Background: an optimization exercise with open tools, aiming at small area and a short achievable clock period. Do not read the settings as production practice. At most, simulation tests tie the RTL to the original design; equivalence was not proved. Some runs may be left out. An edit can pass the tests and still lose a function that they never use. The RTL of runs 1, 2 and 7 was laid out without a check of its function.

==> flow/design.v, too long to show whole: its modules and the start of the top module <==
// module iir_DF1_Biquad: 1853 lines
// module iir_fa: 4 lines
// module iir_ha: 4 lines
// module iir_pg: 4 lines
// module iir_pgn: 4 lines
// module iir_pgm: 4 lines
// module iir_gp: 4 lines
// module iir_gg: 3 lines
// module iir_sr: 3 lines
module iir_DF1_Biquad (
  input clk,
  input rst,
  input signed [15:0] din,
  output signed [15:0] dout
);
  // ...
==> flow/flow/run.sh <==
#!/bin/bash
# The standard layout (standard.sh, standard synthesis unchanged) with a few
# settings changed: clock tree synthesis inserts no dummy loads, the port buffers are
# buf_2 cells instead of the default delay buffers, and timing repair aims for a
# setup slack of 6.6 ns rather than 0.
set -euo pipefail
export CTS_ARGS="-sink_clustering_enable -repair_clock_nets -buf_list sky130_fd_sc_hd__clkbuf_8 -dont_use_dummy_load"
export BUFFER_PORTS_ARGS="-buffer_cell sky130_fd_sc_hd__buf_2"
export SETUP_SLACK_MARGIN=6.6
bash standard.sh > standard.log 2>&1
==> flow/standard.sh <==
#!/bin/bash
# synth_recipe.tcl (not shown) runs the flow's synth.tcl, then flattens the netlist and writes it again
# the make line also repeats each setting of config.mk as NAME=value (left out here)
make -C /OpenROAD-flow-scripts/flow DESIGN_CONFIG=/design/flow/config.mk WORK_HOME=/design/flow/orfs CLKGATE_MAP_FILE= SYNTH_SCRIPT=/design/flow/synth_recipe.tcl "${@:-finish}"
==> flow/config.mk <==
export PLATFORM = sky130hd
export DESIGN_NAME = iir_DF1_Biquad
export DESIGN_NICKNAME = iir_DF1_Biquad
export VERILOG_FILES = /design/flow/design.v
export SDC_FILE = /design/flow/constraint.sdc
export NUM_CORES = 4
export LEC_CHECK = 0
export CAP_MARGIN = 20
export CORE_MARGIN = 2
export CORE_UTILIZATION = 60
export CTS_BUF_LIST = sky130_fd_sc_hd__clkbuf_8
export PLACE_DENSITY = 0.8
export SLEW_MARGIN = 20
export SYNTH_HIERARCHICAL = 1
export SYNTH_MINIMUM_KEEP_SIZE = 0
==> flow/constraint.sdc <==
create_clock -name core_clock -period 11.0 [get_ports {clk}]
set_input_delay 2.2000 -clock core_clock [delete_from_list [all_inputs] [get_ports {clk}]]
set_output_delay 2.2000 -clock core_clock [all_outputs]
set_load 0.01 [all_outputs]
Run 1, placed cells, one colour a class:
Scale: 3 px per µm.
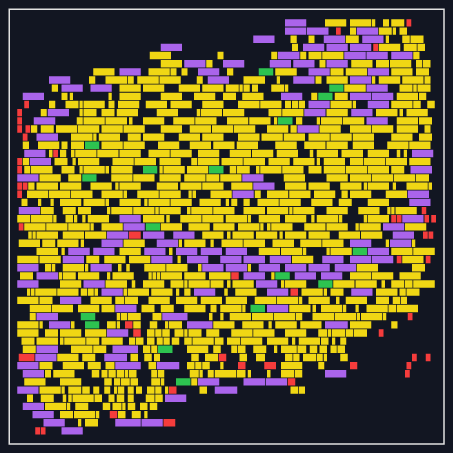
legend:
  all other logic:
    colour: yellow
    cells: 704
    share_of_their_area: 74%
  flops:
    colour: purple
    cells: 132
    share_of_their_area: 22%
  cells driving clock nets:
    colour: green
    cells: 17
    share_of_their_area: 1.9%
  other buffers and delay cells:
    colour: red
    cells: 47
    share_of_their_area: 2.3%
fin area: 12690 µm²
Seq/total area: 21.01%
Final Util: 65.41%
core area: 19400 µm²

Run 1, gate-type map:
Scale: 4 px per µm.
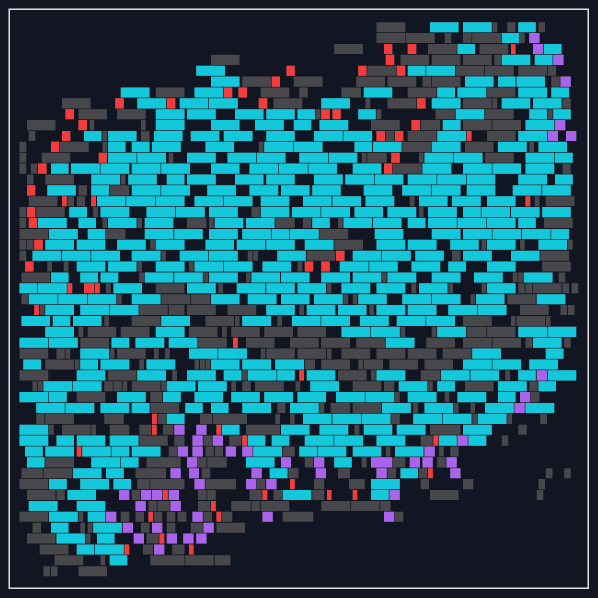
legend:
  NOR gates:
    colour: red
    cells: 63
    where: widely spread
  adder and majority cells:
    colour: cyan
    cells: 405
  AND-OR and OR-AND gates:
    colour: purple
    cells: 55
    where: widely spread
commonest non-fill, non-tap cell in the layout: fa_1
multi-input combinational area share: 69.09%
Layout Cells excl Fill: 1165

Run 1, wire density map:
Scale: 2 px per µm. The die is cut into 29 by 29 equal tiles; dark purple is low, yellow is high, scaled to the fullest tile. Values are wire area over tile area, all layers added.
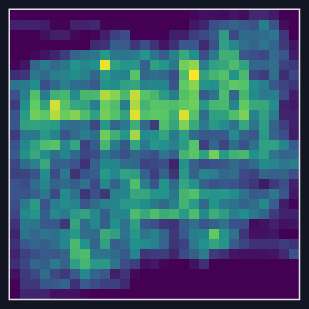
mean over tiles: 0.19
emptiest ninth of the die: bottom right
densest ninth of the die: middle
nearly empty tiles: 15%
fullest tile: 0.58
Global Route Usage Sum: 26.50%
total number of vias: 6347
Avg WL per Cell: 21.27 µm

==> impl_metrics.csv, run 1 <==
group,metric,value,unit
run_status,outcome,"finished clean",
global_routing,first_global_vias,7515,
sta,setup_viol,0,
logic_synthesis,synth_seq_cells,132,
detailed_routing,routed_wirelength,24780,µm
cts,tritoncts,"built",
floorplanning,ios,34,
setup_path,path_max_fanout,13,
logic_synthesis,syn_area,11820,µm²
cts,htree_levels,4,
min_path,hold_depth,0,
layout,inv_count,107,
sta,rsz0062_at_grt,"false",
floorplanning,initial_core_util,60.95,%
placed_design,gp_congestion,0.8708,
setup_path,worstPathArrival,4.57,ns
cts,clk_pin_slew,0.09,ns
sta,finalCriticalPeriod,4.267,ns
logic_synthesis,synth_cell_type_count,16,
cts,cts.path.max_buffers,2,
layout,largestClassByArea,"multi-input gates",
layout,regArea,2666,µm²
setup_path,cp-start-kind,"flop",
layout,nClkBuffers,17,
layout,n_all_buffers,47,
cts,ctsHoldBuffers,0,
floorplanning,rows,51,
setup_path,required,11.30,ns
cts,cts-resized-gates,10,
layout,n_sequential_cell,132,
cts,cts_root_buf,"clkbuf_8",
layout,layout.nets,1325,
layout,syn_to_final_growth,7.312,%
setup_path,path_class,"flop to flop",
placed_design,post_dp_cell_area,12380,µm²
sta,fmax,234.4,MHz
global_routing,antenna_found_initial,0,
sta,period_share,38.79,%
placed_design,portBuffers,33,
sta,hold_viol,0,
global_routing,grt_pass1_wl,39230,µm
logic_synthesis,ys_seq_area_share,22.35,%
setup_path,r2r_cells,13,
setup_path,cp-end-kind,"flop",
sta,worst_slew_pin_slew,0.6602,ns
detailed_routing,avgViaCountPerCell,5.448,
layout,clk_share,1.844,%
global_routing,grt_start_max_net_pins,35,
sta,fin_skew,0.03556,ns
layout,nFillCells,1428,
layout,multi_input_area,8766,µm²
cts,clk_latency,0.46,ns
sta,setup_tns,0,ns
cts,clkSinkCount,132,
logic_synthesis,synth.avg_cell_area,14.09,µm²
logic_synthesis,synth_cells,839,
global_routing,grt-ovfl-total,0,
logic_synthesis,yosysWarnings,7,
detailed_routing,drc,0,
cts,numCtsBuffers,17,
layout,antennaDiodeCount,0,
job,maxCapViolCount,0,
layout,nMultiInputCombCells,597,
layout,drive_above_1_share,8.444,%
placed_design,hpwl,19940,µm
min_path,hp-class,"flop to flop",
sta,drv_slew,0,
## run 1: synthesized netlist by cell type
| cell | count | area [µm²] |
|---|---|---|
| nand2_1 | 2 | 7.510 |
| nor2b_1 | 34 | 212.7 |
| ha_1 | 78 | 975.9 |
| and3_1 | 1 | 6.260 |
| nor3b_1 | 1 | 7.510 |
| xnor2_1 | 16 | 140.1 |
| buf_2 | 2 | 10.01 |
| buf_6 | 1 | 11.26 |
| a21o_1 | 55 | 412.9 |
| dfxtp_1 | 132 | 2643 |
| fa_1 | 327 | 6546 |
| inv_1 | 107 | 401.6 |
| nor2_1 | 28 | 105.1 |
| and2_1 | 52 | 325.3 |
| or2_1 | 1 | 6.260 |
| or2_2 | 2 | 12.51 |
## run 1: worst max-delay path, stage by stage, from the launching register on
cell and delay (ns):
dfxtp_4 0.56, ha_1 0.33, and2_1 0.17, fa_1 0.48
fa_1 0.55, fa_1 0.43, ha_1 0.33, a21o_1 0.20
a21o_1 0.24, a21o_1 0.26, a21o_1 0.19, a21o_1 0.15
xnor2_1 0.16, nor2_1 0.07
## run 1: logic make-up after synthesis
logic type	synth area share, %
AO/OA/AOI/OAI	3.492
XOR/XNOR	1.185
adder cells (fa/ha/maj)	63.62
buffers and inverters	3.577
flip-flops	22.35
AND/OR/NAND/NOR	5.778
## run 1: layout by cell type (no fill, tap or decap), types with 2 or more instances in the layout
cell	Yosys	final
nor2b_1	34	34
dfxtp_4	0	5
or2_2	2	2
and2_1	52	52
fa_1	327	327
nand2_1	2	2
dfxtp_2	0	4
clkbuf_8	0	17
buf_6	1	3
nor2_1	28	28
buf_2	2	33
a21o_1	55	54
buf_4	0	10
xnor2_1	16	16
dfxtp_1	132	123
inv_1	107	107
ha_1	78	78
## run 1: layer usage
metal | vias up | part of all wire [%] | track usage [%]
met1 | 3474 | 39 | 33.80
li1 | 2650 | - | -
met4 | 0 | 2.7 | 9.249
met5 | - | 0 | 0
met3 | 51 | 4.6 | 4.470
met2 | 172 | 53 | 46.30
## run 1: per-stage QoR
step                hold slack (ns)  setup slack [ns]  cells  utilization [%]
global placement             0.4452             6.305   1145            63.83
CTS                          0.4676             6.605   1162            65.11
global route                 0.4668             6.601   1165            65.41
finish                       0.4564             6.733   1165            65.41
detailed placement           0.4588             6.203   1145            63.83
floorplan                    0.4063             6.729    839                -
==> inputs of run 2 (changes only) <==
==> flow/flow/run.sh (replaced) <==
#!/bin/bash
# The standard layout (standard.sh, standard synthesis unchanged) with a few
# settings changed: clock tree synthesis inserts no dummy loads, the port buffers are
# buf_2 cells instead of the default delay buffers, and timing repair aims for a
# setup slack of 6.8 ns rather than 0.
set -euo pipefail
export CTS_ARGS="-sink_clustering_enable -repair_clock_nets -buf_list sky130_fd_sc_hd__clkbuf_8 -dont_use_dummy_load"
export BUFFER_PORTS_ARGS="-buffer_cell sky130_fd_sc_hd__buf_2"
export SETUP_SLACK_MARGIN=6.8
bash standard.sh > standard.log 2>&1
==> run 2 against run 1 <==
Net effect: maximum frequency is 4.3% higher; global-route usage increased by 0.17 points; core utilization increased by 1.1 points; sequential share of layout area fell by 0.30 points; design area is 1.7% higher; synthesized cell count did not move; via count increased by 1.5%; hold slack better by 0.012 ns; first-iteration DRC count is 11% lower; cell count grew 1.4%; area after synthesis stayed put; critical path type unchanged; largest cell class unchanged; highest routed layer unchanged.
==> impl_metrics.csv, run 2 <==
group,metric,value,unit
run_status,outcome,"finished clean",
floorplanning,core_area,19400,µm²
layout,antennaDiodeCount,0,
logic_synthesis,synth_cells,839,
logic_synthesis,syn_nets,1262,
layout,final_common_cell,"fa_1",
cts,numCtsBuffers,17,
sta,worst_slew_pin_slew,0.6648,ns
logic_synthesis,synth.avg_cell_area,14.09,µm²
layout,layout_common_cells,"326 x fa_1, 124 x dfxtp_1, 106 x inv_1",
layout,layout.nets,1341,
setup_path,r2r_setup_slack,6.91,ns
logic_synthesis,synth_edf_count,0,
cts,clk_pin_slew,0.07,ns
placed_design,gp_congestion,0.9020,
sta,layout_setup_ws,6.911,ns
floorplanning,die_w,144.4,µm
global_routing,grt_pass1_wl,39700,µm
global_routing,antenna_found_initial,0,
floorplanning,die_h,144.4,µm
detailed_routing,dr.pass1.iters,7,
cts,clk_latency,0.45,ns
setup_path,required,11.31,ns
cts,cts_root_buf,"clkbuf_8",
logic_synthesis,ys_top_cells_by_area,"fa_1 55%, dfxtp_1 22%, ha_1 8.3%",
cts,ctsHoldBuffers,0,
logic_synthesis,async_flop_share,0,%
global_routing,first_global_vias,7539,
setup_path,r2r_cells,15,
logic_synthesis,synth_top_cell_by_area,"fa_1",
placed_design,portBuffers,33,
cts,cts.path.max_buffers,2,
floorplanning,die_area,20850,µm²
placed_design,hpwl,19770,µm
logic_synthesis,synth_seq_cells,132,
setup_path,path_max_fanout,9,
sta,setup_viol,0,
detailed_routing,drc,0,
layout,syn_to_final_growth,9.132,%
detailed_routing,wl_met2,13460,µm
sta,slew_headroom,55.68,%
detailed_routing,top_layer_used,"met4",
min_path,hold_depth,0,
detailed_routing,drt_iter0_drc,386,
floorplanning,initial_core_util,60.95,%
sta,setup_tns,0,ns
sta,rsz0062_at_grt,"true",
layout,drive_above_1_share,10.70,%
cts,tritoncts,"built",
detailed_routing,avgViaCountPerCell,5.456,
setup_path,path_class,"flop to flop",
placed_design,place_ws,6.360,ns
global_routing,grt-ovfl-total,0,
logic_synthesis,netlist_top_cells_count,"327 x fa_1, 132 x dfxtp_1, 107 x inv_1",
job,maxCapViolCount,0,
min_path,hp-class,"flop to flop",
logic_synthesis,syn_area,11820,µm²
setup_path,cp-end-kind,"flop",
sta,finalCriticalPeriod,4.089,ns
cts,htree_levels,4,
setup_path,cp-start-kind,"flop",
logic_synthesis,yosysTopAreaCellShare,55.37,%
sta,drv_slew,0,
detailed_routing,ant_nets,0,
sta,hold_viol,0,
logic_synthesis,synth_cell_type_count,16,
logic_synthesis,yosysWarnings,7,
placed_design,post_dp_cell_area,12370,µm²
detailed_routing,route.met3.wl,1188,µm
sta,period_share,37.17,%
logic_synthesis,synth.most_common_cell,"fa_1",
floorplanning,ios,34,
setup_path,worstPathArrival,4.40,ns
sta,fin_skew,0.02738,ns
detailed_routing,met1_length,9494,µm
logic_synthesis,synth_ff_type,"dfxtp_1",
cts,clkSinkCount,132,
global_routing,grt_start_max_net_pins,35,
logic_synthesis,ys_seq_area_share,22.35,%
sta,fmax,244.5,MHz
-- run 2: cell count changes in the layout (fill, tap and decap cells not counted) --
cell      delta
fa_2         +1
inv_1        -1
buf_4       +12
and2_2       +1
clkbuf_2     +1
and2_1       -1
inv_2        +1
ha_1         -4
dfxtp_1      +1
dfxtp_4      +3
fa_1         -1
buf_12       +3
dfxtp_2      -4
ha_4         +4
-- run 2: area by class of cell --
| cell class | instances | area [µm²] |
|---|---|---|
| clock buffers | 17 | 234.0 |
| fillers | 1368 | 6495 |
| repair buffers | 63 | 444.2 |
| flip-flops and latches | 132 | 2673 |
| well taps | 265 | 331.6 |
| inverters | 107 | 401.6 |
| multi-input cells | 597 | 8820 |
-- run 2: worst max-delay path, stage by stage (launching register included) --
cell and delay [ns]:
dfxtp_4 0.38, buf_12 0.16, fa_1 0.53, inv_1 0.05, fa_2 0.33, inv_2 0.06, fa_1 0.43, fa_1 0.60
ha_4 0.22, a21o_1 0.20, a21o_1 0.21, a21o_1 0.23, a21o_1 0.19, a21o_1 0.15, xnor2_1 0.15, nor2_1 0.05
-- run 2: stage by stage --
step / util [%] / cells / hold slack (ns)
floorplan: - / 839 / 0.4063
CTS: 65.36 / 1165 / 0.4703
detailed placement: 63.77 / 1143 / 0.4617
global route: 66.52 / 1181 / 0.4911
finish: 66.52 / 1181 / 0.4680
global placement: 63.77 / 1143 / 0.4565
-- run 2: what timing repair did --
action                                  in CTS  in global routing
pin swaps                                    0                 10
gates resized for setup                     15                 21
buffers inserted                             5                 16
endpoints found under the setup margin      30                 15
-- run 2: layer usage --
layer	track usage, %	up-vias
met5	0	-
met4	10.07	0
met3	4.371	65
met2	46.84	177
met1	33.53	3513
li1	-	2688
-- run 2: cell families after synthesis --
kind of cell / after synthesis / share of synthesized area (%)
fa+ha+maj: 405 / 63.62
compound gates: 55 / 3.492
buf+inv: 110 / 3.577
flops: 132 / 22.35
simple gates: 121 / 5.778
xor+xnor: 16 / 1.185
Run 2, placed cells, one colour a class:
Scale: 3 px per µm.
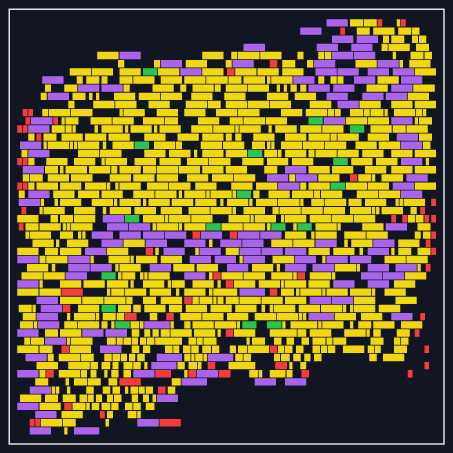
legend:
  flops:
    colour: purple
    cells: 132
    share_of_their_area: 21%
  all other logic:
    colour: yellow
    cells: 704
    share_of_their_area: 73%
  cells driving clock nets:
    colour: green
    cells: 17
    share_of_their_area: 1.9%
  other buffers and delay cells:
    colour: red
    cells: 63
    share_of_their_area: 3.5%
fin area: 12900 µm²
Seq/total area: 20.71%
Final Util: 66.52%
row count: 51

Run 2, wire density map:
Scale: 2 px per µm. The die is cut into 29 by 29 equal tiles; dark purple is low, yellow is high, scaled to the fullest tile. Values are wire area over tile area, all layers added.
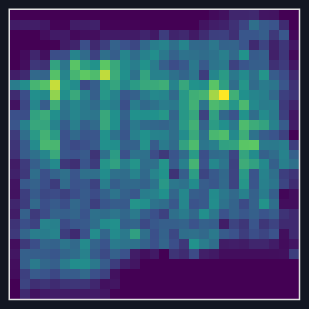
mean over tiles: 0.19
tiles over half the peak: 12%
nearly empty tiles: 14%
emptiest ninth of the die: bottom right
fullest tile: 0.68
total number of vias: 6443
Global Route Usage Sum: 26.67%
DRT Wirelength: 24990 µm
Avg WL per Cell: 21.16 µm

## Run 3: large edit since run 2, in outline
flow/design.v: 1883 -> 1836 lines; modules unchanged: 8
  iir_DF1_Biquad: edited, 1853 -> 1806 lines
==> flow/flow/run.sh (replaced) <==
#!/bin/bash
# The standard layout (standard.sh, standard synthesis unchanged) with a few
# settings changed: clock tree synthesis inserts no dummy loads, the port buffers are
# buf_2 cells instead of the default delay buffers, and timing repair aims for a
# setup slack of 6.6 ns rather than 0.
set -euo pipefail
export CTS_ARGS="-sink_clustering_enable -repair_clock_nets -buf_list sky130_fd_sc_hd__clkbuf_8 -dont_use_dummy_load"
export BUFFER_PORTS_ARGS="-buffer_cell sky130_fd_sc_hd__buf_2"
export SETUP_SLACK_MARGIN=6.6
bash standard.sh > standard.log 2>&1
==> run 3 against run 2 <==
Net effect: design area fell by 6.4%; die area fell by 4.1%; flip-flop and latch count fell by 25; cell count fell by 6.9%; sequential share of layout area fell by 2.7 points; wire length fell by 0.72%; maximum frequency fell by 5.3%; setup slack got worse by 0.23 ns; critical endpoint is now c1_13.
==> impl_metrics.csv, run 3 <==
group,metric,value,unit
setup_path,cp_slowest_cell,"fa_1",
sta,fin_skew,0.03318,ns
layout,drive_above_1_share,8.776,%
detailed_routing,drt_iter0_drc,234,
setup_path,cp_cell_sequence,"buf_6, fa_2, fa_1, fa_2, fa_1, fa_1, fa_2, fa_1, fa_1",
logic_synthesis,syn_nets,1235,
logic_synthesis,syn_area,11330,µm²
logic_synthesis,synth_cells,810,
global_routing,first_global_vias,7565,
sta,setup_tns,0,ns
logic_synthesis,synth_top_cell_by_area,"fa_1",
floorplanning,die_w,141.4,µm
min_path,hp-class,"flop to flop",
logic_synthesis,yosysTopAreaCellShare,57.78,%
cts,clk_latency,0.40,ns
cts,htree_levels,3,
layout,syn_to_final_growth,6.615,%
setup_path,path_depth,9,
detailed_routing,dr.pass1.iters,4,
logic_synthesis,synth_cell_type_count,14,
setup_path,path_max_fanout,13,
setup_path,r2r_cells,9,
detailed_routing,ant_nets,0,
global_routing,antenna_found_initial,0,
placed_design,hpwl,20040,µm
layout,multi_input_area,8790,µm²
job,maxCapViolCount,0,
logic_synthesis,synth.most_common_cell,"fa_1",
layout,final_common_cell,"fa_1",
setup_path,cp-start-kind,"flop",
setup_path,slowest_delay,0.54,ns
detailed_routing,vias,6161,
layout,regArea,2178,µm²
layout,layout_common_cells,"323 x fa_1, 103 x inv_1, 94 x dfxtp_1",
logic_synthesis,async_flop_share,0,%
placed_design,portBuffers,33,
sta,fmax,231.5,MHz
cts,cts.path.max_buffers,2,
detailed_routing,drc,0,
sta,rsz0062_at_grt,"false",
logic_synthesis,synth_seq_cells,107,
sta,drv_slew,0,
sta,period_share,39.27,%
setup_path,path_class,"flop to flop",
layout,nFillCells,1326,
cts,clkSinkCount,107,
sta,worst_slew_pin_slew,0.6556,ns
setup_path,r2r_setup_slack,6.68,ns
logic_synthesis,ys_top_cells_by_area,"fa_1 58%, dfxtp_1 19%, ha_1 8.8%",
setup_path,required,11.28,ns
min_path,hold_depth,0,
floorplanning,die_h,141.4,µm
cts,ctsHoldBuffers,0,
cts,tritoncts,"built",
run_status,outcome,"finished clean",
layout,layout.nets,1293,
logic_synthesis,ys_seq_area_share,18.91,%
layout,antennaDiodeCount,0,
floorplanning,die_area,20000,µm²
sta,slew_headroom,56.29,%
logic_synthesis,synth_ff_type,"dfxtp_1",
cts,numCtsBuffers,9,
global_routing,grt_start_max_net_pins,35,
global_routing,grt-ovfl-total,0,
logic_synthesis,synth_edf_count,0,
placed_design,gp_congestion,0.8958,
setup_path,cp_top_family,"adder cells",
placed_design,post_dp_cell_area,11830,µm²
sta,hold_viol,0,
sta,finalCriticalPeriod,4.320,ns
logic_synthesis,yosysWarnings,7,
floorplanning,ios,34,
detailed_routing,avgViaCountPerCell,5.601,
logic_synthesis,netlist_top_cells_count,"327 x fa_1, 107 x dfxtp_1, 103 x inv_1",
setup_path,cp-end-kind,"flop",
floorplanning,core_area,18640,µm²
cts,clk_pin_slew,0.11,ns
cts,cts_root_buf,"clkbuf_8",
setup_path,cpMostUsedCell,"fa_1",
setup_path,worstPathArrival,4.60,ns
floorplanning,initial_core_util,60.77,%
logic_synthesis,synth.avg_cell_area,13.99,µm²
global_routing,grt_pass1_wl,40610,µm
sta,setup_viol,0,
setup_path,crit_buf_inv,1,
==> run 3: cell types whose count changed in the layout (fill, tap and decap cells not counted), moves of 3 or more <==
| cell | previous run | this run |
|---|---|---|
| dfxtp_2 | 0 | 5 |
| clkbuf_8 | 17 | 9 |
| fa_1 | 326 | 323 |
| dfxtp_1 | 124 | 94 |
| and2_1 | 51 | 56 |
| inv_1 | 106 | 103 |
| buf_4 | 22 | 14 |
| fa_2 | 1 | 4 |
| ha_4 | 4 | 0 |
| buf_12 | 3 | 0 |
| ha_1 | 74 | 80 |
==> run 3: stage by stage <==
stage | hold WS (ns) | setup slack [ns] | utilization [%] | cells
floorplan | 0.5015 | 6.640 | - | 810
global placement | 0.5397 | 6.413 | 63.47 | 1082
detailed placement | 0.5497 | 6.272 | 63.47 | 1082
CTS | 0.5765 | 6.615 | 64.65 | 1100
global route | 0.5375 | 6.601 | 64.79 | 1100
finish | 0.5237 | 6.680 | 64.79 | 1100
==> run 3: per-layer routing <==
layer	global-route usage [%]	part of all wire, %
met1	33.58	36
met2	49.72	54
met3	4.657	5.0
met4	13.58	5.5
met5	0	0
==> run 3: cells by family (layout without fill, tap and decap cells) <==
kind of cell,Yosys count,in the layout,share of synthesized area [%]
compound gates,55,55,3.644
fa+ha+maj,407,407,66.62
simple gates,119,119,5.997
xor+xnor,16,16,1.237
flops,107,107,18.91
buf+inv,106,162,3.600
==> run 3: what timing repair did <==
item / CTS / global route
setup endpoints to repair: 30 / 9
buffers inserted: 9 / 0
resized for setup: 13 / 11
pin swaps: 0 / 1
==> run 3: area by class of cell <==
| class | instances | share of cell area (%) |
|---|---|---|
| clock buffer | 9 | 1.025 |
| inverter | 103 | 3.201 |
| multi-input combinational | 597 | 72.77 |
| sequential | 107 | 18.03 |
| tap | 234 | 2.424 |
| timing repair buffer | 50 | 2.548 |
Run 3, signal wires by layer:
Scale: 4 px per µm.
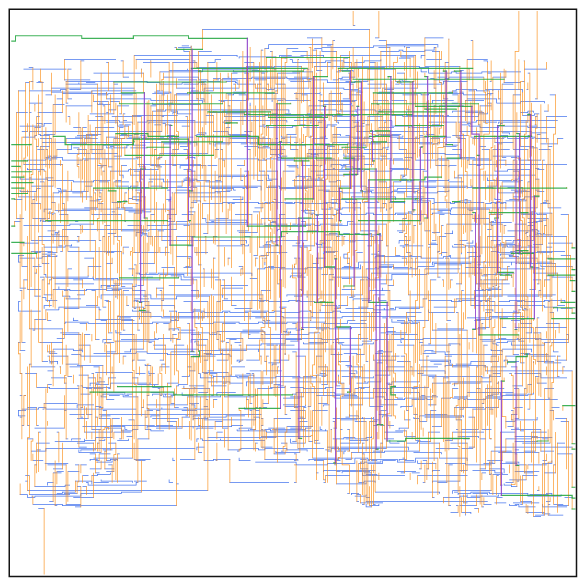
legend:
  met2:
    colour: orange
    wire_length: 13300 µm
  met4:
    colour: purple
    wire_length: 1370 µm
  met3:
    colour: green
    wire_length: 1230 µm
  met1:
    colour: blue
    wire_length: 8900 µm
DRT Wirelength: 24810 µm
Global Route Usage Sum: 28.05%
Avg WL per Cell: 22.55 µm

Run 3, placed cells, one colour a class:
Scale: 3 px per µm.
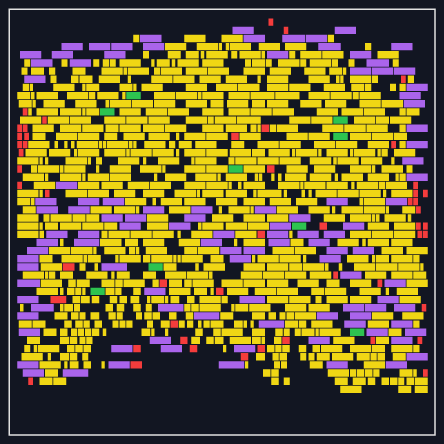
legend:
  flops:
    colour: purple
    cells: 107
    share_of_their_area: 18%
  cells driving clock nets:
    colour: green
    cells: 9
    share_of_their_area: 1.1%
  all other logic:
    colour: yellow
    cells: 700
    share_of_their_area: 78%
  other buffers and delay cells:
    colour: red
    cells: 50
    share_of_their_area: 2.6%
Seq/total area: 18.03%
row count: 50
Final Util: 64.79%
fin area: 12080 µm²

==> inputs of run 4 (changes only) <==
==> flow/flow/run.sh (replaced) <==
#!/bin/bash
# The standard layout (standard.sh, standard synthesis unchanged) with a few
# settings changed: clock tree synthesis inserts no dummy loads, the port buffers are
# buf_2 cells instead of the default delay buffers, and timing repair aims for a
# setup slack of 7.0 ns rather than 0.
set -euo pipefail
export CTS_ARGS="-sink_clustering_enable -repair_clock_nets -buf_list sky130_fd_sc_hd__clkbuf_8 -dont_use_dummy_load"
export BUFFER_PORTS_ARGS="-buffer_cell sky130_fd_sc_hd__buf_2"
export SETUP_SLACK_MARGIN=7.0
bash standard.sh > standard.log 2>&1
==> run 4 against run 3 <==
Net effect: wire length increased by 15%; hold slack gained 0.0082 ns; via count increased by 7.5%; design area up 8.7%; first-iteration DRC count is 76% higher; die area did not move; clock skew rose by 0.0048 ns; critical path type unchanged; critical endpoint is now c1_16.
==> impl_metrics.csv, run 4 <==
group,metric,value,unit
setup_path,slowest_delay,0.56,ns
logic_synthesis,synth_top_cell_by_area,"fa_1",
cts,htree_levels,3,
sta,setup_viol,0,
detailed_routing,ant_nets,0,
min_path,hold_depth,1,
logic_synthesis,synth_cell_type_count,14,
setup_path,cpMostUsedCell,"fa_2",
detailed_routing,route.met3.wl,1585,µm
sta,finalCriticalPeriod,4.279,ns
detailed_routing,top_layer_used,"met4",
logic_synthesis,synth_seq_cells,107,
detailed_routing,met1_length,9405,µm
logic_synthesis,synth_ff_type,"dfxtp_1",
sta,setup_tns,0,ns
logic_synthesis,syn_nets,1235,
setup_path,cp-end-kind,"flop",
placed_design,gp_congestion,0.8855,
global_routing,first_global_vias,7734,
layout,layout.nets,1341,
global_routing,grt-ovfl-total,0,
logic_synthesis,syn_area,11330,µm²
setup_path,cp-start-kind,"flop",
logic_synthesis,ys_seq_area_share,18.91,%
cts,numCtsBuffers,9,
sta,fmax,233.7,MHz
sta,period_share,38.90,%
cts,cts.path.max_buffers,2,
detailed_routing,avgViaCountPerCell,5.770,
logic_synthesis,synth.most_common_cell,"fa_1",
min_path,hp-class,"flop to flop",
logic_synthesis,async_flop_share,0,%
global_routing,grt_pass1_wl,42960,µm
setup_path,worstPathArrival,4.52,ns
floorplanning,initial_core_util,60.77,%
placed_design,place_ws,6.492,ns
cts,tritoncts,"built",
setup_path,cp_slowest_cell,"fa_2",
floorplanning,die_w,141.4,µm
layout,finalNonFillerCells,1148,
cts,clk_pin_slew,0.11,ns
placed_design,portBuffers,33,
setup_path,required,11.24,ns
sta,worst_slew_pin_slew,0.5961,ns
logic_synthesis,netlist_top_cells_count,"327 x fa_1, 107 x dfxtp_1, 103 x inv_1",
sta,holdWs,0.5319,ns
logic_synthesis,yosysTopAreaCellShare,57.78,%
layout,drive_above_1_share,30.63,%
floorplanning,die_h,141.4,µm
cts,cts_root_buf,"clkbuf_8",
logic_synthesis,yosysWarnings,7,
floorplanning,ios,34,
logic_synthesis,synth.avg_cell_area,13.99,µm²
global_routing,grt_start_max_net_pins,35,
layout,layout_common_cells,"239 x fa_1, 88 x fa_2, 87 x inv_1",
job,maxCapViolCount,0,
sta,fin_skew,0.03797,ns
sta,hold_viol,0,
layout,nFillCells,1205,
global_routing,antenna_found_initial,0,
layout,syn_to_final_growth,15.87,%
cts,ctsHoldBuffers,0,
sta,rsz0062_at_grt,"true",
setup_path,path_depth,8,
floorplanning,die_area,20000,µm²
logic_synthesis,synth_cells,810,
setup_path,cp_cell_sequence,"fa_2, fa_1, fa_2, fa_2, fa_2, fa_2, fa_1, fa_1",
setup_path,path_max_fanout,2,
detailed_routing,dr.pass1.iters,6,
sta,drv_slew,0,
sta,slew_headroom,60.26,%
sta,layout_setup_ws,6.721,ns
setup_path,cp_top_family,"adder cells",
detailed_routing,drc,0,
placed_design,hpwl,19560,µm
detailed_routing,wl_met2,15380,µm
floorplanning,rows,50,
cts,clkSinkCount,107,
detailed_routing,drt_iter0_drc,413,
logic_synthesis,ys_top_cells_by_area,"fa_1 58%, dfxtp_1 19%, ha_1 8.8%",
layout,final_common_cell,"fa_1",
placed_design,dp_cells,1075,
setup_path,crit_buf_inv,0,
setup_path,r2r_setup_slack,6.72,ns
setup_path,path_class,"flop to flop",
logic_synthesis,synth_edf_count,0,
setup_path,r2r_cells,8,
cts,clk_latency,0.39,ns
layout,antennaDiodeCount,0,
run_status,outcome,"finished clean",
run 4: cell count changes in the layout (fill, tap and decap cells not counted), sizes merged:
cell      change
inv           -1
clkbuf        +2
buf          +45
clkinvlp      +1
a21o          +1
run 4: repair_timing:
action	CTS	global route
gates cloned	0	1
gates resized for setup	109	54
pin swaps	42	72
setup endpoints to repair	47	41
buffers inserted	60	3
run 4: cell families after synthesis:
family / synth area share, %
xor gates and xnor gates: 1.237
adders and majority gates: 66.62
DFF: 18.91
AOI/OAI and AO/OA: 3.644
buffers and inverters: 3.600
and+or+nand+nor: 5.997
run 4: cell type report:
cell class	count	area [µm²]	area share [%]
flip-flops and latches	107	2262	17.23
clock buffers	9	123.9	0.9436
repair buffers	97	787.0	5.995
well taps	234	292.8	2.230
inverters	103	405.4	3.088
multi-input cells	598	9256	70.51
run 4: routing by layer:
metal,track usage [%],vias up
li1,-,2674
met1,33.35,3560
met2,54.62,278
met3,5.096,112
met4,20.16,0
met5,0,-
run 4: per-stage QoR:
stage	util [%]	area, µm²
final	70.42	13130
after global routing	70.42	13130
after CTS	69.11	12880
after detailed placement	64.08	11950
after global placement	64.08	11950
after floorplan	-	11500
Run 4, placed cells, one colour a class:
Scale: 3 px per µm.
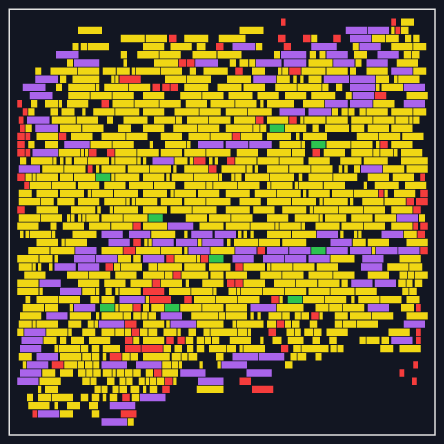
legend:
  all other logic:
    colour: yellow
    cells: 701
    share_of_their_area: 75%
  cells driving clock nets:
    colour: green
    cells: 9
    share_of_their_area: 0.97%
  flops:
    colour: purple
    cells: 107
    share_of_their_area: 18%
  other buffers and delay cells:
    colour: red
    cells: 97
    share_of_their_area: 6.1%
Final Util: 70.42%
Seq/total area: 17.23%
fin area: 13130 µm²
core area: 18640 µm²

Run 4, signal wires by layer:
Scale: 4 px per µm.
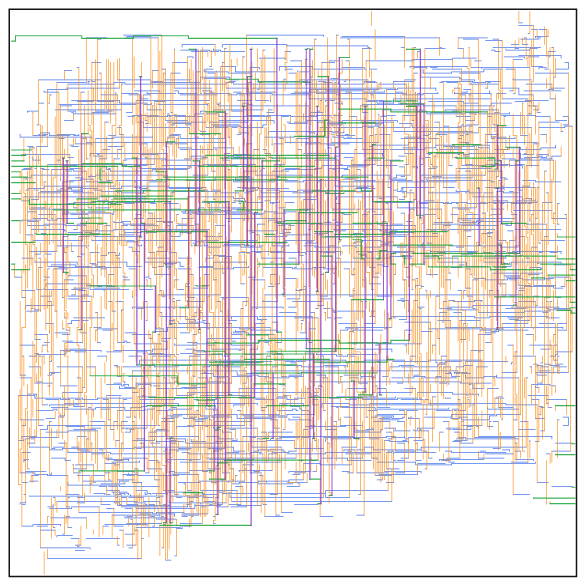
legend:
  met3:
    colour: green
    wire_length: 1590 µm
  met1:
    colour: blue
    wire_length: 9410 µm
  met2:
    colour: orange
    wire_length: 15400 µm
  met4:
    colour: purple
    wire_length: 2240 µm
total number of vias: 6624
Global Route Usage Sum: 30.45%
Avg WL per Cell: 24.92 µm
DRT Wirelength: 28610 µm

==> inputs of run 5 (changes only) <==
==> flow/flow/run.sh (replaced) <==
#!/bin/bash
# The standard layout (standard.sh, standard synthesis unchanged) with a few
# settings changed: clock tree synthesis inserts no dummy loads, the port buffers are
# buf_2 cells instead of the default delay buffers, and timing repair aims for a
# setup slack of 6.7 ns rather than 0.
set -euo pipefail
export CTS_ARGS="-sink_clustering_enable -repair_clock_nets -buf_list sky130_fd_sc_hd__clkbuf_8 -sink_clustering_size 12 -dont_use_dummy_load"
export BUFFER_PORTS_ARGS="-buffer_cell sky130_fd_sc_hd__buf_2"
export SETUP_SLACK_MARGIN=6.7
bash standard.sh > standard.log 2>&1
==> run 5 against run 4 <==
Net effect: still clean; via count fell by 4.7%; design area fell by 6.3%; global-route usage fell by 2.1 points; cell count fell by 2.8%; area after synthesis did not move; setup slack improved by 0.052 ns; clock skew fell by 0.0094 ns; clock-buffer cell count did not move; non-clock buffer count fell by 31; critical path type unchanged; largest cell class unchanged.
==> impl_metrics.csv, run 5 <==
group,metric,value,unit
run_status,outcome,"finished clean",
job,maxCapViolCount,0,
global_routing,use_met2,50.15,%
logic_synthesis,synth_simple_gate_area_share,5.997,%
setup_path,cp_cell_sequence,"buf_12, fa_2, fa_1, fa_2, fa_1, fa_1, fa_2, fa_1, fa_1",
placed_design,gp_congestion,0.8968,
sta,fmax,236.6,MHz
sta,setup_viol,0,
layout,layout.nets,1309,
cts,cts.path.max_buffers,2,
floorplanning,die_w,141.4,µm
logic_synthesis,async_flop_share,0,%
global_routing,use_met1,32.65,%
min_path,hp-class,"flop to flop",
logic_synthesis,yosysTopAreaCellShare,57.78,%
detailed_routing,drt_iter0_drc,341,
floorplanning,rows,50,
sta,worst_slew_pin_slew,0.6633,ns
setup_path,r2r_setup_slack,6.77,ns
logic_synthesis,ys_seq_area_share,18.91,%
logic_synthesis,yosysWarnings,7,
logic_synthesis,synth_compound_area_share,3.644,%
setup_path,path_class,"flop to flop",
layout,syn_to_final_growth,8.525,%
logic_synthesis,synth_cells,810,
detailed_routing,drc,0,
sta,slew_headroom,55.78,%
placed_design,post_dp_cell_area,11820,µm²
sta,fin_skew,0.02861,ns
logic_synthesis,synth.avg_cell_area,13.99,µm²
layout,layout_common_cells,"318 x fa_1, 103 x inv_1, 83 x dfxtp_1",
logic_synthesis,synth_xor_area_share,1.237,%
floorplanning,core_area,18640,µm²
logic_synthesis,syn_area,11330,µm²
min_path,hold_depth,1,
logic_synthesis,synth_ff_type,"dfxtp_1",
cts,htree_levels,3,
floorplanning,die_area,20000,µm²
setup_path,cp-end-kind,"flop",
layout,nFillCells,1296,
setup_path,cp_slowest_cell,"fa_2",
cts,clk_pin_slew,0.11,ns
floorplanning,die_h,141.4,µm
global_routing,grt-ovfl-total,0,
detailed_routing,dr.pass1.iters,4,
logic_synthesis,synth.most_common_cell,"fa_1",
global_routing,first_global_vias,7493,
cts,numCtsBuffers,9,
sta,holdWs,0.5457,ns
layout,drive_above_1_share,12.81,%
setup_path,path_max_fanout,13,
setup_path,cp-start-kind,"flop",
sta,period_share,38.42,%
global_routing,antenna_found_initial,0,
floorplanning,ios,34,
layout,final_common_cell,"fa_1",
logic_synthesis,muxShareOfSynthArea,0,%
setup_path,slowest_delay,0.56,ns
global_routing,grt-busiest-layer,"met2",
placed_design,dp_cells,1079,
logic_synthesis,synth_seq_cells,107,
placed_design,hpwl,20250,µm
layout,finalNonFillerCells,1116,
global_routing,grt_pass1_wl,40710,µm
logic_synthesis,synth_top_family_by_area,"adder cells",
sta,rsz0062_at_grt,"false",
layout,antennaDiodeCount,0,
detailed_routing,avgViaCountPerCell,5.656,
logic_synthesis,synth_cell_type_count,14,
global_routing,grt_start_max_net_pins,35,
logic_synthesis,synth_edf_count,0,
logic_synthesis,ys_top_cells_by_area,"fa_1 58%, dfxtp_1 19%, ha_1 8.8%",
setup_path,required,11.26,ns
setup_path,cpMostUsedCell,"fa_1",
cts,tritoncts,"built",
sta,finalCriticalPeriod,4.226,ns
cts,ctsHoldBuffers,0,
logic_synthesis,syn_nets,1235,
logic_synthesis,synth_top_cell_by_area,"fa_1",
sta,drv_slew,0,
cts,cts_root_buf,"clkbuf_8",
placed_design,portBuffers,33,
floorplanning,initial_core_util,60.77,%
logic_synthesis,netlist_top_cells_count,"327 x fa_1, 107 x dfxtp_1, 103 x inv_1",
sta,setup_tns,0,ns
setup_path,worstPathArrival,4.48,ns
cts,clk_latency,0.40,ns
sta,hold_viol,0,
global_routing,met3_usage,5.299,%
logic_synthesis,synth_fa_ha_area_share,66.62,%
detailed_routing,ant_nets,0,
setup_path,r2r_cells,9,
cts,clkSinkCount,107,
run 5: cell type report:
| cell class | instances | area, µm² | share of cell area, % |
|---|---|---|---|
| Clock buffer | 9 | 123.9 | 1.007 |
| Inverter | 103 | 386.6 | 3.144 |
| Multi-Input combinational cell | 597 | 8853 | 72.01 |
| Sequential cell | 107 | 2202 | 17.91 |
| Tap cell | 234 | 292.8 | 2.381 |
| Timing Repair Buffer | 66 | 436.7 | 3.551 |
run 5: layer usage:
layer,up-vias,share of wire (%)
met5,-,0
li1,2597,-
met1,3350,33
met2,265,54
met3,100,6.4
met4,0,6.8
run 5: timing repair:
action                                  4_1_cts  5_1_grt
buffers inserted                             16       12
endpoints found under the setup margin       36       24
endpoints found under the hold margin         0        0
gates resized for setup                      24       21
pin swaps                                     3        9
run 5: stage by stage:
step           util (%)  worst slack, ns
3_3_place_gp      63.42            6.385
2_1_floorplan         -            6.702
4_1_cts           65.11            6.699
6_report          65.95            6.774
5_1_grt           65.95            6.683
3_5_place_dp      63.42            6.313
run 5: logic make-up (layout without fill, tap and decap cells):
| kind of cell | count (synthesis) | count (layout) |
|---|---|---|
| simple gates | 119 | 119 |
| fa+ha+maj | 407 | 407 |
| buf+inv | 106 | 178 |
| xor+xnor | 16 | 16 |
| flops | 107 | 107 |
| compound gates | 55 | 55 |
run 5: critical path: cells and delay by family, from the launching register on:
family | cells | cell delay (ns)
adder cells (fa/ha/maj) | 8 | 3.58
flip-flops | 1 | 0.34
buffers and inverters | 1 | 0.16
Run 5, placed cells, one colour a class:
Scale: 3 px per µm.
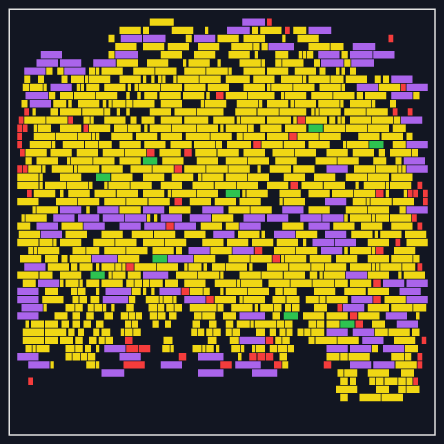
legend:
  cells driving clock nets:
    colour: green
    cells: 9
    share_of_their_area: 1.0%
  other buffers and delay cells:
    colour: red
    cells: 66
    share_of_their_area: 3.6%
  flops:
    colour: purple
    cells: 107
    share_of_their_area: 18%
  all other logic:
    colour: yellow
    cells: 700
    share_of_their_area: 77%
Final Util: 65.95%
fin area: 12300 µm²
Seq/total area: 17.91%

Run 5, wire density map:
Scale: 3 px per µm. The die is cut into 28 by 28 equal tiles; dark purple is low, yellow is high, scaled to the fullest tile. Values are wire area over tile area, all layers added.
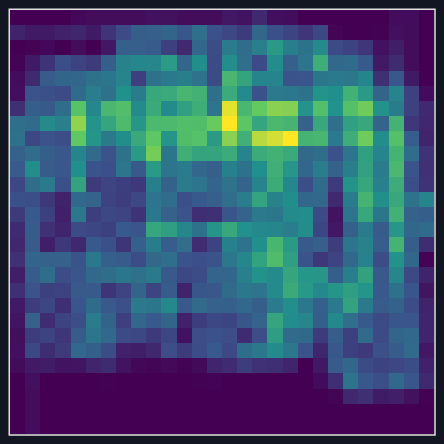
densest ninth of the die: top middle
nearly empty tiles: 16%
fullest tile: 0.76
DRT Wirelength: 25610 µm
Avg WL per Cell: 22.95 µm
total number of vias: 6312
Global Route Usage Sum: 28.38%

==> inputs of run 6 (changes only) <==
--- a/flow/flow/run.sh
+++ b/flow/flow/run.sh
@@ -5,5 +5,5 @@
 # setup slack of 6.7 ns rather than 0.
 set -euo pipefail
-export CTS_ARGS="-sink_clustering_enable -repair_clock_nets -buf_list sky130_fd_sc_hd__clkbuf_8 -sink_clustering_size 12 -dont_use_dummy_load"
+export CTS_ARGS="-sink_clustering_enable -repair_clock_nets -buf_list {sky130_fd_sc_hd__clkbuf_8 sky130_fd_sc_hd__clkbuf_16} -dont_use_dummy_load"
 export BUFFER_PORTS_ARGS="-buffer_cell sky130_fd_sc_hd__buf_2"
 export SETUP_SLACK_MARGIN=6.7
==> run 6 against run 5 <==
Net effect: sequential share of layout area fell by 0.055 points; critical path depth is the same; setup slack better by 0.0015 ns; synthesized cell count unchanged; flip-flop and latch count did not move; hold slack worse by 0.0090 ns; clock skew fell by 0.0084 ns; area after synthesis stayed put; cell count fell by 0.45%; non-clock buffer count down 5.
==> impl_metrics.csv, run 6 <==
group,metric,value,unit
layout,multi_input_area,8836,µm²
sta,worst_slew_pin_slew,0.6825,ns
floorplanning,core_area,18640,µm²
global_routing,first_global_vias,7643,
logic_synthesis,syn_area,11330,µm²
logic_synthesis,synth_ff_type,"dfxtp_1",
floorplanning,ios,34,
cts,cts.path.max_buffers,2,
detailed_routing,drt_iter0_drc,369,
floorplanning,die_w,141.4,µm
logic_synthesis,synth_top_cell_by_area,"fa_1",
sta,drv_slew,0,
setup_path,required,11.22,ns
placed_design,gp_congestion,0.8968,
sta,layout_setup_ws,6.775,ns
sta,hold_viol,0,
logic_synthesis,synth_seq_cells,107,
setup_path,cp-end-kind,"flop",
logic_synthesis,synth.most_common_cell,"fa_1",
logic_synthesis,synth_cells,810,
job,maxCapViolCount,0,
setup_path,worstPathArrival,4.45,ns
sta,finalCriticalPeriod,4.225,ns
setup_path,cpMostUsedCell,"fa_1",
floorplanning,die_area,20000,µm²
logic_synthesis,yosysTopAreaCellShare,57.78,%
sta,setup_viol,0,
run_status,outcome,"finished clean",
logic_synthesis,syn_nets,1235,
sta,setup_tns,0,ns
global_routing,grt-ovfl-total,0,
cts,clk_pin_slew,0.08,ns
layout,layout.nets,1304,
floorplanning,rows,50,
layout,regArea,2202,µm²
setup_path,slowest_delay,0.53,ns
cts,htree_levels,3,
setup_path,cp_slowest_cell,"fa_1",
sta,fin_skew,0.02019,ns
detailed_routing,dr.pass1.iters,4,
layout,drive_above_1_share,11.97,%
setup_path,cp-start-kind,"flop",
detailed_routing,ant_nets,0,
sta,fmax,236.7,MHz
logic_synthesis,synth_edf_count,0,
setup_path,cp_cell_sequence,"buf_8, fa_2, fa_1, fa_2, fa_1, fa_1, fa_1, fa_1, fa_1",
logic_synthesis,ys_seq_area_share,18.91,%
min_path,hp-class,"flop to flop",
min_path,hold_depth,1,
placed_design,hpwl,20250,µm
setup_path,r2r_cells,9,
logic_synthesis,ys_top_cells_by_area,"fa_1 58%, dfxtp_1 19%, ha_1 8.8%",
floorplanning,initial_core_util,60.77,%
layout,antennaDiodeCount,0,
cts,cts_root_buf,"clkbuf_16",
layout,syn_to_final_growth,8.857,%
cts,tritoncts,"built",
logic_synthesis,synth_cell_type_count,14,
layout,nFillCells,1286,
cts,clkSinkCount,107,
sta,holdWs,0.5368,ns
layout,final_common_cell,"fa_1",
logic_synthesis,yosysWarnings,7,
cts,numCtsBuffers,9,
setup_path,r2r_setup_slack,6.77,ns
global_routing,grt_start_max_net_pins,35,
global_routing,grt_pass1_wl,40820,µm
cts,clk_latency,0.36,ns
cts,ctsHoldBuffers,0,
floorplanning,die_h,141.4,µm
layout,layout_common_cells,"320 x fa_1, 103 x inv_1, 83 x dfxtp_1",
placed_design,place_ws,6.313,ns
global_routing,antenna_found_initial,0,
placed_design,portBuffers,33,
sta,rsz0062_at_grt,"true",
detailed_routing,drc,0,
logic_synthesis,synth.avg_cell_area,13.99,µm²
setup_path,path_max_fanout,13,
setup_path,path_class,"flop to flop",
sta,slew_headroom,54.50,%
sta,period_share,38.41,%
logic_synthesis,async_flop_share,0,%
detailed_routing,avgViaCountPerCell,5.721,
logic_synthesis,netlist_top_cells_count,"327 x fa_1, 107 x dfxtp_1, 103 x inv_1",
[run 6: cell types whose count changed in the layout (fill, tap and decap cells not counted)]
cell / before / now
buf_6: 3 / 2
buf_4: 29 / 25
fa_1: 318 / 320
buf_12: 1 / 0
fa_2: 9 / 7
ha_4: 4 / 3
clkbuf_8: 9 / 0
ha_1: 76 / 77
clkbuf_16: 0 / 9
buf_8: 0 / 1
[run 6: cells by family after synthesis]
kind of cell               Yosys count  synth area share [%]
xor gates and xnor gates            16                 1.237
adders and majority gates          407                 66.62
DFF                                107                 18.91
AOI/OAI and AO/OA                   55                 3.644
and+or+nand+nor                    119                 5.997
buffers and inverters              106                 3.600
[run 6: metal layers]
metal	vias to the layer above	share of wire (%)	global-route usage (%)
met5	-	0	0
met4	0	7.0	17.53
met3	110	5.9	5.434
met2	240	54	50.54
met1	3423	33	31.91
li1	2583	-	-
[run 6: timing repair]
item | in CTS | in global routing
buffers inserted | 12 | 11
endpoints found under the setup margin | 34 | 28
pin swaps | 3 | 4
resized for setup | 25 | 15
[run 6: stage by stage]
step,cells,area (µm²)
5_1_grt,1111,12330
4_1_cts,1100,12210
6_report,1111,12330
3_3_place_gp,1079,11820
3_5_place_dp,1079,11820
2_1_floorplan,810,11350
[run 6: cell type report]
class	count	area share [%]
Clock buffer	9	1.826
Timing Repair Buffer	61	3.165
Multi-Input combinational cell	597	71.64
Sequential cell	107	17.86
Tap cell	234	2.374
Inverter	103	3.135
[run 6: critical path: cells and delay by family (launching register included)]
family	cells	cell delay (ns)
buffers and inverters	1	0.17
adders and majority gates	8	3.59
DFF	1	0.32
Run 6, signal wires by layer:
Scale: 4 px per µm.
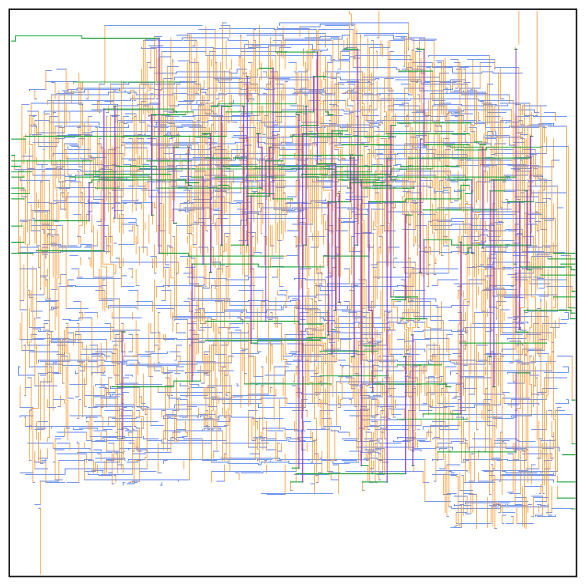
legend:
  met2:
    colour: orange
    wire_length: 14000 µm
  met1:
    colour: blue
    wire_length: 8550 µm
  met3:
    colour: green
    wire_length: 1520 µm
  met4:
    colour: purple
    wire_length: 1800 µm
Avg WL per Cell: 23.29 µm
total number of vias: 6356
DRT Wirelength: 25880 µm
Global Route Usage Sum: 28.50%

Run 6, placed cells, one colour a class:
Scale: 3 px per µm.
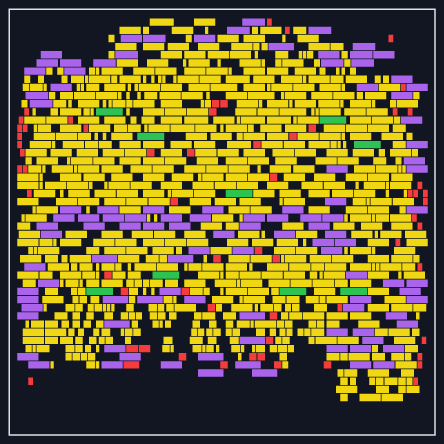
legend:
  flops:
    colour: purple
    cells: 107
    share_of_their_area: 18%
  all other logic:
    colour: yellow
    cells: 700
    share_of_their_area: 77%
  cells driving clock nets:
    colour: green
    cells: 9
    share_of_their_area: 1.9%
  other buffers and delay cells:
    colour: red
    cells: 61
    share_of_their_area: 3.2%
fin area: 12330 µm²
Final Util: 66.15%
Seq/total area: 17.86%

## Run 7: large edit since run 6, in outline
flow/design.v: 1836 -> 1888 lines; modules unchanged: 8
  iir_DF1_Biquad: edited, 1806 -> 1858 lines
==> flow/flow/run.sh (replaced) <==
#!/bin/bash
# The standard layout (standard.sh, standard synthesis unchanged) with a few
# settings changed: clock tree synthesis inserts no dummy loads, the port buffers are
# buf_2 cells instead of the default delay buffers, and timing repair aims for a
# setup slack of 6.75 ns rather than 0.
set -euo pipefail
export CTS_ARGS="-sink_clustering_enable -repair_clock_nets -buf_list {sky130_fd_sc_hd__clkbuf_8 sky130_fd_sc_hd__clkbuf_16} -dont_use_dummy_load"
export BUFFER_PORTS_ARGS="-buffer_cell sky130_fd_sc_hd__buf_2"
export SETUP_SLACK_MARGIN=6.75
bash standard.sh > standard.log 2>&1
==> run 7 against run 6 <==
Net effect: synthesized cell count increased by 7.5%; register-to-register slack worse by 0.07 ns; setup slack worse by 0.073 ns; first-iteration DRC count is 2.4% higher; flip-flop and latch count is 16 higher; critical path depth decreased by 1; cell count rose by 8.2%; area after synthesis grew 4.3%; highest routed layer unchanged.
==> impl_metrics.csv, run 7 <==
group,metric,value,unit
run_status,outcome,"finished clean",
placed_design,gp_congestion,0.9353,
cts,htree_levels,4,
logic_synthesis,synth_ff_type,"dfxtp_1",
global_routing,grt-ovfl-total,0,
logic_synthesis,ys_top_cells_by_area,"fa_1 55%, dfxtp_1 21%, ha_1 8.5%",
logic_synthesis,async_flop_share,0,%
cts,cts_root_buf,"clkbuf_16",
job,maxCapViolCount,0,
layout,final_common_cell,"fa_1",
sta,rsz0062_at_grt,"true",
min_path,hold_depth,0,
sta,setup_viol,0,
logic_synthesis,synth_seq_cells,123,
min_path,hp-class,"flop to flop",
setup_path,cp-end-kind,"flop",
cts,cts.path.max_buffers,2,
sta,drv_slew,0,
global_routing,grt_start_max_net_pins,35,
cts,clk_pin_slew,0.06,ns
logic_synthesis,syn_nets,1296,
logic_synthesis,synth.avg_cell_area,13.56,µm²
layout,syn_to_final_growth,10.53,%
setup_path,worstPathArrival,4.58,ns
logic_synthesis,synth_top_cell_by_area,"fa_1",
cts,numCtsBuffers,17,
logic_synthesis,synth_edf_count,0,
placed_design,portBuffers,33,
sta,holdWs,0.4905,ns
placed_design,hpwl,20740,µm
cts,clk_latency,0.42,ns
global_routing,grt_use_total,29.32,%
logic_synthesis,syn_area,11810,µm²
floorplanning,initial_core_util,60.89,%
sta,hold_viol,0,
setup_path,path_class,"flop to flop",
detailed_routing,wl_per_cell,23.21,µm
logic_synthesis,netlist_top_cells_count,"327 x fa_1, 141 x inv_1, 123 x dfxtp_1",
setup_path,cp-start-kind,"flop",
sta,setup_tns,0,ns
sta,period_share,39.08,%
layout,antennaDiodeCount,0,
detailed_routing,drt_iter0_drc,378,
logic_synthesis,yosysWarnings,7,
global_routing,grt-busiest-layer,"met2",
floorplanning,die_h,144.3,µm
layout,layout_common_cells,"310 x fa_1, 141 x inv_1, 86 x dfxtp_1",
logic_synthesis,synth_cell_type_count,16,
cts,tritoncts,"built",
global_routing,met3_usage,6.921,%
sta,fin_skew,0.02690,ns
setup_path,path_max_fanout,3,
global_routing,first_global_vias,8031,
setup_path,required,11.28,ns
detailed_routing,dr.pass1.iters,5,
detailed_routing,routed_wirelength,27900,µm
layout,drive_above_1_share,13.98,%
logic_synthesis,ys_seq_area_share,20.85,%
layout,multi_input_area,8904,µm²
sta,finalCriticalPeriod,4.298,ns
global_routing,antenna_found_initial,0,
layout,nFillCells,1341,
global_routing,use_met2,51.11,%
detailed_routing,avgViaCountPerCell,5.546,
logic_synthesis,synth_cells,871,
cts,ctsHoldBuffers,0,
global_routing,use_met1,33.66,%
setup_path,r2r_cells,8,
sta,fmax,232.7,MHz
logic_synthesis,synth.most_common_cell,"fa_1",
setup_path,r2r_setup_slack,6.70,ns
global_routing,grt_pass1_wl,42950,µm
sta,worst_slew_pin_slew,0.7533,ns
sta,slew_headroom,49.78,%
logic_synthesis,yosysTopAreaCellShare,55.42,%
floorplanning,ios,34,
detailed_routing,vias,6666,
detailed_routing,drc,0,
cts,clkSinkCount,123,
layout,regArea,2554,µm²
floorplanning,die_area,20820,µm²
detailed_routing,ant_nets,0,
floorplanning,die_w,144.3,µm
layout,layout.nets,1364,
[run 7: critical path, cell delays in order, from the launching register on]
cell and delay (ns):
dfxtp_4 0.36, fa_2 0.41, fa_1 0.53, fa_2 0.36, fa_1 0.49, fa_1 0.62
fa_2 0.48, fa_1 0.53, fa_1 0.41
[run 7: area by class of cell]
class                      instances  area share (%)
multi-input combinational        604           68.20
sequential                       123           19.56
inverter                         141           4.054
timing repair buffer              52           2.386
tap                              265           2.540
clock buffer                      17           3.259
[run 7: cells by family after synthesis]
kind of cell	count (synthesis)	share of synthesized area (%)
DFF	123	20.85
and+or+nand+nor	126	5.911
buffers and inverters	144	4.661
xor gates and xnor gates	16	1.186
adders and majority gates	407	63.90
AOI/OAI and AO/OA	55	3.496
[run 7: what timing repair did]
item,CTS,global route
setup endpoints to repair,29,24
setup buffers,11,8
gates resized for setup,46,29
pin swaps,8,11
[run 7: per-layer routing]
metal	routed length, µm	up-vias
li1	-	2734
met2	14930	287
met1	9606	3548
met4	1555	0
met3	1806	97
met5	0	-
[run 7: metrics by stage]
step / setup WS [ns] / cell area [µm²] / utilization [%] / cells
after floorplan: 6.745 / 11820 / - / 871
after global placement: 6.521 / 12290 / 63.37 / 1166
after detailed placement: 6.448 / 12290 / 63.37 / 1166
after CTS: 6.722 / 12900 / 66.52 / 1194
after global routing: 6.682 / 13060 / 67.30 / 1202
final: 6.702 / 13060 / 67.30 / 1202
Run 7, gate-type map:
Scale: 4 px per µm.
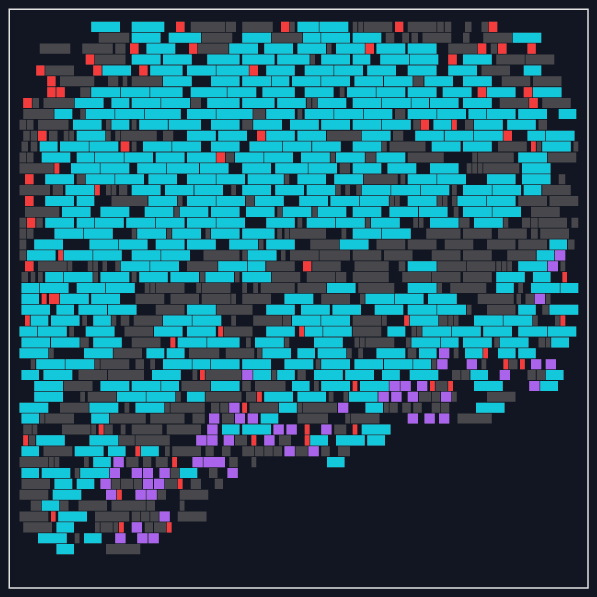
legend:
  NOR gates:
    colour: red
    cells: 70
    where: widely spread
  AND-OR and OR-AND gates:
    colour: purple
    cells: 55
    where: a horizontal strip, bottom
  adder and majority cells:
    colour: cyan
    cells: 407
Layout Cells excl Fill: 1202
multi-input combinational area share: 68.20%

Run 7, placed cells, one colour a class:
Scale: 3 px per µm.
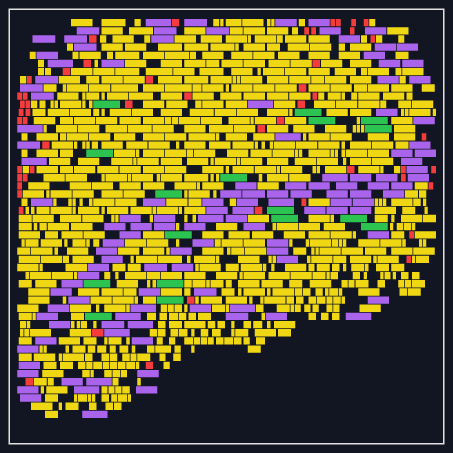
legend:
  flops:
    colour: purple
    cells: 123
    share_of_their_area: 20%
  all other logic:
    colour: yellow
    cells: 745
    share_of_their_area: 74%
  other buffers and delay cells:
    colour: red
    cells: 52
    share_of_their_area: 2.4%
  cells driving clock nets:
    colour: green
    cells: 17
    share_of_their_area: 3.3%
row count: 51
Final Util: 67.30%
core area: 19400 µm²

## Run 8: large edit since run 7, in outline
flow/design.v: 1888 -> 1813 lines; modules unchanged: 8
  iir_DF1_Biquad: edited, 1858 -> 1783 lines
==> flow/flow/run.sh (replaced) <==
#!/bin/bash
# The standard layout (standard.sh, standard synthesis unchanged) with a few
# settings changed: clock tree synthesis inserts no dummy loads, the port buffers are
# buf_2 cells instead of the default delay buffers, and timing repair aims for a
# setup slack of 6.7 ns rather than 0.
set -euo pipefail
export CTS_ARGS="-sink_clustering_enable -repair_clock_nets -buf_list {sky130_fd_sc_hd__clkbuf_8 sky130_fd_sc_hd__clkbuf_16} -dont_use_dummy_load"
export BUFFER_PORTS_ARGS="-buffer_cell sky130_fd_sc_hd__buf_2"
export SETUP_SLACK_MARGIN=6.7
bash standard.sh > standard.log 2>&1
==> run 8 against run 7 <==
Net effect: still clean; maximum frequency increased by 3.5%; setup slack improved by 0.14 ns; wire length decreased by 7.6%; core utilization decreased by 0.64 points; register-to-register slack improved by 0.14 ns; synthesized cell count decreased by 8.3%; non-clock buffer count increased by 22; critical endpoint is now c1_12.
==> impl_metrics.csv, run 8 <==
group,metric,value,unit
global_routing,met3_usage,5.639,%
cts,clkSinkCount,107,
global_routing,grt-ovfl-total,0,
global_routing,grt_pass1_wl,42040,µm
sta,drv_slew,0,
sta,hold_viol,0,
detailed_routing,ant_nets,0,
logic_synthesis,synth_simple_gate_area_share,5.878,%
cts,clk_pin_slew,0.08,ns
setup_path,path_max_fanout,4,
logic_synthesis,syn_area,11280,µm²
logic_synthesis,synth.avg_cell_area,14.12,µm²
cts,numCtsBuffers,9,
run_status,outcome,"finished clean",
logic_synthesis,syn_nets,1225,
sta,fmax,240.8,MHz
sta,finalCriticalPeriod,4.154,ns
global_routing,use_met1,34.69,%
sta,fin_skew,0.01689,ns
setup_path,cp-start-kind,"flop",
logic_synthesis,ys_seq_area_share,18.99,%
logic_synthesis,synth_edf_count,0,
logic_synthesis,async_flop_share,0,%
logic_synthesis,yosysTopAreaCellShare,58.03,%
global_routing,grt_start_max_net_pins,35,
logic_synthesis,synth_top_cell_by_area,"fa_1",
logic_synthesis,yosysWarnings,7,
cts,cts_root_buf,"clkbuf_16",
setup_path,r2r_setup_slack,6.85,ns
logic_synthesis,synth_cell_type_count,14,
logic_synthesis,ys_top_cells_by_area,"fa_1 58%, dfxtp_1 19%, ha_1 9.0%",
setup_path,cp_cell_sequence,"fa_1, fa_1, fa_1, inv_1, fa_1, fa_1, inv_1, fa_1, fa_1",
floorplanning,die_area,19910,µm²
cts,htree_levels,3,
setup_path,cp-end-kind,"flop",
sta,worst_slew_pin_slew,0.7757,ns
setup_path,path_class,"flop to flop",
sta,rsz0062_at_grt,"false",
floorplanning,initial_core_util,60.71,%
cts,clk_latency,0.36,ns
min_path,hold_depth,0,
logic_synthesis,synth_fa_ha_area_share,67.01,%
detailed_routing,routed_wirelength,25790,µm
layout,nFillCells,1287,
job,maxCapViolCount,0,
setup_path,worstPathArrival,4.38,ns
placed_design,portBuffers,33,
layout,layout_common_cells,"327 x fa_1, 91 x inv_1, 83 x dfxtp_1",
global_routing,grt_use_total,29.30,%
setup_path,slowest_delay,0.59,ns
sta,period_share,37.76,%
min_path,hp-class,"flop to flop",
logic_synthesis,synth_xor_area_share,1.242,%
layout,drive_above_1_share,12.40,%
logic_synthesis,synth_cells,799,
logic_synthesis,synth_compound_area_share,3.660,%
layout,syn_to_final_growth,9.793,%
layout,antennaDiodeCount,0,
setup_path,required,11.23,ns
floorplanning,die_h,141.1,µm
logic_synthesis,synth.most_common_cell,"fa_1",
detailed_routing,wl_per_cell,23.17,µm
logic_synthesis,synth_seq_cells,107,
layout,final_common_cell,"fa_1",
setup_path,cp_slowest_cell,"dfxtp_1",
sta,setup_tns,0,ns
detailed_routing,dr.pass1.iters,4,
cts,ctsHoldBuffers,0,
setup_path,cpMostUsedCell,"fa_1",
logic_synthesis,netlist_top_cells_count,"327 x fa_1, 107 x dfxtp_1, 91 x inv_1",
sta,slew_headroom,48.29,%
logic_synthesis,synth_top_family_by_area,"adder cells",
placed_design,hpwl,19990,µm
[run 8: cell types whose count changed after synthesis, sizes merged]
cell	change
and2	-1
dfxtp	-16
ha	+1
inv	-50
nand2	-1
nand3	-1
nor2	-2
nor2b	-2
[run 8: per-stage QoR]
| stage | cell area [µm²] | hold slack, ns | worst slack [ns] |
|---|---|---|---|
| after global placement | 11760 | 0.6153 | 6.203 |
| after CTS | 12040 | 0.5383 | 6.718 |
| after detailed placement | 11760 | 0.6219 | 6.133 |
| final | 12390 | 0.5265 | 6.846 |
| after global routing | 12390 | 0.5400 | 6.673 |
| after floorplan | 11280 | 0.5703 | 6.717 |
[run 8: timing repair]
item	CTS	global route
gates resized for setup	27	24
buffers inserted	0	35
endpoints found under the hold margin	0	0
setup endpoints to repair	18	18
[run 8: area by class of cell]
| type | instances | area share, % |
|---|---|---|
| Multi-Input combinational cell | 598 | 70.92 |
| Sequential cell | 107 | 17.80 |
| Timing Repair Buffer | 74 | 4.344 |
| Inverter | 91 | 2.758 |
| Tap cell | 234 | 2.364 |
| Clock buffer | 9 | 1.818 |
[run 8: layer usage]
metal	up-vias	part of all wire (%)
li1	2598	-
met1	3432	36
met2	186	55
met3	78	4.8
met4	2	4.2
met5	-	0.050
[run 8: critical path: cells and delay by family (launching register included)]
| kind | cells | cell delay, ns |
|---|---|---|
| buffers and inverters | 2 | 0.18 |
| DFF | 1 | 0.59 |
| adders and majority gates | 7 | 3.24 |
[run 8: logic make-up (layout without fill, tap and decap cells)]
kind of cell             count (synthesis)  in the layout
adder cells (fa/ha/maj)                408            408
buffers and inverters                   94            174
AND/OR/NAND/NOR                        119            119
XOR/XNOR                                16             16
flip-flops                             107            107
AO/OA/AOI/OAI                           55             55
Run 8, placed cells, one colour a class:
Scale: 3 px per µm.
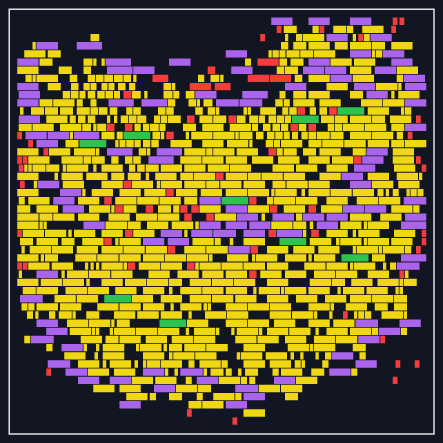
legend:
  flops:
    colour: purple
    cells: 107
    share_of_their_area: 18%
  all other logic:
    colour: yellow
    cells: 689
    share_of_their_area: 75%
  other buffers and delay cells:
    colour: red
    cells: 74
    share_of_their_area: 4.4%
  cells driving clock nets:
    colour: green
    cells: 9
    share_of_their_area: 1.9%
Final Util: 66.66%
row count: 50
core area: 18580 µm²
fin area: 12390 µm²

Run 8, gate-type map:
Scale: 4 px per µm.
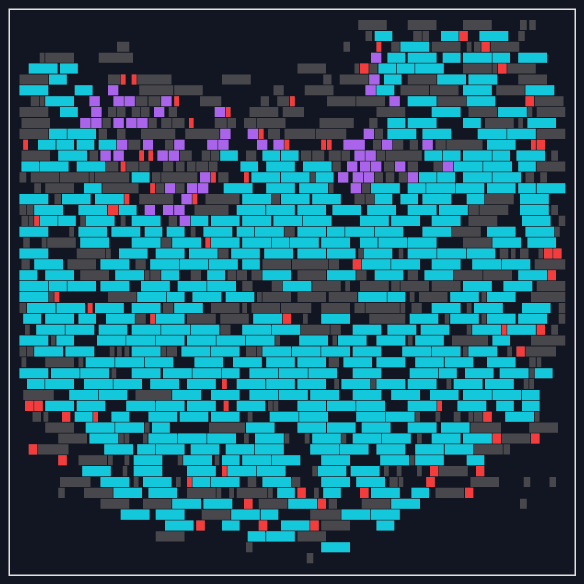
legend:
  NOR gates:
    colour: red
    cells: 66
    where: widely spread
  adder and majority cells:
    colour: cyan
    cells: 408
  AND-OR and OR-AND gates:
    colour: purple
    cells: 55
Layout Cells excl Fill: 1113
multi-input combinational area share: 70.92%

==> inputs of run 9 (changes only) <==
==> flow/flow/run.sh (replaced) <==
#!/bin/bash
# The standard layout (standard.sh, standard synthesis unchanged) with a few
# settings changed: clock tree synthesis inserts no dummy loads, the port buffers are
# buf_2 cells instead of the default delay buffers, and timing repair aims for a
# setup slack of 6.85 ns rather than 0.
set -euo pipefail
export CTS_ARGS="-sink_clustering_enable -repair_clock_nets -buf_list {sky130_fd_sc_hd__clkbuf_8 sky130_fd_sc_hd__clkbuf_16} -dont_use_dummy_load"
export BUFFER_PORTS_ARGS="-buffer_cell sky130_fd_sc_hd__buf_2"
export SETUP_SLACK_MARGIN=6.85
bash standard.sh > standard.log 2>&1
==> run 9 against run 8 <==
Net effect: still clean on timing, DRC and antenna; sequential share of layout area up 0.18 points; critical path depth up 4; clock-buffer cell count unchanged; design area up 0.66%; hold slack better by 0.021 ns; setup slack better by 0.10 ns; cell count up 0.36%; synthesized cell count unchanged; critical endpoint is now y[12].
==> impl_metrics.csv, run 9 <==
group,metric,value,unit
sta,drv_slew,0,
sta,setup_viol,0,
layout,nFillCells,1278,
setup_path,cpMostUsedCell,"fa_1",
detailed_routing,dr.pass1.iters,4,
logic_synthesis,netlist_top_cells_count,"327 x fa_1, 107 x dfxtp_1, 91 x inv_1",
floorplanning,die_area,19910,µm²
logic_synthesis,synth_ff_type,"dfxtp_1",
logic_synthesis,syn_area,11280,µm²
placed_design,place_ws,6.314,ns
placed_design,hpwl,19370,µm
setup_path,path_depth,13,
global_routing,antenna_found_initial,0,
logic_synthesis,synth_top_cell_by_area,"fa_1",
layout,layout.nets,1311,
setup_path,crit_buf_inv,1,
setup_path,cp_cell_sequence,"buf_4, fa_1, fa_1, fa_1, fa_1, ha_1, and2_1, and2_1, a21o_4, a21o_1, a21o_1, xnor2_1, nor2_1",
sta,layout_setup_ws,6.949,ns
sta,worst_slew_pin_slew,0.8086,ns
logic_synthesis,synth_cell_type_count,14,
setup_path,slowest_delay,0.51,ns
layout,regArea,2242,µm²
detailed_routing,drt_iter0_drc,377,
layout,final_common_cell,"fa_1",
global_routing,grt_start_max_net_pins,35,
detailed_routing,ant_nets,0,
setup_path,cp_slowest_cell,"fa_1",
sta,fmax,246.9,MHz
sta,finalCriticalPeriod,4.051,ns
cts,clk_latency,0.36,ns
min_path,hold_depth,1,
cts,ctsHoldBuffers,0,
floorplanning,die_h,141.1,µm
logic_synthesis,synth_seq_cells,107,
detailed_routing,avgViaCountPerCell,5.684,
sta,period_share,36.82,%
logic_synthesis,synth_cells,799,
layout,layout_common_cells,"326 x fa_1, 91 x inv_1, 79 x ha_1",
floorplanning,initial_core_util,60.71,%
placed_design,gp_congestion,0.8435,
logic_synthesis,syn_nets,1225,
cts,cts_root_buf,"clkbuf_16",
cts,clk_pin_slew,0.06,ns
logic_synthesis,yosysWarnings,7,
global_routing,first_global_vias,7699,
placed_design,portBuffers,33,
floorplanning,core_area,18580,µm²
layout,syn_to_final_growth,10.52,%
sta,slew_headroom,46.10,%
global_routing,grt-ovfl-total,0,
global_routing,grt_pass1_wl,41400,µm
cts,cts.path.max_buffers,2,
layout,drive_above_1_share,14.61,%
setup_path,path_class,"flop to flop",
setup_path,path_max_fanout,6,
layout,multi_input_area,8845,µm²
logic_synthesis,async_flop_share,0,%
setup_path,cp_top_family,"adder cells",
cts,clkSinkCount,107,
floorplanning,die_w,141.1,µm
sta,setup_tns,0,ns
logic_synthesis,ys_top_cells_by_area,"fa_1 58%, dfxtp_1 19%, ha_1 9.0%",
logic_synthesis,synth.most_common_cell,"fa_1",
logic_synthesis,synth.avg_cell_area,14.12,µm²
sta,fin_skew,0.01613,ns
detailed_routing,drc,0,
layout,fin_util,67.10,%
floorplanning,ios,34,
job,maxCapViolCount,0,
floorplanning,rows,50,
min_path,hp-class,"flop to flop",
logic_synthesis,yosysTopAreaCellShare,58.03,%
setup_path,r2r_cells,13,
setup_path,cp-start-kind,"flop",
sta,hold_viol,0,
layout,antennaDiodeCount,0,
logic_synthesis,ys_seq_area_share,18.99,%
cts,numCtsBuffers,9,
run_status,outcome,"finished clean",
sta,rsz0062_at_grt,"true",
setup_path,worstPathArrival,4.26,ns
setup_path,cp-end-kind,"flop",
cts,htree_levels,3,
logic_synthesis,synth_edf_count,0,
cts,tritoncts,"built",
setup_path,r2r_setup_slack,6.95,ns
setup_path,required,11.21,ns
run 9: worst reg2reg max path: cells and delay by family (launching register included):
kind / cells / cell delay (ns)
fa+ha+maj: 5 / 2.22
compound gates: 3 / 0.56
simple gates: 3 / 0.42
flops: 1 / 0.37
buf+inv: 1 / 0.18
xor+xnor: 1 / 0.16
run 9: cell type report:
class,instances,share of cell area [%]
clock buffers,9,1.806
inverters,91,2.740
multi-input cells,599,70.95
flip-flops and latches,107,17.98
well taps,234,2.348
repair buffers,77,4.175
run 9: layer usage:
metal	vias up	wire length, µm	global-route usage (%)
met4	0	1180	13.05
met1	3424	9443	34.95
met2	222	13730	50.36
met3	87	1413	6.046
li1	2616	-	-
met5	-	0	0
run 9: cells by family (layout without fill, tap and decap cells):
kind of cell               after synthesis  after routing  synth area share, %
AOI/OAI and AO/OA                       55             56                3.660
xor gates and xnor gates                16             16                1.242
adders and majority gates              408            408                67.01
buffers and inverters                   94            177                3.217
DFF                                    107            107                18.99
and+or+nand+nor                        119            119                5.879
run 9: what timing repair did:
item / CTS / global route
gates cloned: 0 / 1
gates resized for setup: 35 / 27
setup endpoints to repair: 24 / 17
buffers inserted: 24 / 18
pin swaps: 0 / 4
endpoints found under the hold margin: 0 / 0
run 9: metrics by stage:
stage / instance area, µm² / hold WS, ns / instances
after global placement: 11750 / 0.5953 / 1065
after floorplan: 11290 / 0.5372 / 799
after detailed placement: 11750 / 0.5913 / 1065
after CTS: 12220 / 0.5269 / 1098
final: 12470 / 0.5476 / 1117
after global routing: 12470 / 0.5659 / 1117
Run 9, wire density map:
Scale: 3 px per µm. The die is cut into 28 by 28 equal tiles; dark purple is low, yellow is high, scaled to the fullest tile. Values are wire area over tile area, all layers added.
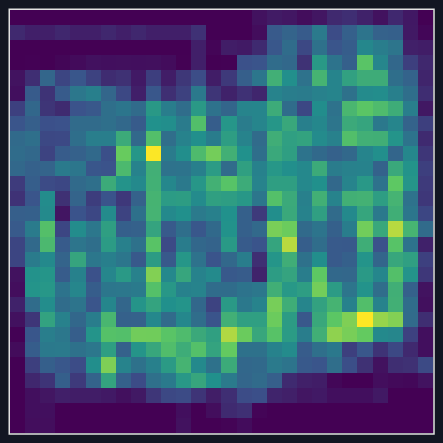
tiles over half the peak: 23%
nearly empty tiles: 12%
emptiest ninth of the die: top left
total number of vias: 6349
DRT Wirelength: 25770 µm
Avg WL per Cell: 23.07 µm

Run 9, signal wires by layer:
Scale: 4 px per µm.
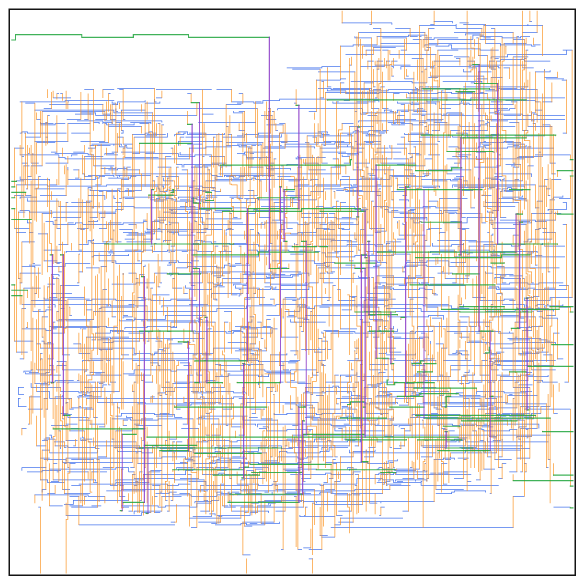
legend:
  met4:
    colour: purple
    wire_length: 1180 µm
  met3:
    colour: green
    wire_length: 1410 µm
  met1:
    colour: blue
    wire_length: 9440 µm
  met2:
    colour: orange
    wire_length: 13700 µm
Global Route Usage Sum: 28.93%

==> inputs of run 10 (changes only) <==
==> flow/flow/run.sh (replaced) <==
#!/bin/bash
# The standard layout (standard.sh, standard synthesis unchanged) with a few
# settings changed: clock tree synthesis inserts no dummy loads, the port buffers are
# buf_2 cells instead of the default delay buffers, and timing repair aims for a
# setup slack of 7.0 ns rather than 0.
set -euo pipefail
export CTS_ARGS="-sink_clustering_enable -repair_clock_nets -buf_list {sky130_fd_sc_hd__clkbuf_8 sky130_fd_sc_hd__clkbuf_16} -dont_use_dummy_load"
export BUFFER_PORTS_ARGS="-buffer_cell sky130_fd_sc_hd__buf_2"
export SETUP_SLACK_MARGIN=7.0
bash standard.sh > standard.log 2>&1
==> run 10 against run 9 <==
Net effect: via count rose by 3.2%; flip-flop and latch count did not move; setup slack better by 0.024 ns.
==> impl_metrics.csv, run 10 <==
group,metric,value,unit
logic_synthesis,yosysTopAreaCellShare,58.03,%
placed_design,dp_cells,1064,
floorplanning,die_w,141.1,µm
layout,antennaDiodeCount,0,
sta,fmax,248.4,MHz
setup_path,cp-start-kind,"flop",
global_routing,antenna_found_initial,0,
run_status,outcome,"finished clean",
logic_synthesis,async_flop_share,0,%
sta,fin_skew,0.01812,ns
layout,syn_to_final_growth,15.54,%
logic_synthesis,synth_cells,799,
logic_synthesis,synth_top_cell_by_area,"fa_1",
sta,setup_tns,0,ns
floorplanning,rows,50,
sta,drv_slew,0,
cts,cts.path.max_buffers,2,
placed_design,portBuffers,33,
setup_path,cp-end-kind,"flop",
layout,layout_common_cells,"305 x fa_1, 89 x inv_1, 66 x dfxtp_1",
cts,clk_pin_slew,0.08,ns
cts,clkSinkCount,107,
cts,htree_levels,3,
floorplanning,die_h,141.1,µm
detailed_routing,ant_nets,0,
logic_synthesis,synth.most_common_cell,"fa_1",
sta,holdWs,0.5808,ns
setup_path,path_class,"flop to flop",
setup_path,worstPathArrival,4.25,ns
detailed_routing,drt_iter0_drc,521,
logic_synthesis,yosysWarnings,7,
floorplanning,core_area,18580,µm²
layout,final_common_cell,"fa_1",
cts,clk_latency,0.36,ns
floorplanning,initial_core_util,60.71,%
logic_synthesis,ys_seq_area_share,18.99,%
cts,tritoncts,"built",
logic_synthesis,synth.avg_cell_area,14.12,µm²
sta,period_share,36.60,%
job,maxCapViolCount,0,
sta,worst_slew_pin_slew,0.6535,ns
sta,setup_viol,0,
detailed_routing,drc,0,
placed_design,gp_congestion,0.8666,
setup_path,r2r_cells,13,
detailed_routing,dr.pass1.iters,5,
logic_synthesis,netlist_top_cells_count,"327 x fa_1, 107 x dfxtp_1, 91 x inv_1",
setup_path,required,11.22,ns
placed_design,hpwl,18700,µm
logic_synthesis,synth_ff_type,"dfxtp_1",
setup_path,r2r_setup_slack,6.97,ns
logic_synthesis,ys_top_cells_by_area,"fa_1 58%, dfxtp_1 19%, ha_1 9.0%",
global_routing,first_global_vias,7622,
layout,layout.nets,1333,
min_path,hold_depth,1,
logic_synthesis,synth_cell_type_count,14,
floorplanning,ios,34,
sta,slew_headroom,56.43,%
cts,cts_root_buf,"clkbuf_16",
detailed_routing,avgViaCountPerCell,5.755,
global_routing,grt_pass1_wl,40610,µm
floorplanning,die_area,19910,µm²
sta,finalCriticalPeriod,4.027,ns
min_path,hp-class,"flop to flop",
sta,hold_viol,0,
logic_synthesis,syn_nets,1225,
setup_path,path_max_fanout,4,
logic_synthesis,synth_edf_count,0,
layout,drive_above_1_share,23.43,%
logic_synthesis,synth_seq_cells,107,
global_routing,grt-ovfl-total,0,
layout,finalNonFillerCells,1139,
global_routing,grt_start_max_net_pins,35,
sta,rsz0062_at_grt,"true",
logic_synthesis,syn_area,11280,µm²
cts,numCtsBuffers,9,
-- run 10: changes by cell type in the layout (fill, tap and decap cells not counted), sizes merged --
cell  change
buf      +22
-- run 10: layout make-up --
class | instances | area (µm²)
multi-input cells | 599 | 9156
clock buffers | 9 | 225.2
flip-flops and latches | 107 | 2271
well taps | 234 | 292.8
inverters | 91 | 341.6
repair buffers | 99 | 747.0
fillers | 1147 | 5547
-- run 10: logic make-up after synthesis --
kind of cell | count (synthesis) | share of synthesized area, %
adder cells (fa/ha/maj) | 408 | 67.01
XOR/XNOR | 16 | 1.242
AND/OR/NAND/NOR | 119 | 5.879
flip-flops | 107 | 18.99
AO/OA/AOI/OAI | 55 | 3.660
buffers and inverters | 94 | 3.217
-- run 10: metrics by stage --
step	instance area, µm²	setup slack [ns]
floorplan	11300	7.005
global placement	11750	6.597
detailed placement	11750	6.490
CTS	12490	7.002
global route	13030	6.871
finish	13030	6.973
-- run 10: critical path: stages (launching register included) --
cell and delay [ns]:
dfxtp_4 0.38, fa_2 0.42, fa_1 0.53, fa_1 0.54, fa_1 0.58, ha_4 0.22, a21o_1 0.19, a21o_1 0.21
buf_4 0.14, buf_6 0.11, a21o_1 0.15, a21o_1 0.17, xnor2_1 0.16, nor2_1 0.07
-- run 10: per-layer routing --
| layer | wire length, µm | global-route usage (%) |
|---|---|---|
| met3 | 1510 | 5.435 |
| met1 | 10320 | 35.33 |
| met5 | 0 | 0 |
| met2 | 14880 | 48.77 |
| met4 | 985 | 10.58 |
-- run 10: timing repair --
action                                  CTS  global route
gates resized for setup                  51            74
pin swaps                                 6            47
hold buffers                              0             0
gates cloned                              0             1
endpoints found under the setup margin   28            26
buffers inserted                         43            22
Run 10, placed cells, one colour a class:
Scale: 3 px per µm.
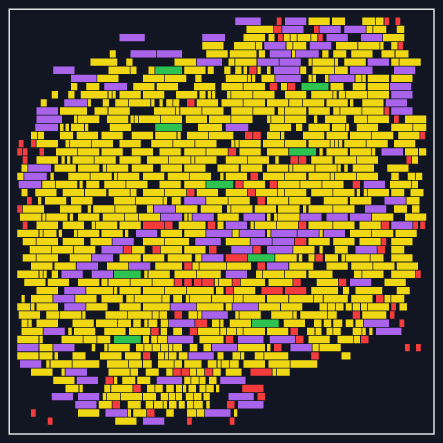
legend:
  flops:
    colour: purple
    cells: 107
    share_of_their_area: 18%
  all other logic:
    colour: yellow
    cells: 690
    share_of_their_area: 75%
  other buffers and delay cells:
    colour: red
    cells: 99
    share_of_their_area: 5.9%
  cells driving clock nets:
    colour: green
    cells: 9
    share_of_their_area: 1.8%
fin area: 13030 µm²
Seq/total area: 17.42%
Final Util: 70.15%

Run 10, wire density map:
Scale: 3 px per µm. The die is cut into 28 by 28 equal tiles; dark purple is low, yellow is high, scaled to the fullest tile. Values are wire area over tile area, all layers added.
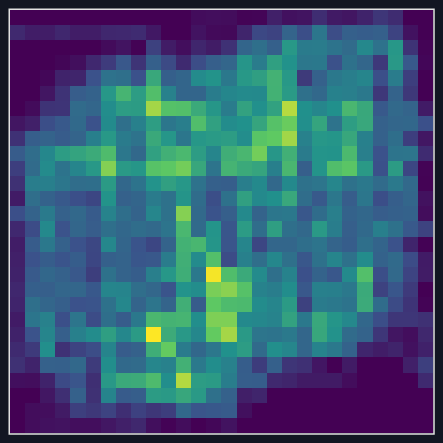
emptiest ninth of the die: bottom right
nearly empty tiles: 12%
mean over tiles: 0.22
Global Route Usage Sum: 28.09%
DRT Wirelength: 27700 µm
total number of vias: 6555
Avg WL per Cell: 24.32 µm

==> inputs of run 11 (changes only) <==
==> flow/flow/run.sh (replaced) <==
#!/bin/bash
# The standard layout (standard.sh, standard synthesis unchanged) with a few
# settings changed: clock tree synthesis inserts no dummy loads, the port buffers are
# buf_2 cells instead of the default delay buffers, and timing repair aims for a
# setup slack of 6.8 ns rather than 0.
set -euo pipefail
export CTS_ARGS="-sink_clustering_enable -repair_clock_nets -buf_list {sky130_fd_sc_hd__clkbuf_8 sky130_fd_sc_hd__clkbuf_16} -dont_use_dummy_load"
export BUFFER_PORTS_ARGS="-buffer_cell sky130_fd_sc_hd__buf_2"
export SETUP_SLACK_MARGIN=6.8
bash standard.sh > standard.log 2>&1
==> run 11 against run 10 <==
Net effect: die area did not move; maximum frequency fell by 1.2%; setup slack got worse by 0.047 ns; first-iteration DRC count fell by 31%; still clean; sequential share of layout area rose by 0.47 points; design area fell by 5.0%; area after synthesis did not move.
==> impl_metrics.csv, run 11 <==
group,metric,value,unit
cts,cts.path.max_buffers,2,
cts,clkSinkCount,107,
layout,layout_common_cells,"326 x fa_1, 91 x inv_1, 82 x dfxtp_1",
sta,hold_viol,0,
layout,syn_to_final_growth,9.793,%
logic_synthesis,netlist_top_cells_count,"327 x fa_1, 107 x dfxtp_1, 91 x inv_1",
detailed_routing,ant_nets,0,
layout,finalNonFillerCells,1108,
logic_synthesis,synth_ff_type,"dfxtp_1",
logic_synthesis,syn_nets,1225,
layout,drive_above_1_share,12.36,%
logic_synthesis,async_flop_share,0,%
cts,htree_levels,3,
logic_synthesis,synth.most_common_cell,"fa_1",
placed_design,hpwl,19370,µm
logic_synthesis,synth_simple_gate_area_share,5.878,%
placed_design,portBuffers,33,
logic_synthesis,yosysWarnings,7,
placed_design,post_dp_cell_area,11760,µm²
global_routing,grt_pass1_wl,41660,µm
layout,antennaDiodeCount,0,
floorplanning,die_h,141.1,µm
min_path,hp-class,"flop to flop",
global_routing,grt_start_max_net_pins,35,
sta,rsz0062_at_grt,"false",
min_path,hold_depth,0,
sta,worst_slew_pin_slew,0.8395,ns
detailed_routing,drt_iter0_drc,357,
logic_synthesis,muxShareOfSynthArea,0,%
logic_synthesis,synth.avg_cell_area,14.12,µm²
logic_synthesis,ys_top_cells_by_area,"fa_1 58%, dfxtp_1 19%, ha_1 9.0%",
sta,finalCriticalPeriod,4.074,ns
sta,slew_headroom,44.04,%
floorplanning,rows,50,
layout,layout.nets,1302,
job,maxCapViolCount,0,
detailed_routing,drc,0,
floorplanning,core_area,18580,µm²
layout,multi_input_area,8806,µm²
logic_synthesis,synth_top_family_by_area,"adder cells",
cts,ctsHoldBuffers,0,
layout,regArea,2216,µm²
setup_path,cp-end-kind,"flop",
run_status,outcome,"finished clean",
logic_synthesis,syn_area,11280,µm²
setup_path,r2r_setup_slack,6.93,ns
sta,drv_slew,0,
logic_synthesis,synth_top_cell_by_area,"fa_1",
logic_synthesis,yosysTopAreaCellShare,58.03,%
setup_path,required,11.22,ns
cts,numCtsBuffers,9,
sta,fin_skew,0.01380,ns
floorplanning,die_w,141.1,µm
setup_path,cp-start-kind,"flop",
placed_design,dp_cells,1068,
sta,fmax,245.5,MHz
sta,setup_viol,0,
logic_synthesis,synth_cell_type_count,14,
layout,nFillCells,1262,
setup_path,r2r_cells,13,
global_routing,first_global_vias,7727,
floorplanning,initial_core_util,60.71,%
setup_path,worstPathArrival,4.29,ns
logic_synthesis,synth_fa_ha_area_share,67.01,%
logic_synthesis,synth_seq_cells,107,
cts,cts_root_buf,"clkbuf_16",
layout,final_common_cell,"fa_1",
setup_path,path_max_fanout,15,
sta,setup_tns,0,ns
cts,tritoncts,"built",
logic_synthesis,synth_edf_count,0,
detailed_routing,avgViaCountPerCell,5.617,
logic_synthesis,synth_xor_area_share,1.242,%
logic_synthesis,synth_compound_area_share,3.660,%
detailed_routing,dr.pass1.iters,4,
floorplanning,die_area,19910,µm²
cts,clk_latency,0.35,ns
logic_synthesis,ys_seq_area_share,18.99,%
global_routing,antenna_found_initial,0,
floorplanning,ios,34,
global_routing,grt-ovfl-total,0,
cts,clk_pin_slew,0.07,ns
placed_design,gp_congestion,0.8414,
setup_path,path_class,"flop to flop",
sta,period_share,37.03,%
logic_synthesis,synth_cells,799,
## run 11: cell types whose count changed in the layout (fill, tap and decap cells not counted), moves of 7 or more
| cell | delta |
|---|---|
| and2_1 | +7 |
| and2_4 | -7 |
| buf_4 | -28 |
| dfxtp_1 | +16 |
| dfxtp_4 | -14 |
| fa_1 | +21 |
| fa_2 | -21 |
| ha_1 | +20 |
| ha_4 | -19 |
## run 11: timing repair
item | in CTS | in global routing
resized for setup | 33 | 18
pin swaps | 0 | 1
gates cloned | 0 | 0
setup endpoints to repair | 24 | 14
buffers inserted | 16 | 15
## run 11: area by class of cell
type,count,share of cell area [%]
clock buffer,9,1.818
inverter,91,2.758
multi-input combinational,598,71.10
sequential,107,17.89
tap,234,2.364
timing repair buffer,69,4.071
## run 11: cells by family after synthesis
group,count (synthesis)
flip-flops,107
XOR/XNOR,16
adder cells (fa/ha/maj),408
AND/OR/NAND/NOR,119
AO/OA/AOI/OAI,55
buffers and inverters,94
## run 11: metal layers
metal,global-route usage [%],vias up,routed length [µm],part of all wire (%)
met4,14.42,0,1263,5.0
met2,50.64,180,13640,54
met1,34.89,3380,9393,37
met5,0,-,0,0
met3,5.027,73,1019,4.0
li1,-,2591,-,-
## run 11: metrics by stage
| stage | setup WS, ns | hold WS (ns) |
|---|---|---|
| final | 6.926 | 0.5238 |
| after global routing | 6.777 | 0.5317 |
| after CTS | 6.790 | 0.5136 |
| after detailed placement | 6.230 | 0.6446 |
| after global placement | 6.345 | 0.6444 |
| after floorplan | 6.814 | 0.5372 |
## run 11: critical path, stage by stage (launching register included)
cell and delay [ns]:
dfxtp_1 0.32, buf_6 0.23, fa_1 0.48, fa_1 0.43, fa_1 0.51, fa_1 0.39
ha_1 0.34, a21o_1 0.20, a21o_1 0.23, a21o_4 0.26, a21o_1 0.19, a21o_1 0.16
xnor2_1 0.14, nor2_1 0.05
Run 11, wire density map:
Scale: 3 px per µm. The die is cut into 28 by 28 equal tiles; dark purple is low, yellow is high, scaled to the fullest tile. Values are wire area over tile area, all layers added.
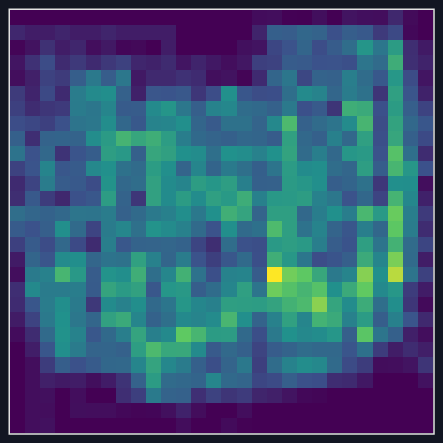
fullest tile: 0.68
mean over tiles: 0.20
tiles over half the peak: 16%
Global Route Usage Sum: 28.96%
DRT Wirelength: 25320 µm
total number of vias: 6224
Avg WL per Cell: 22.85 µm

Run 11, placed cells, one colour a class:
Scale: 3 px per µm.
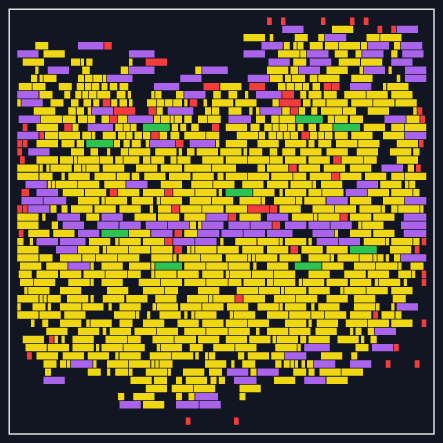
legend:
  other buffers and delay cells:
    colour: red
    cells: 69
    share_of_their_area: 4.2%
  flops:
    colour: purple
    cells: 107
    share_of_their_area: 18%
  all other logic:
    colour: yellow
    cells: 689
    share_of_their_area: 76%
  cells driving clock nets:
    colour: green
    cells: 9
    share_of_their_area: 1.9%
Final Util: 66.66%
fin area: 12390 µm²
Seq/total area: 17.89%

==> inputs of run 12 (changes only) <==
--- a/flow/config.mk
+++ b/flow/config.mk
@@ -8,7 +8,7 @@
 export CAP_MARGIN = 20
 export CORE_MARGIN = 2
-export CORE_UTILIZATION = 60
+export CORE_UTILIZATION = 50
 export CTS_BUF_LIST = sky130_fd_sc_hd__clkbuf_8
-export PLACE_DENSITY = 0.8
+export PLACE_DENSITY = 0.7
 export SLEW_MARGIN = 20
 export SYNTH_HIERARCHICAL = 1
==> run 12 against run 11 <==
Net effect: still clean on timing, DRC and antenna; hold slack worse by 0.0011 ns; cell count rose by 3.9%; clock-buffer cell count unchanged; flip-flop and latch count is the same; non-clock buffer count fell by 3; critical path depth shrank 4; setup slack gained 0.0081 ns; wire length fell by 6.4%; area after synthesis is the same.
==> impl_metrics.csv, run 12 <==
group,metric,value,unit
cts,clk_latency,0.36,ns
setup_path,cp-end-kind,"flop",
sta,fmax,246.0,MHz
logic_synthesis,ys_seq_area_share,18.99,%
layout,antennaDiodeCount,0,
min_path,hold_depth,0,
floorplanning,die_area,23780,µm²
global_routing,grt_start_max_net_pins,35,
cts,htree_levels,3,
global_routing,grt_pass1_wl,39840,µm
detailed_routing,drc,0,
cts,numCtsBuffers,9,
layout,layout.nets,1299,
logic_synthesis,yosysTopAreaCellShare,58.03,%
sta,fin_skew,0.02487,ns
sta,drv_slew,0,
sta,rsz0062_at_grt,"true",
layout,nFillCells,1774,
setup_path,path_max_fanout,4,
logic_synthesis,syn_area,11280,µm²
cts,cts_root_buf,"clkbuf_16",
floorplanning,initial_core_util,51.37,%
logic_synthesis,netlist_top_cells_count,"327 x fa_1, 107 x dfxtp_1, 91 x inv_1",
logic_synthesis,ys_top_cells_by_area,"fa_1 58%, dfxtp_1 19%, ha_1 9.0%",
layout,syn_to_final_growth,9.916,%
logic_synthesis,async_flop_share,0,%
run_status,outcome,"finished clean",
sta,slew_headroom,47.19,%
logic_synthesis,synth.avg_cell_area,14.12,µm²
floorplanning,die_w,154.2,µm
setup_path,cpMostUsedCell,"fa_1",
placed_design,hpwl,18860,µm
sta,setup_viol,0,
sta,setup_tns,0,ns
setup_path,slowest_delay,0.59,ns
layout,layout_common_cells,"327 x fa_1, 91 x inv_1, 81 x ha_1",
logic_synthesis,synth_seq_cells,107,
min_path,hp-class,"flop to flop",
logic_synthesis,synth_ff_type,"dfxtp_1",
global_routing,first_global_vias,7444,
detailed_routing,drt_iter0_drc,267,
global_routing,antenna_found_initial,0,
setup_path,r2r_cells,9,
detailed_routing,avgViaCountPerCell,5.201,
setup_path,worstPathArrival,4.28,ns
floorplanning,die_h,154.2,µm
logic_synthesis,yosysWarnings,7,
detailed_routing,dr.pass1.iters,4,
global_routing,grt-ovfl-total,0,
setup_path,cp_cell_sequence,"fa_1, fa_1, fa_1, inv_1, fa_1, fa_1, inv_1, fa_1, fa_1",
cts,clk_pin_slew,0.07,ns
logic_synthesis,synth_cells,799,
layout,final_common_cell,"fa_1",
detailed_routing,ant_nets,0,
setup_path,cp-start-kind,"flop",
sta,finalCriticalPeriod,4.066,ns
cts,tritoncts,"built",
layout,drive_above_1_share,12.17,%
placed_design,portBuffers,33,
logic_synthesis,synth.most_common_cell,"fa_1",
setup_path,required,11.22,ns
logic_synthesis,synth_cell_type_count,14,
logic_synthesis,synth_edf_count,0,
sta,worst_slew_pin_slew,0.7922,ns
job,maxCapViolCount,0,
setup_path,path_class,"flop to flop",
sta,hold_viol,0,
setup_path,r2r_setup_slack,6.93,ns
cts,cts.path.max_buffers,2,
sta,period_share,36.96,%
floorplanning,ios,34,
cts,clkSinkCount,107,
placed_design,gp_congestion,0.8065,
logic_synthesis,syn_nets,1225,
logic_synthesis,synth_top_cell_by_area,"fa_1",
setup_path,cp_slowest_cell,"dfxtp_1",
[run 12: metal layers]
layer,GRT usage [%],wire [µm],vias up
li1,-,-,2588
met1,28.99,9712,3240
met2,41.36,12700,120
met3,2.774,765,38
met4,6.765,526,0
met5,0,0,-
[run 12: timing repair]
action                                  4_1_cts  5_1_grt
pin swaps                                     0        3
endpoints found under the setup margin       24       15
gates resized for setup                      31       22
cloned                                        0        0
hold buffers                                  0        0
setup buffers                                 5       22
[run 12: area by class of cell]
cell class	instances	area (µm²)	area share, %
Clock buffer	9	225.2	1.816
Inverter	91	341.6	2.755
Multi-Input combinational cell	598	8793	70.92
Sequential cell	107	2223	17.93
Tap cell	280	350.3	2.825
Timing Repair Buffer	66	465.4	3.754
[run 12: logic make-up after synthesis]
group | after synthesis | synth area share (%)
and+or+nand+nor | 119 | 5.879
buffers and inverters | 94 | 3.217
xor gates and xnor gates | 16 | 1.242
adders and majority gates | 408 | 67.01
DFF | 107 | 18.99
AOI/OAI and AO/OA | 55 | 3.660
[run 12: per-stage QoR]
step / hold WS (ns) / cell area [µm²] / worst slack (ns) / cells
2_1_floorplan: 0.5372 / 11290 / 6.814 / 799
3_3_place_gp: 0.5954 / 11830 / 6.307 / 1115
3_5_place_dp: 0.6045 / 11830 / 6.234 / 1115
4_1_cts: 0.5244 / 12150 / 6.812 / 1129
5_1_grt: 0.5310 / 12400 / 6.787 / 1151
6_report: 0.5227 / 12400 / 6.934 / 1151
[run 12: worst max-delay path, delay by kind of cell, from the launching register on]
| family | cells | cell delay, ns |
|---|---|---|
| buf+inv | 2 | 0.14 |
| fa+ha+maj | 7 | 3.20 |
| flops | 1 | 0.59 |
Run 12, placed cells, one colour a class:
Scale: 3 px per µm.
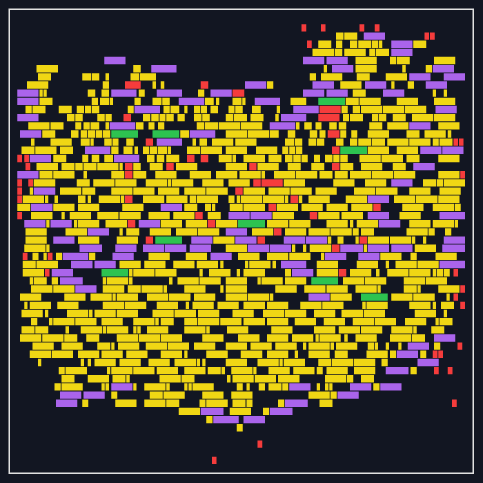
legend:
  cells driving clock nets:
    colour: green
    cells: 9
    share_of_their_area: 1.9%
  flops:
    colour: purple
    cells: 107
    share_of_their_area: 18%
  other buffers and delay cells:
    colour: red
    cells: 66
    share_of_their_area: 3.9%
  all other logic:
    colour: yellow
    cells: 689
    share_of_their_area: 76%
Final Util: 56.47%
core area: 21960 µm²
row count: 54

Run 12, signal wires by layer:
Scale: 4 px per µm.
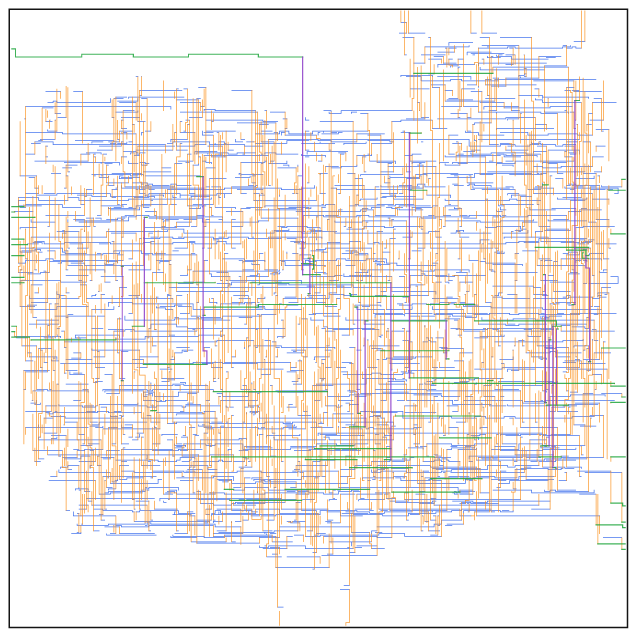
legend:
  met4:
    colour: purple
    wire_length: 526 µm
  met1:
    colour: blue
    wire_length: 9710 µm
  met2:
    colour: orange
    wire_length: 12700 µm
  met3:
    colour: green
    wire_length: 766 µm
DRT Wirelength: 23700 µm
total number of vias: 5986
Avg WL per Cell: 20.59 µm
Global Route Usage Sum: 22.83%

==> inputs of run 13 (changes only) <==
==> flow/flow/run.sh (replaced) <==
#!/bin/bash
# The standard layout (standard.sh, standard synthesis unchanged) with a few
# settings changed: clock tree synthesis inserts no dummy loads, the port buffers are
# buf_2 cells instead of the default delay buffers, and timing repair aims for a
# setup slack of 6.9 ns rather than 0.
set -euo pipefail
export CTS_ARGS="-sink_clustering_enable -repair_clock_nets -buf_list {sky130_fd_sc_hd__clkbuf_8 sky130_fd_sc_hd__clkbuf_16} -dont_use_dummy_load"
export BUFFER_PORTS_ARGS="-buffer_cell sky130_fd_sc_hd__buf_2"
export SETUP_SLACK_MARGIN=6.9
bash standard.sh > standard.log 2>&1
==> run 13 against run 12 <==
Net effect: synthesized cell count unchanged; critical endpoint is now c1_10; largest cell class unchanged; wire length up 3.4%; flip-flop and latch count unchanged; setup slack better by 0.11 ns; hold slack better by 0.021 ns; area after synthesis unchanged; highest routed layer unchanged; first-iteration DRC count down 5.2%; clock skew down 0.0039 ns; still clean on timing, DRC and antenna.
==> impl_metrics.csv, run 13 <==
group,metric,value,unit
detailed_routing,met1_length,9746,µm
layout,final_common_cell,"fa_1",
global_routing,antenna_found_initial,1,
setup_path,cp-end-kind,"flop",
layout,fin_util,57.54,%
floorplanning,core_area,21960,µm²
cts,clkSinkCount,107,
placed_design,post_dp_cell_area,11810,µm²
logic_synthesis,yosysTopAreaCellShare,58.03,%
placed_design,portBuffers,33,
logic_synthesis,synth_cells,799,
floorplanning,die_area,23780,µm²
logic_synthesis,synth_edf_count,0,
setup_path,cp_top_family,"adder cells",
setup_path,path_depth,9,
floorplanning,die_h,154.2,µm
min_path,hp-class,"flop to flop",
layout,syn_to_final_growth,12.00,%
setup_path,r2r_setup_slack,7.04,ns
detailed_routing,dr.pass1.iters,4,
cts,cts_root_buf,"clkbuf_16",
detailed_routing,vias,6134,
placed_design,hpwl,18730,µm
setup_path,cp-start-kind,"flop",
cts,clk_pin_slew,0.07,ns
detailed_routing,top_layer_used,"met4",
layout,nFillCells,1731,
setup_path,slowest_delay,0.57,ns
detailed_routing,routed_wirelength,24500,µm
setup_path,cpMostUsedCell,"fa_1",
floorplanning,ios,34,
setup_path,required,11.23,ns
global_routing,grt_pass1_wl,40840,µm
detailed_routing,ant_nets,0,
logic_synthesis,ys_seq_area_share,18.99,%
detailed_routing,drt_iter0_drc,253,
sta,period_share,36.00,%
detailed_routing,avgViaCountPerCell,5.238,
detailed_routing,wl_met2,12710,µm
setup_path,path_class,"flop to flop",
floorplanning,rows,54,
setup_path,worstPathArrival,4.19,ns
layout,drive_above_1_share,16.16,%
logic_synthesis,yosysWarnings,7,
sta,setup_tns,0,ns
sta,fin_skew,0.02096,ns
sta,rsz0062_at_grt,"false",
logic_synthesis,async_flop_share,0,%
layout,antennaDiodeCount,0,
sta,hold_viol,0,
sta,slew_headroom,47.67,%
logic_synthesis,netlist_top_cells_count,"327 x fa_1, 107 x dfxtp_1, 91 x inv_1",
cts,ctsHoldBuffers,0,
setup_path,r2r_cells,9,
global_routing,grt-ovfl-total,0,
min_path,hold_depth,1,
logic_synthesis,synth.avg_cell_area,14.12,µm²
layout,layout.nets,1319,
global_routing,first_global_vias,7490,
sta,fmax,252.5,MHz
floorplanning,initial_core_util,51.37,%
placed_design,dp_cells,1111,
setup_path,cp_cell_sequence,"inv_1, ha_1, fa_1, fa_1, inv_1, fa_1, fa_1, fa_1, fa_1",
cts,clk_latency,0.36,ns
layout,layout_common_cells,"323 x fa_1, 91 x inv_1, 78 x ha_1",
cts,tritoncts,"built",
sta,finalCriticalPeriod,3.960,ns
cts,cts.path.max_buffers,2,
logic_synthesis,synth_cell_type_count,14,
logic_synthesis,synth.most_common_cell,"fa_1",
global_routing,grt_start_max_net_pins,35,
placed_design,gp_congestion,0.8005,
logic_synthesis,ys_top_cells_by_area,"fa_1 58%, dfxtp_1 19%, ha_1 9.0%",
layout,fin_area,12630,µm²
logic_synthesis,syn_nets,1225,
logic_synthesis,synth_seq_cells,107,
sta,drv_slew,0,
logic_synthesis,synth_ff_type,"dfxtp_1",
run_status,outcome,"finished clean",
sta,worst_slew_pin_slew,0.7850,ns
detailed_routing,route.met3.wl,1185,µm
sta,setup_viol,0,
detailed_routing,drc,0,
setup_path,cp_slowest_cell,"fa_1",
job,maxCapViolCount,0,
setup_path,path_max_fanout,4,
floorplanning,die_w,154.2,µm
cts,htree_levels,3,
cts,numCtsBuffers,9,
logic_synthesis,synth_top_cell_by_area,"fa_1",
logic_synthesis,syn_area,11280,µm²
setup_path,crit_buf_inv,2,
run 13: cell counts after synthesis:
No cell type changed its count.
run 13: cells by family (layout without fill, tap and decap cells):
family,count (synthesis),after routing,synth area share (%)
fa+ha+maj,408,408,67.01
simple gates,119,119,5.879
flops,107,107,18.99
buf+inv,94,185,3.217
compound gates,55,56,3.660
xor+xnor,16,16,1.242
run 13: final cells by class:
class	count	area [µm²]	share of cell area [%]
multi-input combinational	599	8867	70.18
tap	280	350.3	2.773
inverter	91	341.6	2.704
sequential	107	2253	17.84
timing repair buffer	85	596.8	4.724
clock buffer	9	225.2	1.783
run 13: metrics by stage:
stage          hold slack, ns  setup slack [ns]
2_1_floorplan          0.4950             6.906
3_3_place_gp           0.5884             6.505
3_5_place_dp           0.5887             6.478
4_1_cts                0.5253             6.900
5_1_grt                0.5559             6.897
6_report               0.5442             7.040
run 13: repair_timing:
action	CTS	global route
setup buffers	34	16
cloned	0	1
pin swaps	0	11
endpoints found under the setup margin	26	21
resized for setup	34	33
run 13: routing by layer:
layer	global-route usage, %	vias up
met3	5.156	53
met2	40.74	140
met4	9.301	0
met1	29.06	3316
met5	0	-
li1	-	2625
Run 13, wire density map:
Scale: 2 px per µm. The die is cut into 31 by 31 equal tiles; dark purple is low, yellow is high, scaled to the fullest tile. Values are wire area over tile area, all layers added.
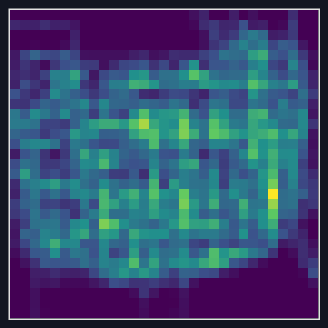
densest ninth of the die: middle
tiles over half the peak: 13%
mean over tiles: 0.16
fullest tile: 0.61
nearly empty tiles: 20%
Avg WL per Cell: 20.93 µm
Global Route Usage Sum: 23.55%

Run 13, gate-type map:
Scale: 4 px per µm.
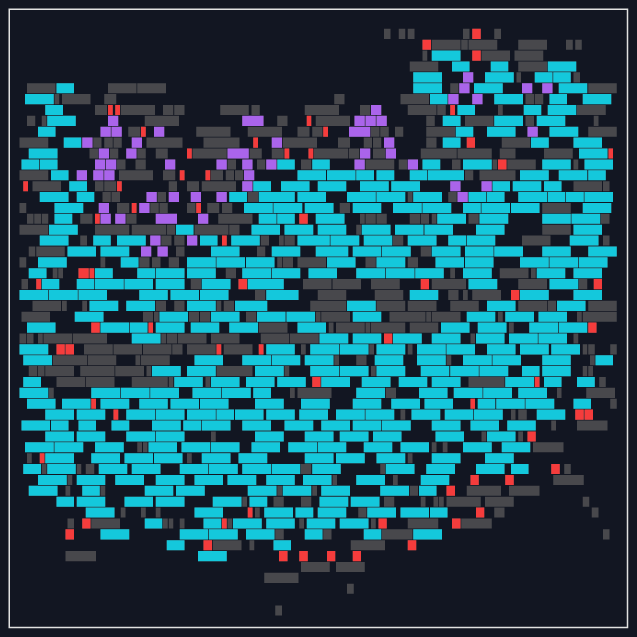
legend:
  AND-OR and OR-AND gates:
    colour: purple
    cells: 56
  adder and majority cells:
    colour: cyan
    cells: 408
  NOR gates:
    colour: red
    cells: 66
    where: widely spread
Layout Cells excl Fill: 1171
multi-input combinational area share: 70.18%

==> inputs of run 14 (changes only) <==
--- a/flow/config.mk
+++ b/flow/config.mk
@@ -8,7 +8,7 @@
 export CAP_MARGIN = 20
 export CORE_MARGIN = 2
-export CORE_UTILIZATION = 50
+export CORE_UTILIZATION = 60
 export CTS_BUF_LIST = sky130_fd_sc_hd__clkbuf_8
-export PLACE_DENSITY = 0.7
+export PLACE_DENSITY = 0.8
 export SLEW_MARGIN = 20
 export SYNTH_HIERARCHICAL = 1
==> run 14 against run 13 <==
Net effect: still clean; area after synthesis did not move; register-to-register slack got worse by 0.08 ns; maximum frequency fell by 2.1%; cell count fell by 4.7%.
==> impl_metrics.csv, run 14 <==
group,metric,value,unit
sta,holdWs,0.5782,ns
detailed_routing,drc,0,
cts,cts_root_buf,"clkbuf_16",
layout,syn_to_final_growth,11.06,%
placed_design,gp_congestion,0.8265,
layout,final_common_cell,"fa_1",
setup_path,r2r_setup_slack,6.96,ns
logic_synthesis,synth_cells,799,
cts,clkSinkCount,107,
setup_path,path_max_fanout,4,
floorplanning,ios,34,
cts,htree_levels,3,
logic_synthesis,synth_ff_type,"dfxtp_1",
logic_synthesis,syn_area,11280,µm²
setup_path,cp-start-kind,"flop",
layout,layout.nets,1310,
setup_path,cp-end-kind,"flop",
placed_design,hpwl,18930,µm
logic_synthesis,async_flop_share,0,%
sta,fmax,247.4,MHz
job,maxCapViolCount,0,
cts,numCtsBuffers,9,
sta,fin_skew,0.02899,ns
detailed_routing,ant_nets,0,
sta,drv_slew,0,
sta,setup_tns,0,ns
sta,period_share,36.75,%
sta,finalCriticalPeriod,4.043,ns
cts,cts.path.max_buffers,2,
global_routing,first_global_vias,7364,
layout,nFillCells,1249,
setup_path,crit_buf_inv,3,
floorplanning,die_area,19910,µm²
layout,drive_above_1_share,15.42,%
setup_path,path_class,"flop to flop",
run_status,outcome,"finished clean",
setup_path,required,11.23,ns
logic_synthesis,synth_edf_count,0,
layout,antennaDiodeCount,0,
logic_synthesis,ys_seq_area_share,18.99,%
global_routing,grt_use_total,27.25,%
global_routing,grt_start_max_net_pins,35,
logic_synthesis,synth.most_common_cell,"fa_1",
sta,hold_viol,0,
floorplanning,die_h,141.1,µm
logic_synthesis,ys_top_cells_by_area,"fa_1 58%, dfxtp_1 19%, ha_1 9.0%",
cts,clk_latency,0.37,ns
floorplanning,rows,50,
placed_design,portBuffers,33,
global_routing,antenna_found_initial,0,
setup_path,cp_cell_sequence,"buf_4, fa_1, fa_1, fa_1, inv_1, fa_1, fa_1, inv_1, fa_1, fa_1",
setup_path,path_depth,10,
setup_path,r2r_cells,10,
detailed_routing,vias,6262,
cts,tritoncts,"built",
min_path,hp-class,"flop to flop",
logic_synthesis,yosysTopAreaCellShare,58.03,%
min_path,hold_depth,1,
detailed_routing,routed_wirelength,25330,µm
setup_path,cp_slowest_cell,"fa_1",
detailed_routing,avgViaCountPerCell,5.611,
placed_design,place_ws,6.369,ns
logic_synthesis,synth_top_cell_by_area,"fa_1",
global_routing,grt-ovfl-total,0,
logic_synthesis,syn_nets,1225,
detailed_routing,wl_per_cell,22.70,µm
setup_path,worstPathArrival,4.28,ns
global_routing,grt_pass1_wl,39330,µm
detailed_routing,drt_iter0_drc,363,
sta,rsz0062_at_grt,"true",
sta,slew_headroom,51.57,%
floorplanning,initial_core_util,60.71,%
setup_path,cp_top_family,"adder cells",
sta,layout_setup_ws,6.957,ns
floorplanning,core_area,18580,µm²
sta,setup_viol,0,
run 14: cell counts after synthesis:
No cell type changed its count.
run 14: final cells by class:
cell class	instances	area (µm²)	area share [%]
Clock buffer	9	225.2	1.798
Timing Repair Buffer	77	524.3	4.185
Tap cell	234	292.8	2.337
Multi-Input combinational cell	598	8899	71.03
Sequential cell	107	2246	17.93
Inverter	91	341.6	2.726
run 14: stage by stage:
step                instances  area, µm²  util (%)
floorplan                 799      11300         -
global placement         1064      11740     63.20
detailed placement       1064      11740     63.20
CTS                      1103      12280     66.11
global route             1116      12530     67.43
finish                   1116      12530     67.43
run 14: routing by layer:
metal / global-route usage, % / up-vias / part of all wire [%]
met3: 4.450 / 54 / 4.5
met1: 35.40 / 3414 / 38
met4: 11.21 / 0 / 3.5
met2: 46.27 / 187 / 53
met5: 0 / - / 0
li1: - / 2607 / -
run 14: cells by family after synthesis:
logic type      count (synthesis)  share of synthesized area (%)
compound gates                 55                          3.660
fa+ha+maj                     408                          67.01
simple gates                  119                          5.879
flops                         107                          18.99
xor+xnor                       16                          1.242
buf+inv                        94                          3.217
run 14: worst register-to-register path: cells and delay by family, from the launching register on:
family | cells | cell delay (ns)
buffers and inverters | 3 | 0.33
DFF | 1 | 0.37
adders and majority gates | 7 | 3.21
run 14: timing repair:
action / CTS / global route
gates resized for setup: 34 / 29
endpoints found under the hold margin: 0 / 0
pin swaps: 0 / 3
endpoints found under the setup margin: 27 / 18
setup buffers: 30 / 13
hold buffers: 0 / 0
Run 14, gate-type map:
Scale: 4 px per µm.
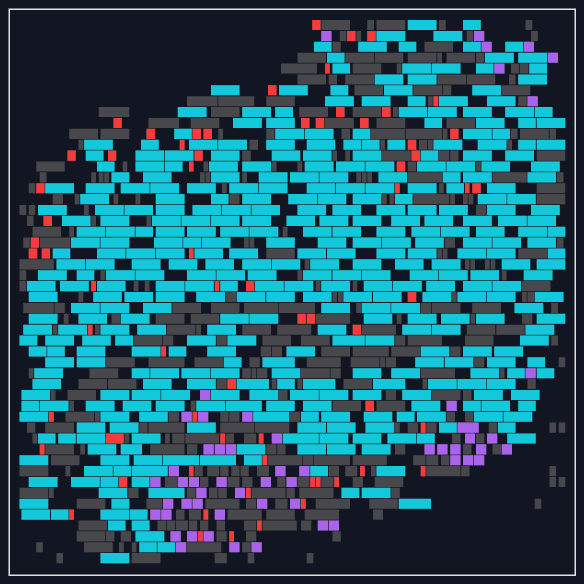
legend:
  AND-OR and OR-AND gates:
    colour: purple
    cells: 55
  adder and majority cells:
    colour: cyan
    cells: 408
  NOR gates:
    colour: red
    cells: 66
    where: widely spread
multi-input combinational area share: 71.03%
Layout Cells excl Fill: 1116

Run 14, placed cells, one colour a class:
Scale: 3 px per µm.
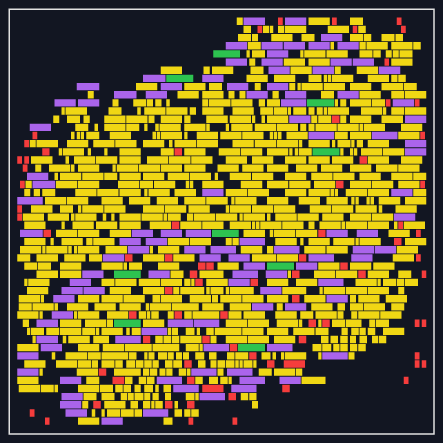
legend:
  other buffers and delay cells:
    colour: red
    cells: 77
    share_of_their_area: 4.3%
  all other logic:
    colour: yellow
    cells: 689
    share_of_their_area: 76%
  cells driving clock nets:
    colour: green
    cells: 9
    share_of_their_area: 1.8%
  flops:
    colour: purple
    cells: 107
    share_of_their_area: 18%
Seq/total area: 17.93%
Final Util: 67.43%


==> notes/layouts.md <==
Pictures saved along the way, in no particular order.

Gate-type map.
Scale: 4 px per µm.
Plate I
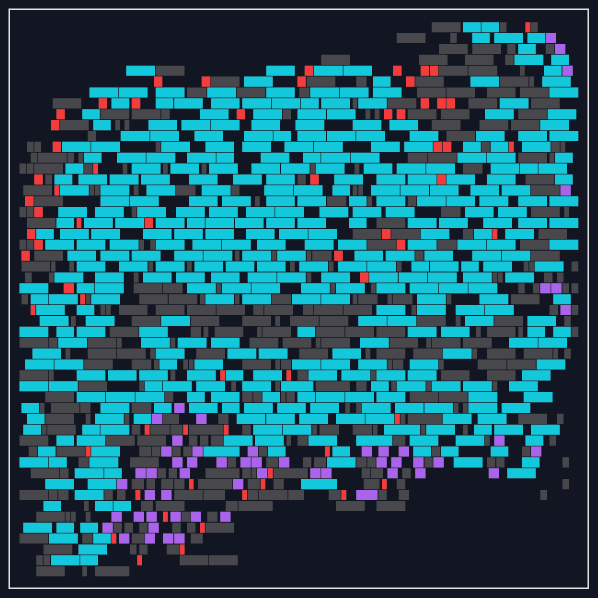
Plate II
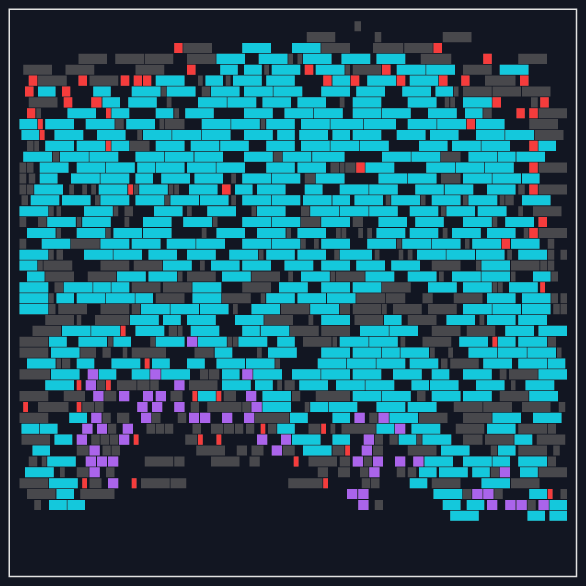
Plate III
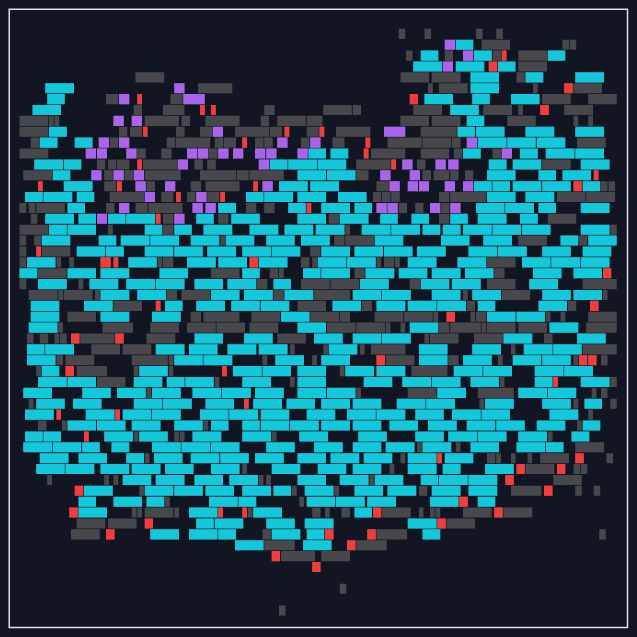
Plate II -> run 3
Plate III -> run 12
Plate I -> run 2

[afterwards: timing with drivers on the ports]
The flow's constraints put no driver on any port. The routed layouts listed below were extracted and timed again, unchanged, in two steps.
Step 1 sets driving cells, clkbuf_16 on the clock port and buf_2 on the other inputs (assumed; they add their load-dependent delay and slew).
Step 2 also shifts input and output timing later by t, the mid clock arrival at the registers, as if the neighbouring blocks saw the same clock.
Three values: ideal ports, drivers, drivers and shift; two values: the first two.
run | shift t [ns] | slack for setup (ns) | worst setup path at the end | worst register clock-pin slew, ns | pins driven straight from the clock port
run 1 | 0.480 | 6.733 / 6.733 / 6.733 | register to register | 0.09 / 0.09 | 1
run 2 | 0.475 | 6.911 / 6.911 / 6.911 | register to register | 0.08 / 0.08 | 1
run 3 | 0.426 | 6.680 / 6.680 / 6.505 | input to register | 0.12 / 0.12 | 1
run 4 | 0.417 | 6.721 / 6.721 / 6.460 | input to register | 0.11 / 0.11 | 1
run 5 | 0.426 | 6.774 / 6.774 / 6.429 | input to register | 0.11 / 0.11 | 1
run 6 | 0.398 | 6.775 / 6.775 / 6.451 | input to register | 0.08 / 0.08 | 1
run 7 | 0.454 | 6.702 / 6.702 / 6.475 | input to register | 0.07 / 0.07 | 1
run 8 | 0.394 | 6.846 / 6.846 / 6.846 | register to register | 0.08 / 0.08 | 1
run 9 | 0.395 | 6.949 / 6.949 / 6.949 | register to register | 0.08 / 0.08 | 1
run 10 | 0.397 | 6.973 / 6.973 / 6.897 | input to register | 0.08 / 0.08 | 1
run 11 | 0.388 | 6.926 / 6.926 / 6.926 | register to register | 0.07 / 0.07 | 1
run 12 | 0.394 | 6.934 / 6.934 / 6.934 | register to register | 0.08 / 0.08 | 1
run 13 | 0.399 | 7.040 / 7.040 / 6.995 | input to register | 0.08 / 0.08 | 1
run 14 | 0.394 | 6.957 / 6.957 / 6.957 | register to register | 0.08 / 0.08 | 1
After both steps setup and hold are still met in every run listed. The setup slack of run 5, which loses most, moves by 0.000 ns with the drivers and by -0.345 ns with both steps.
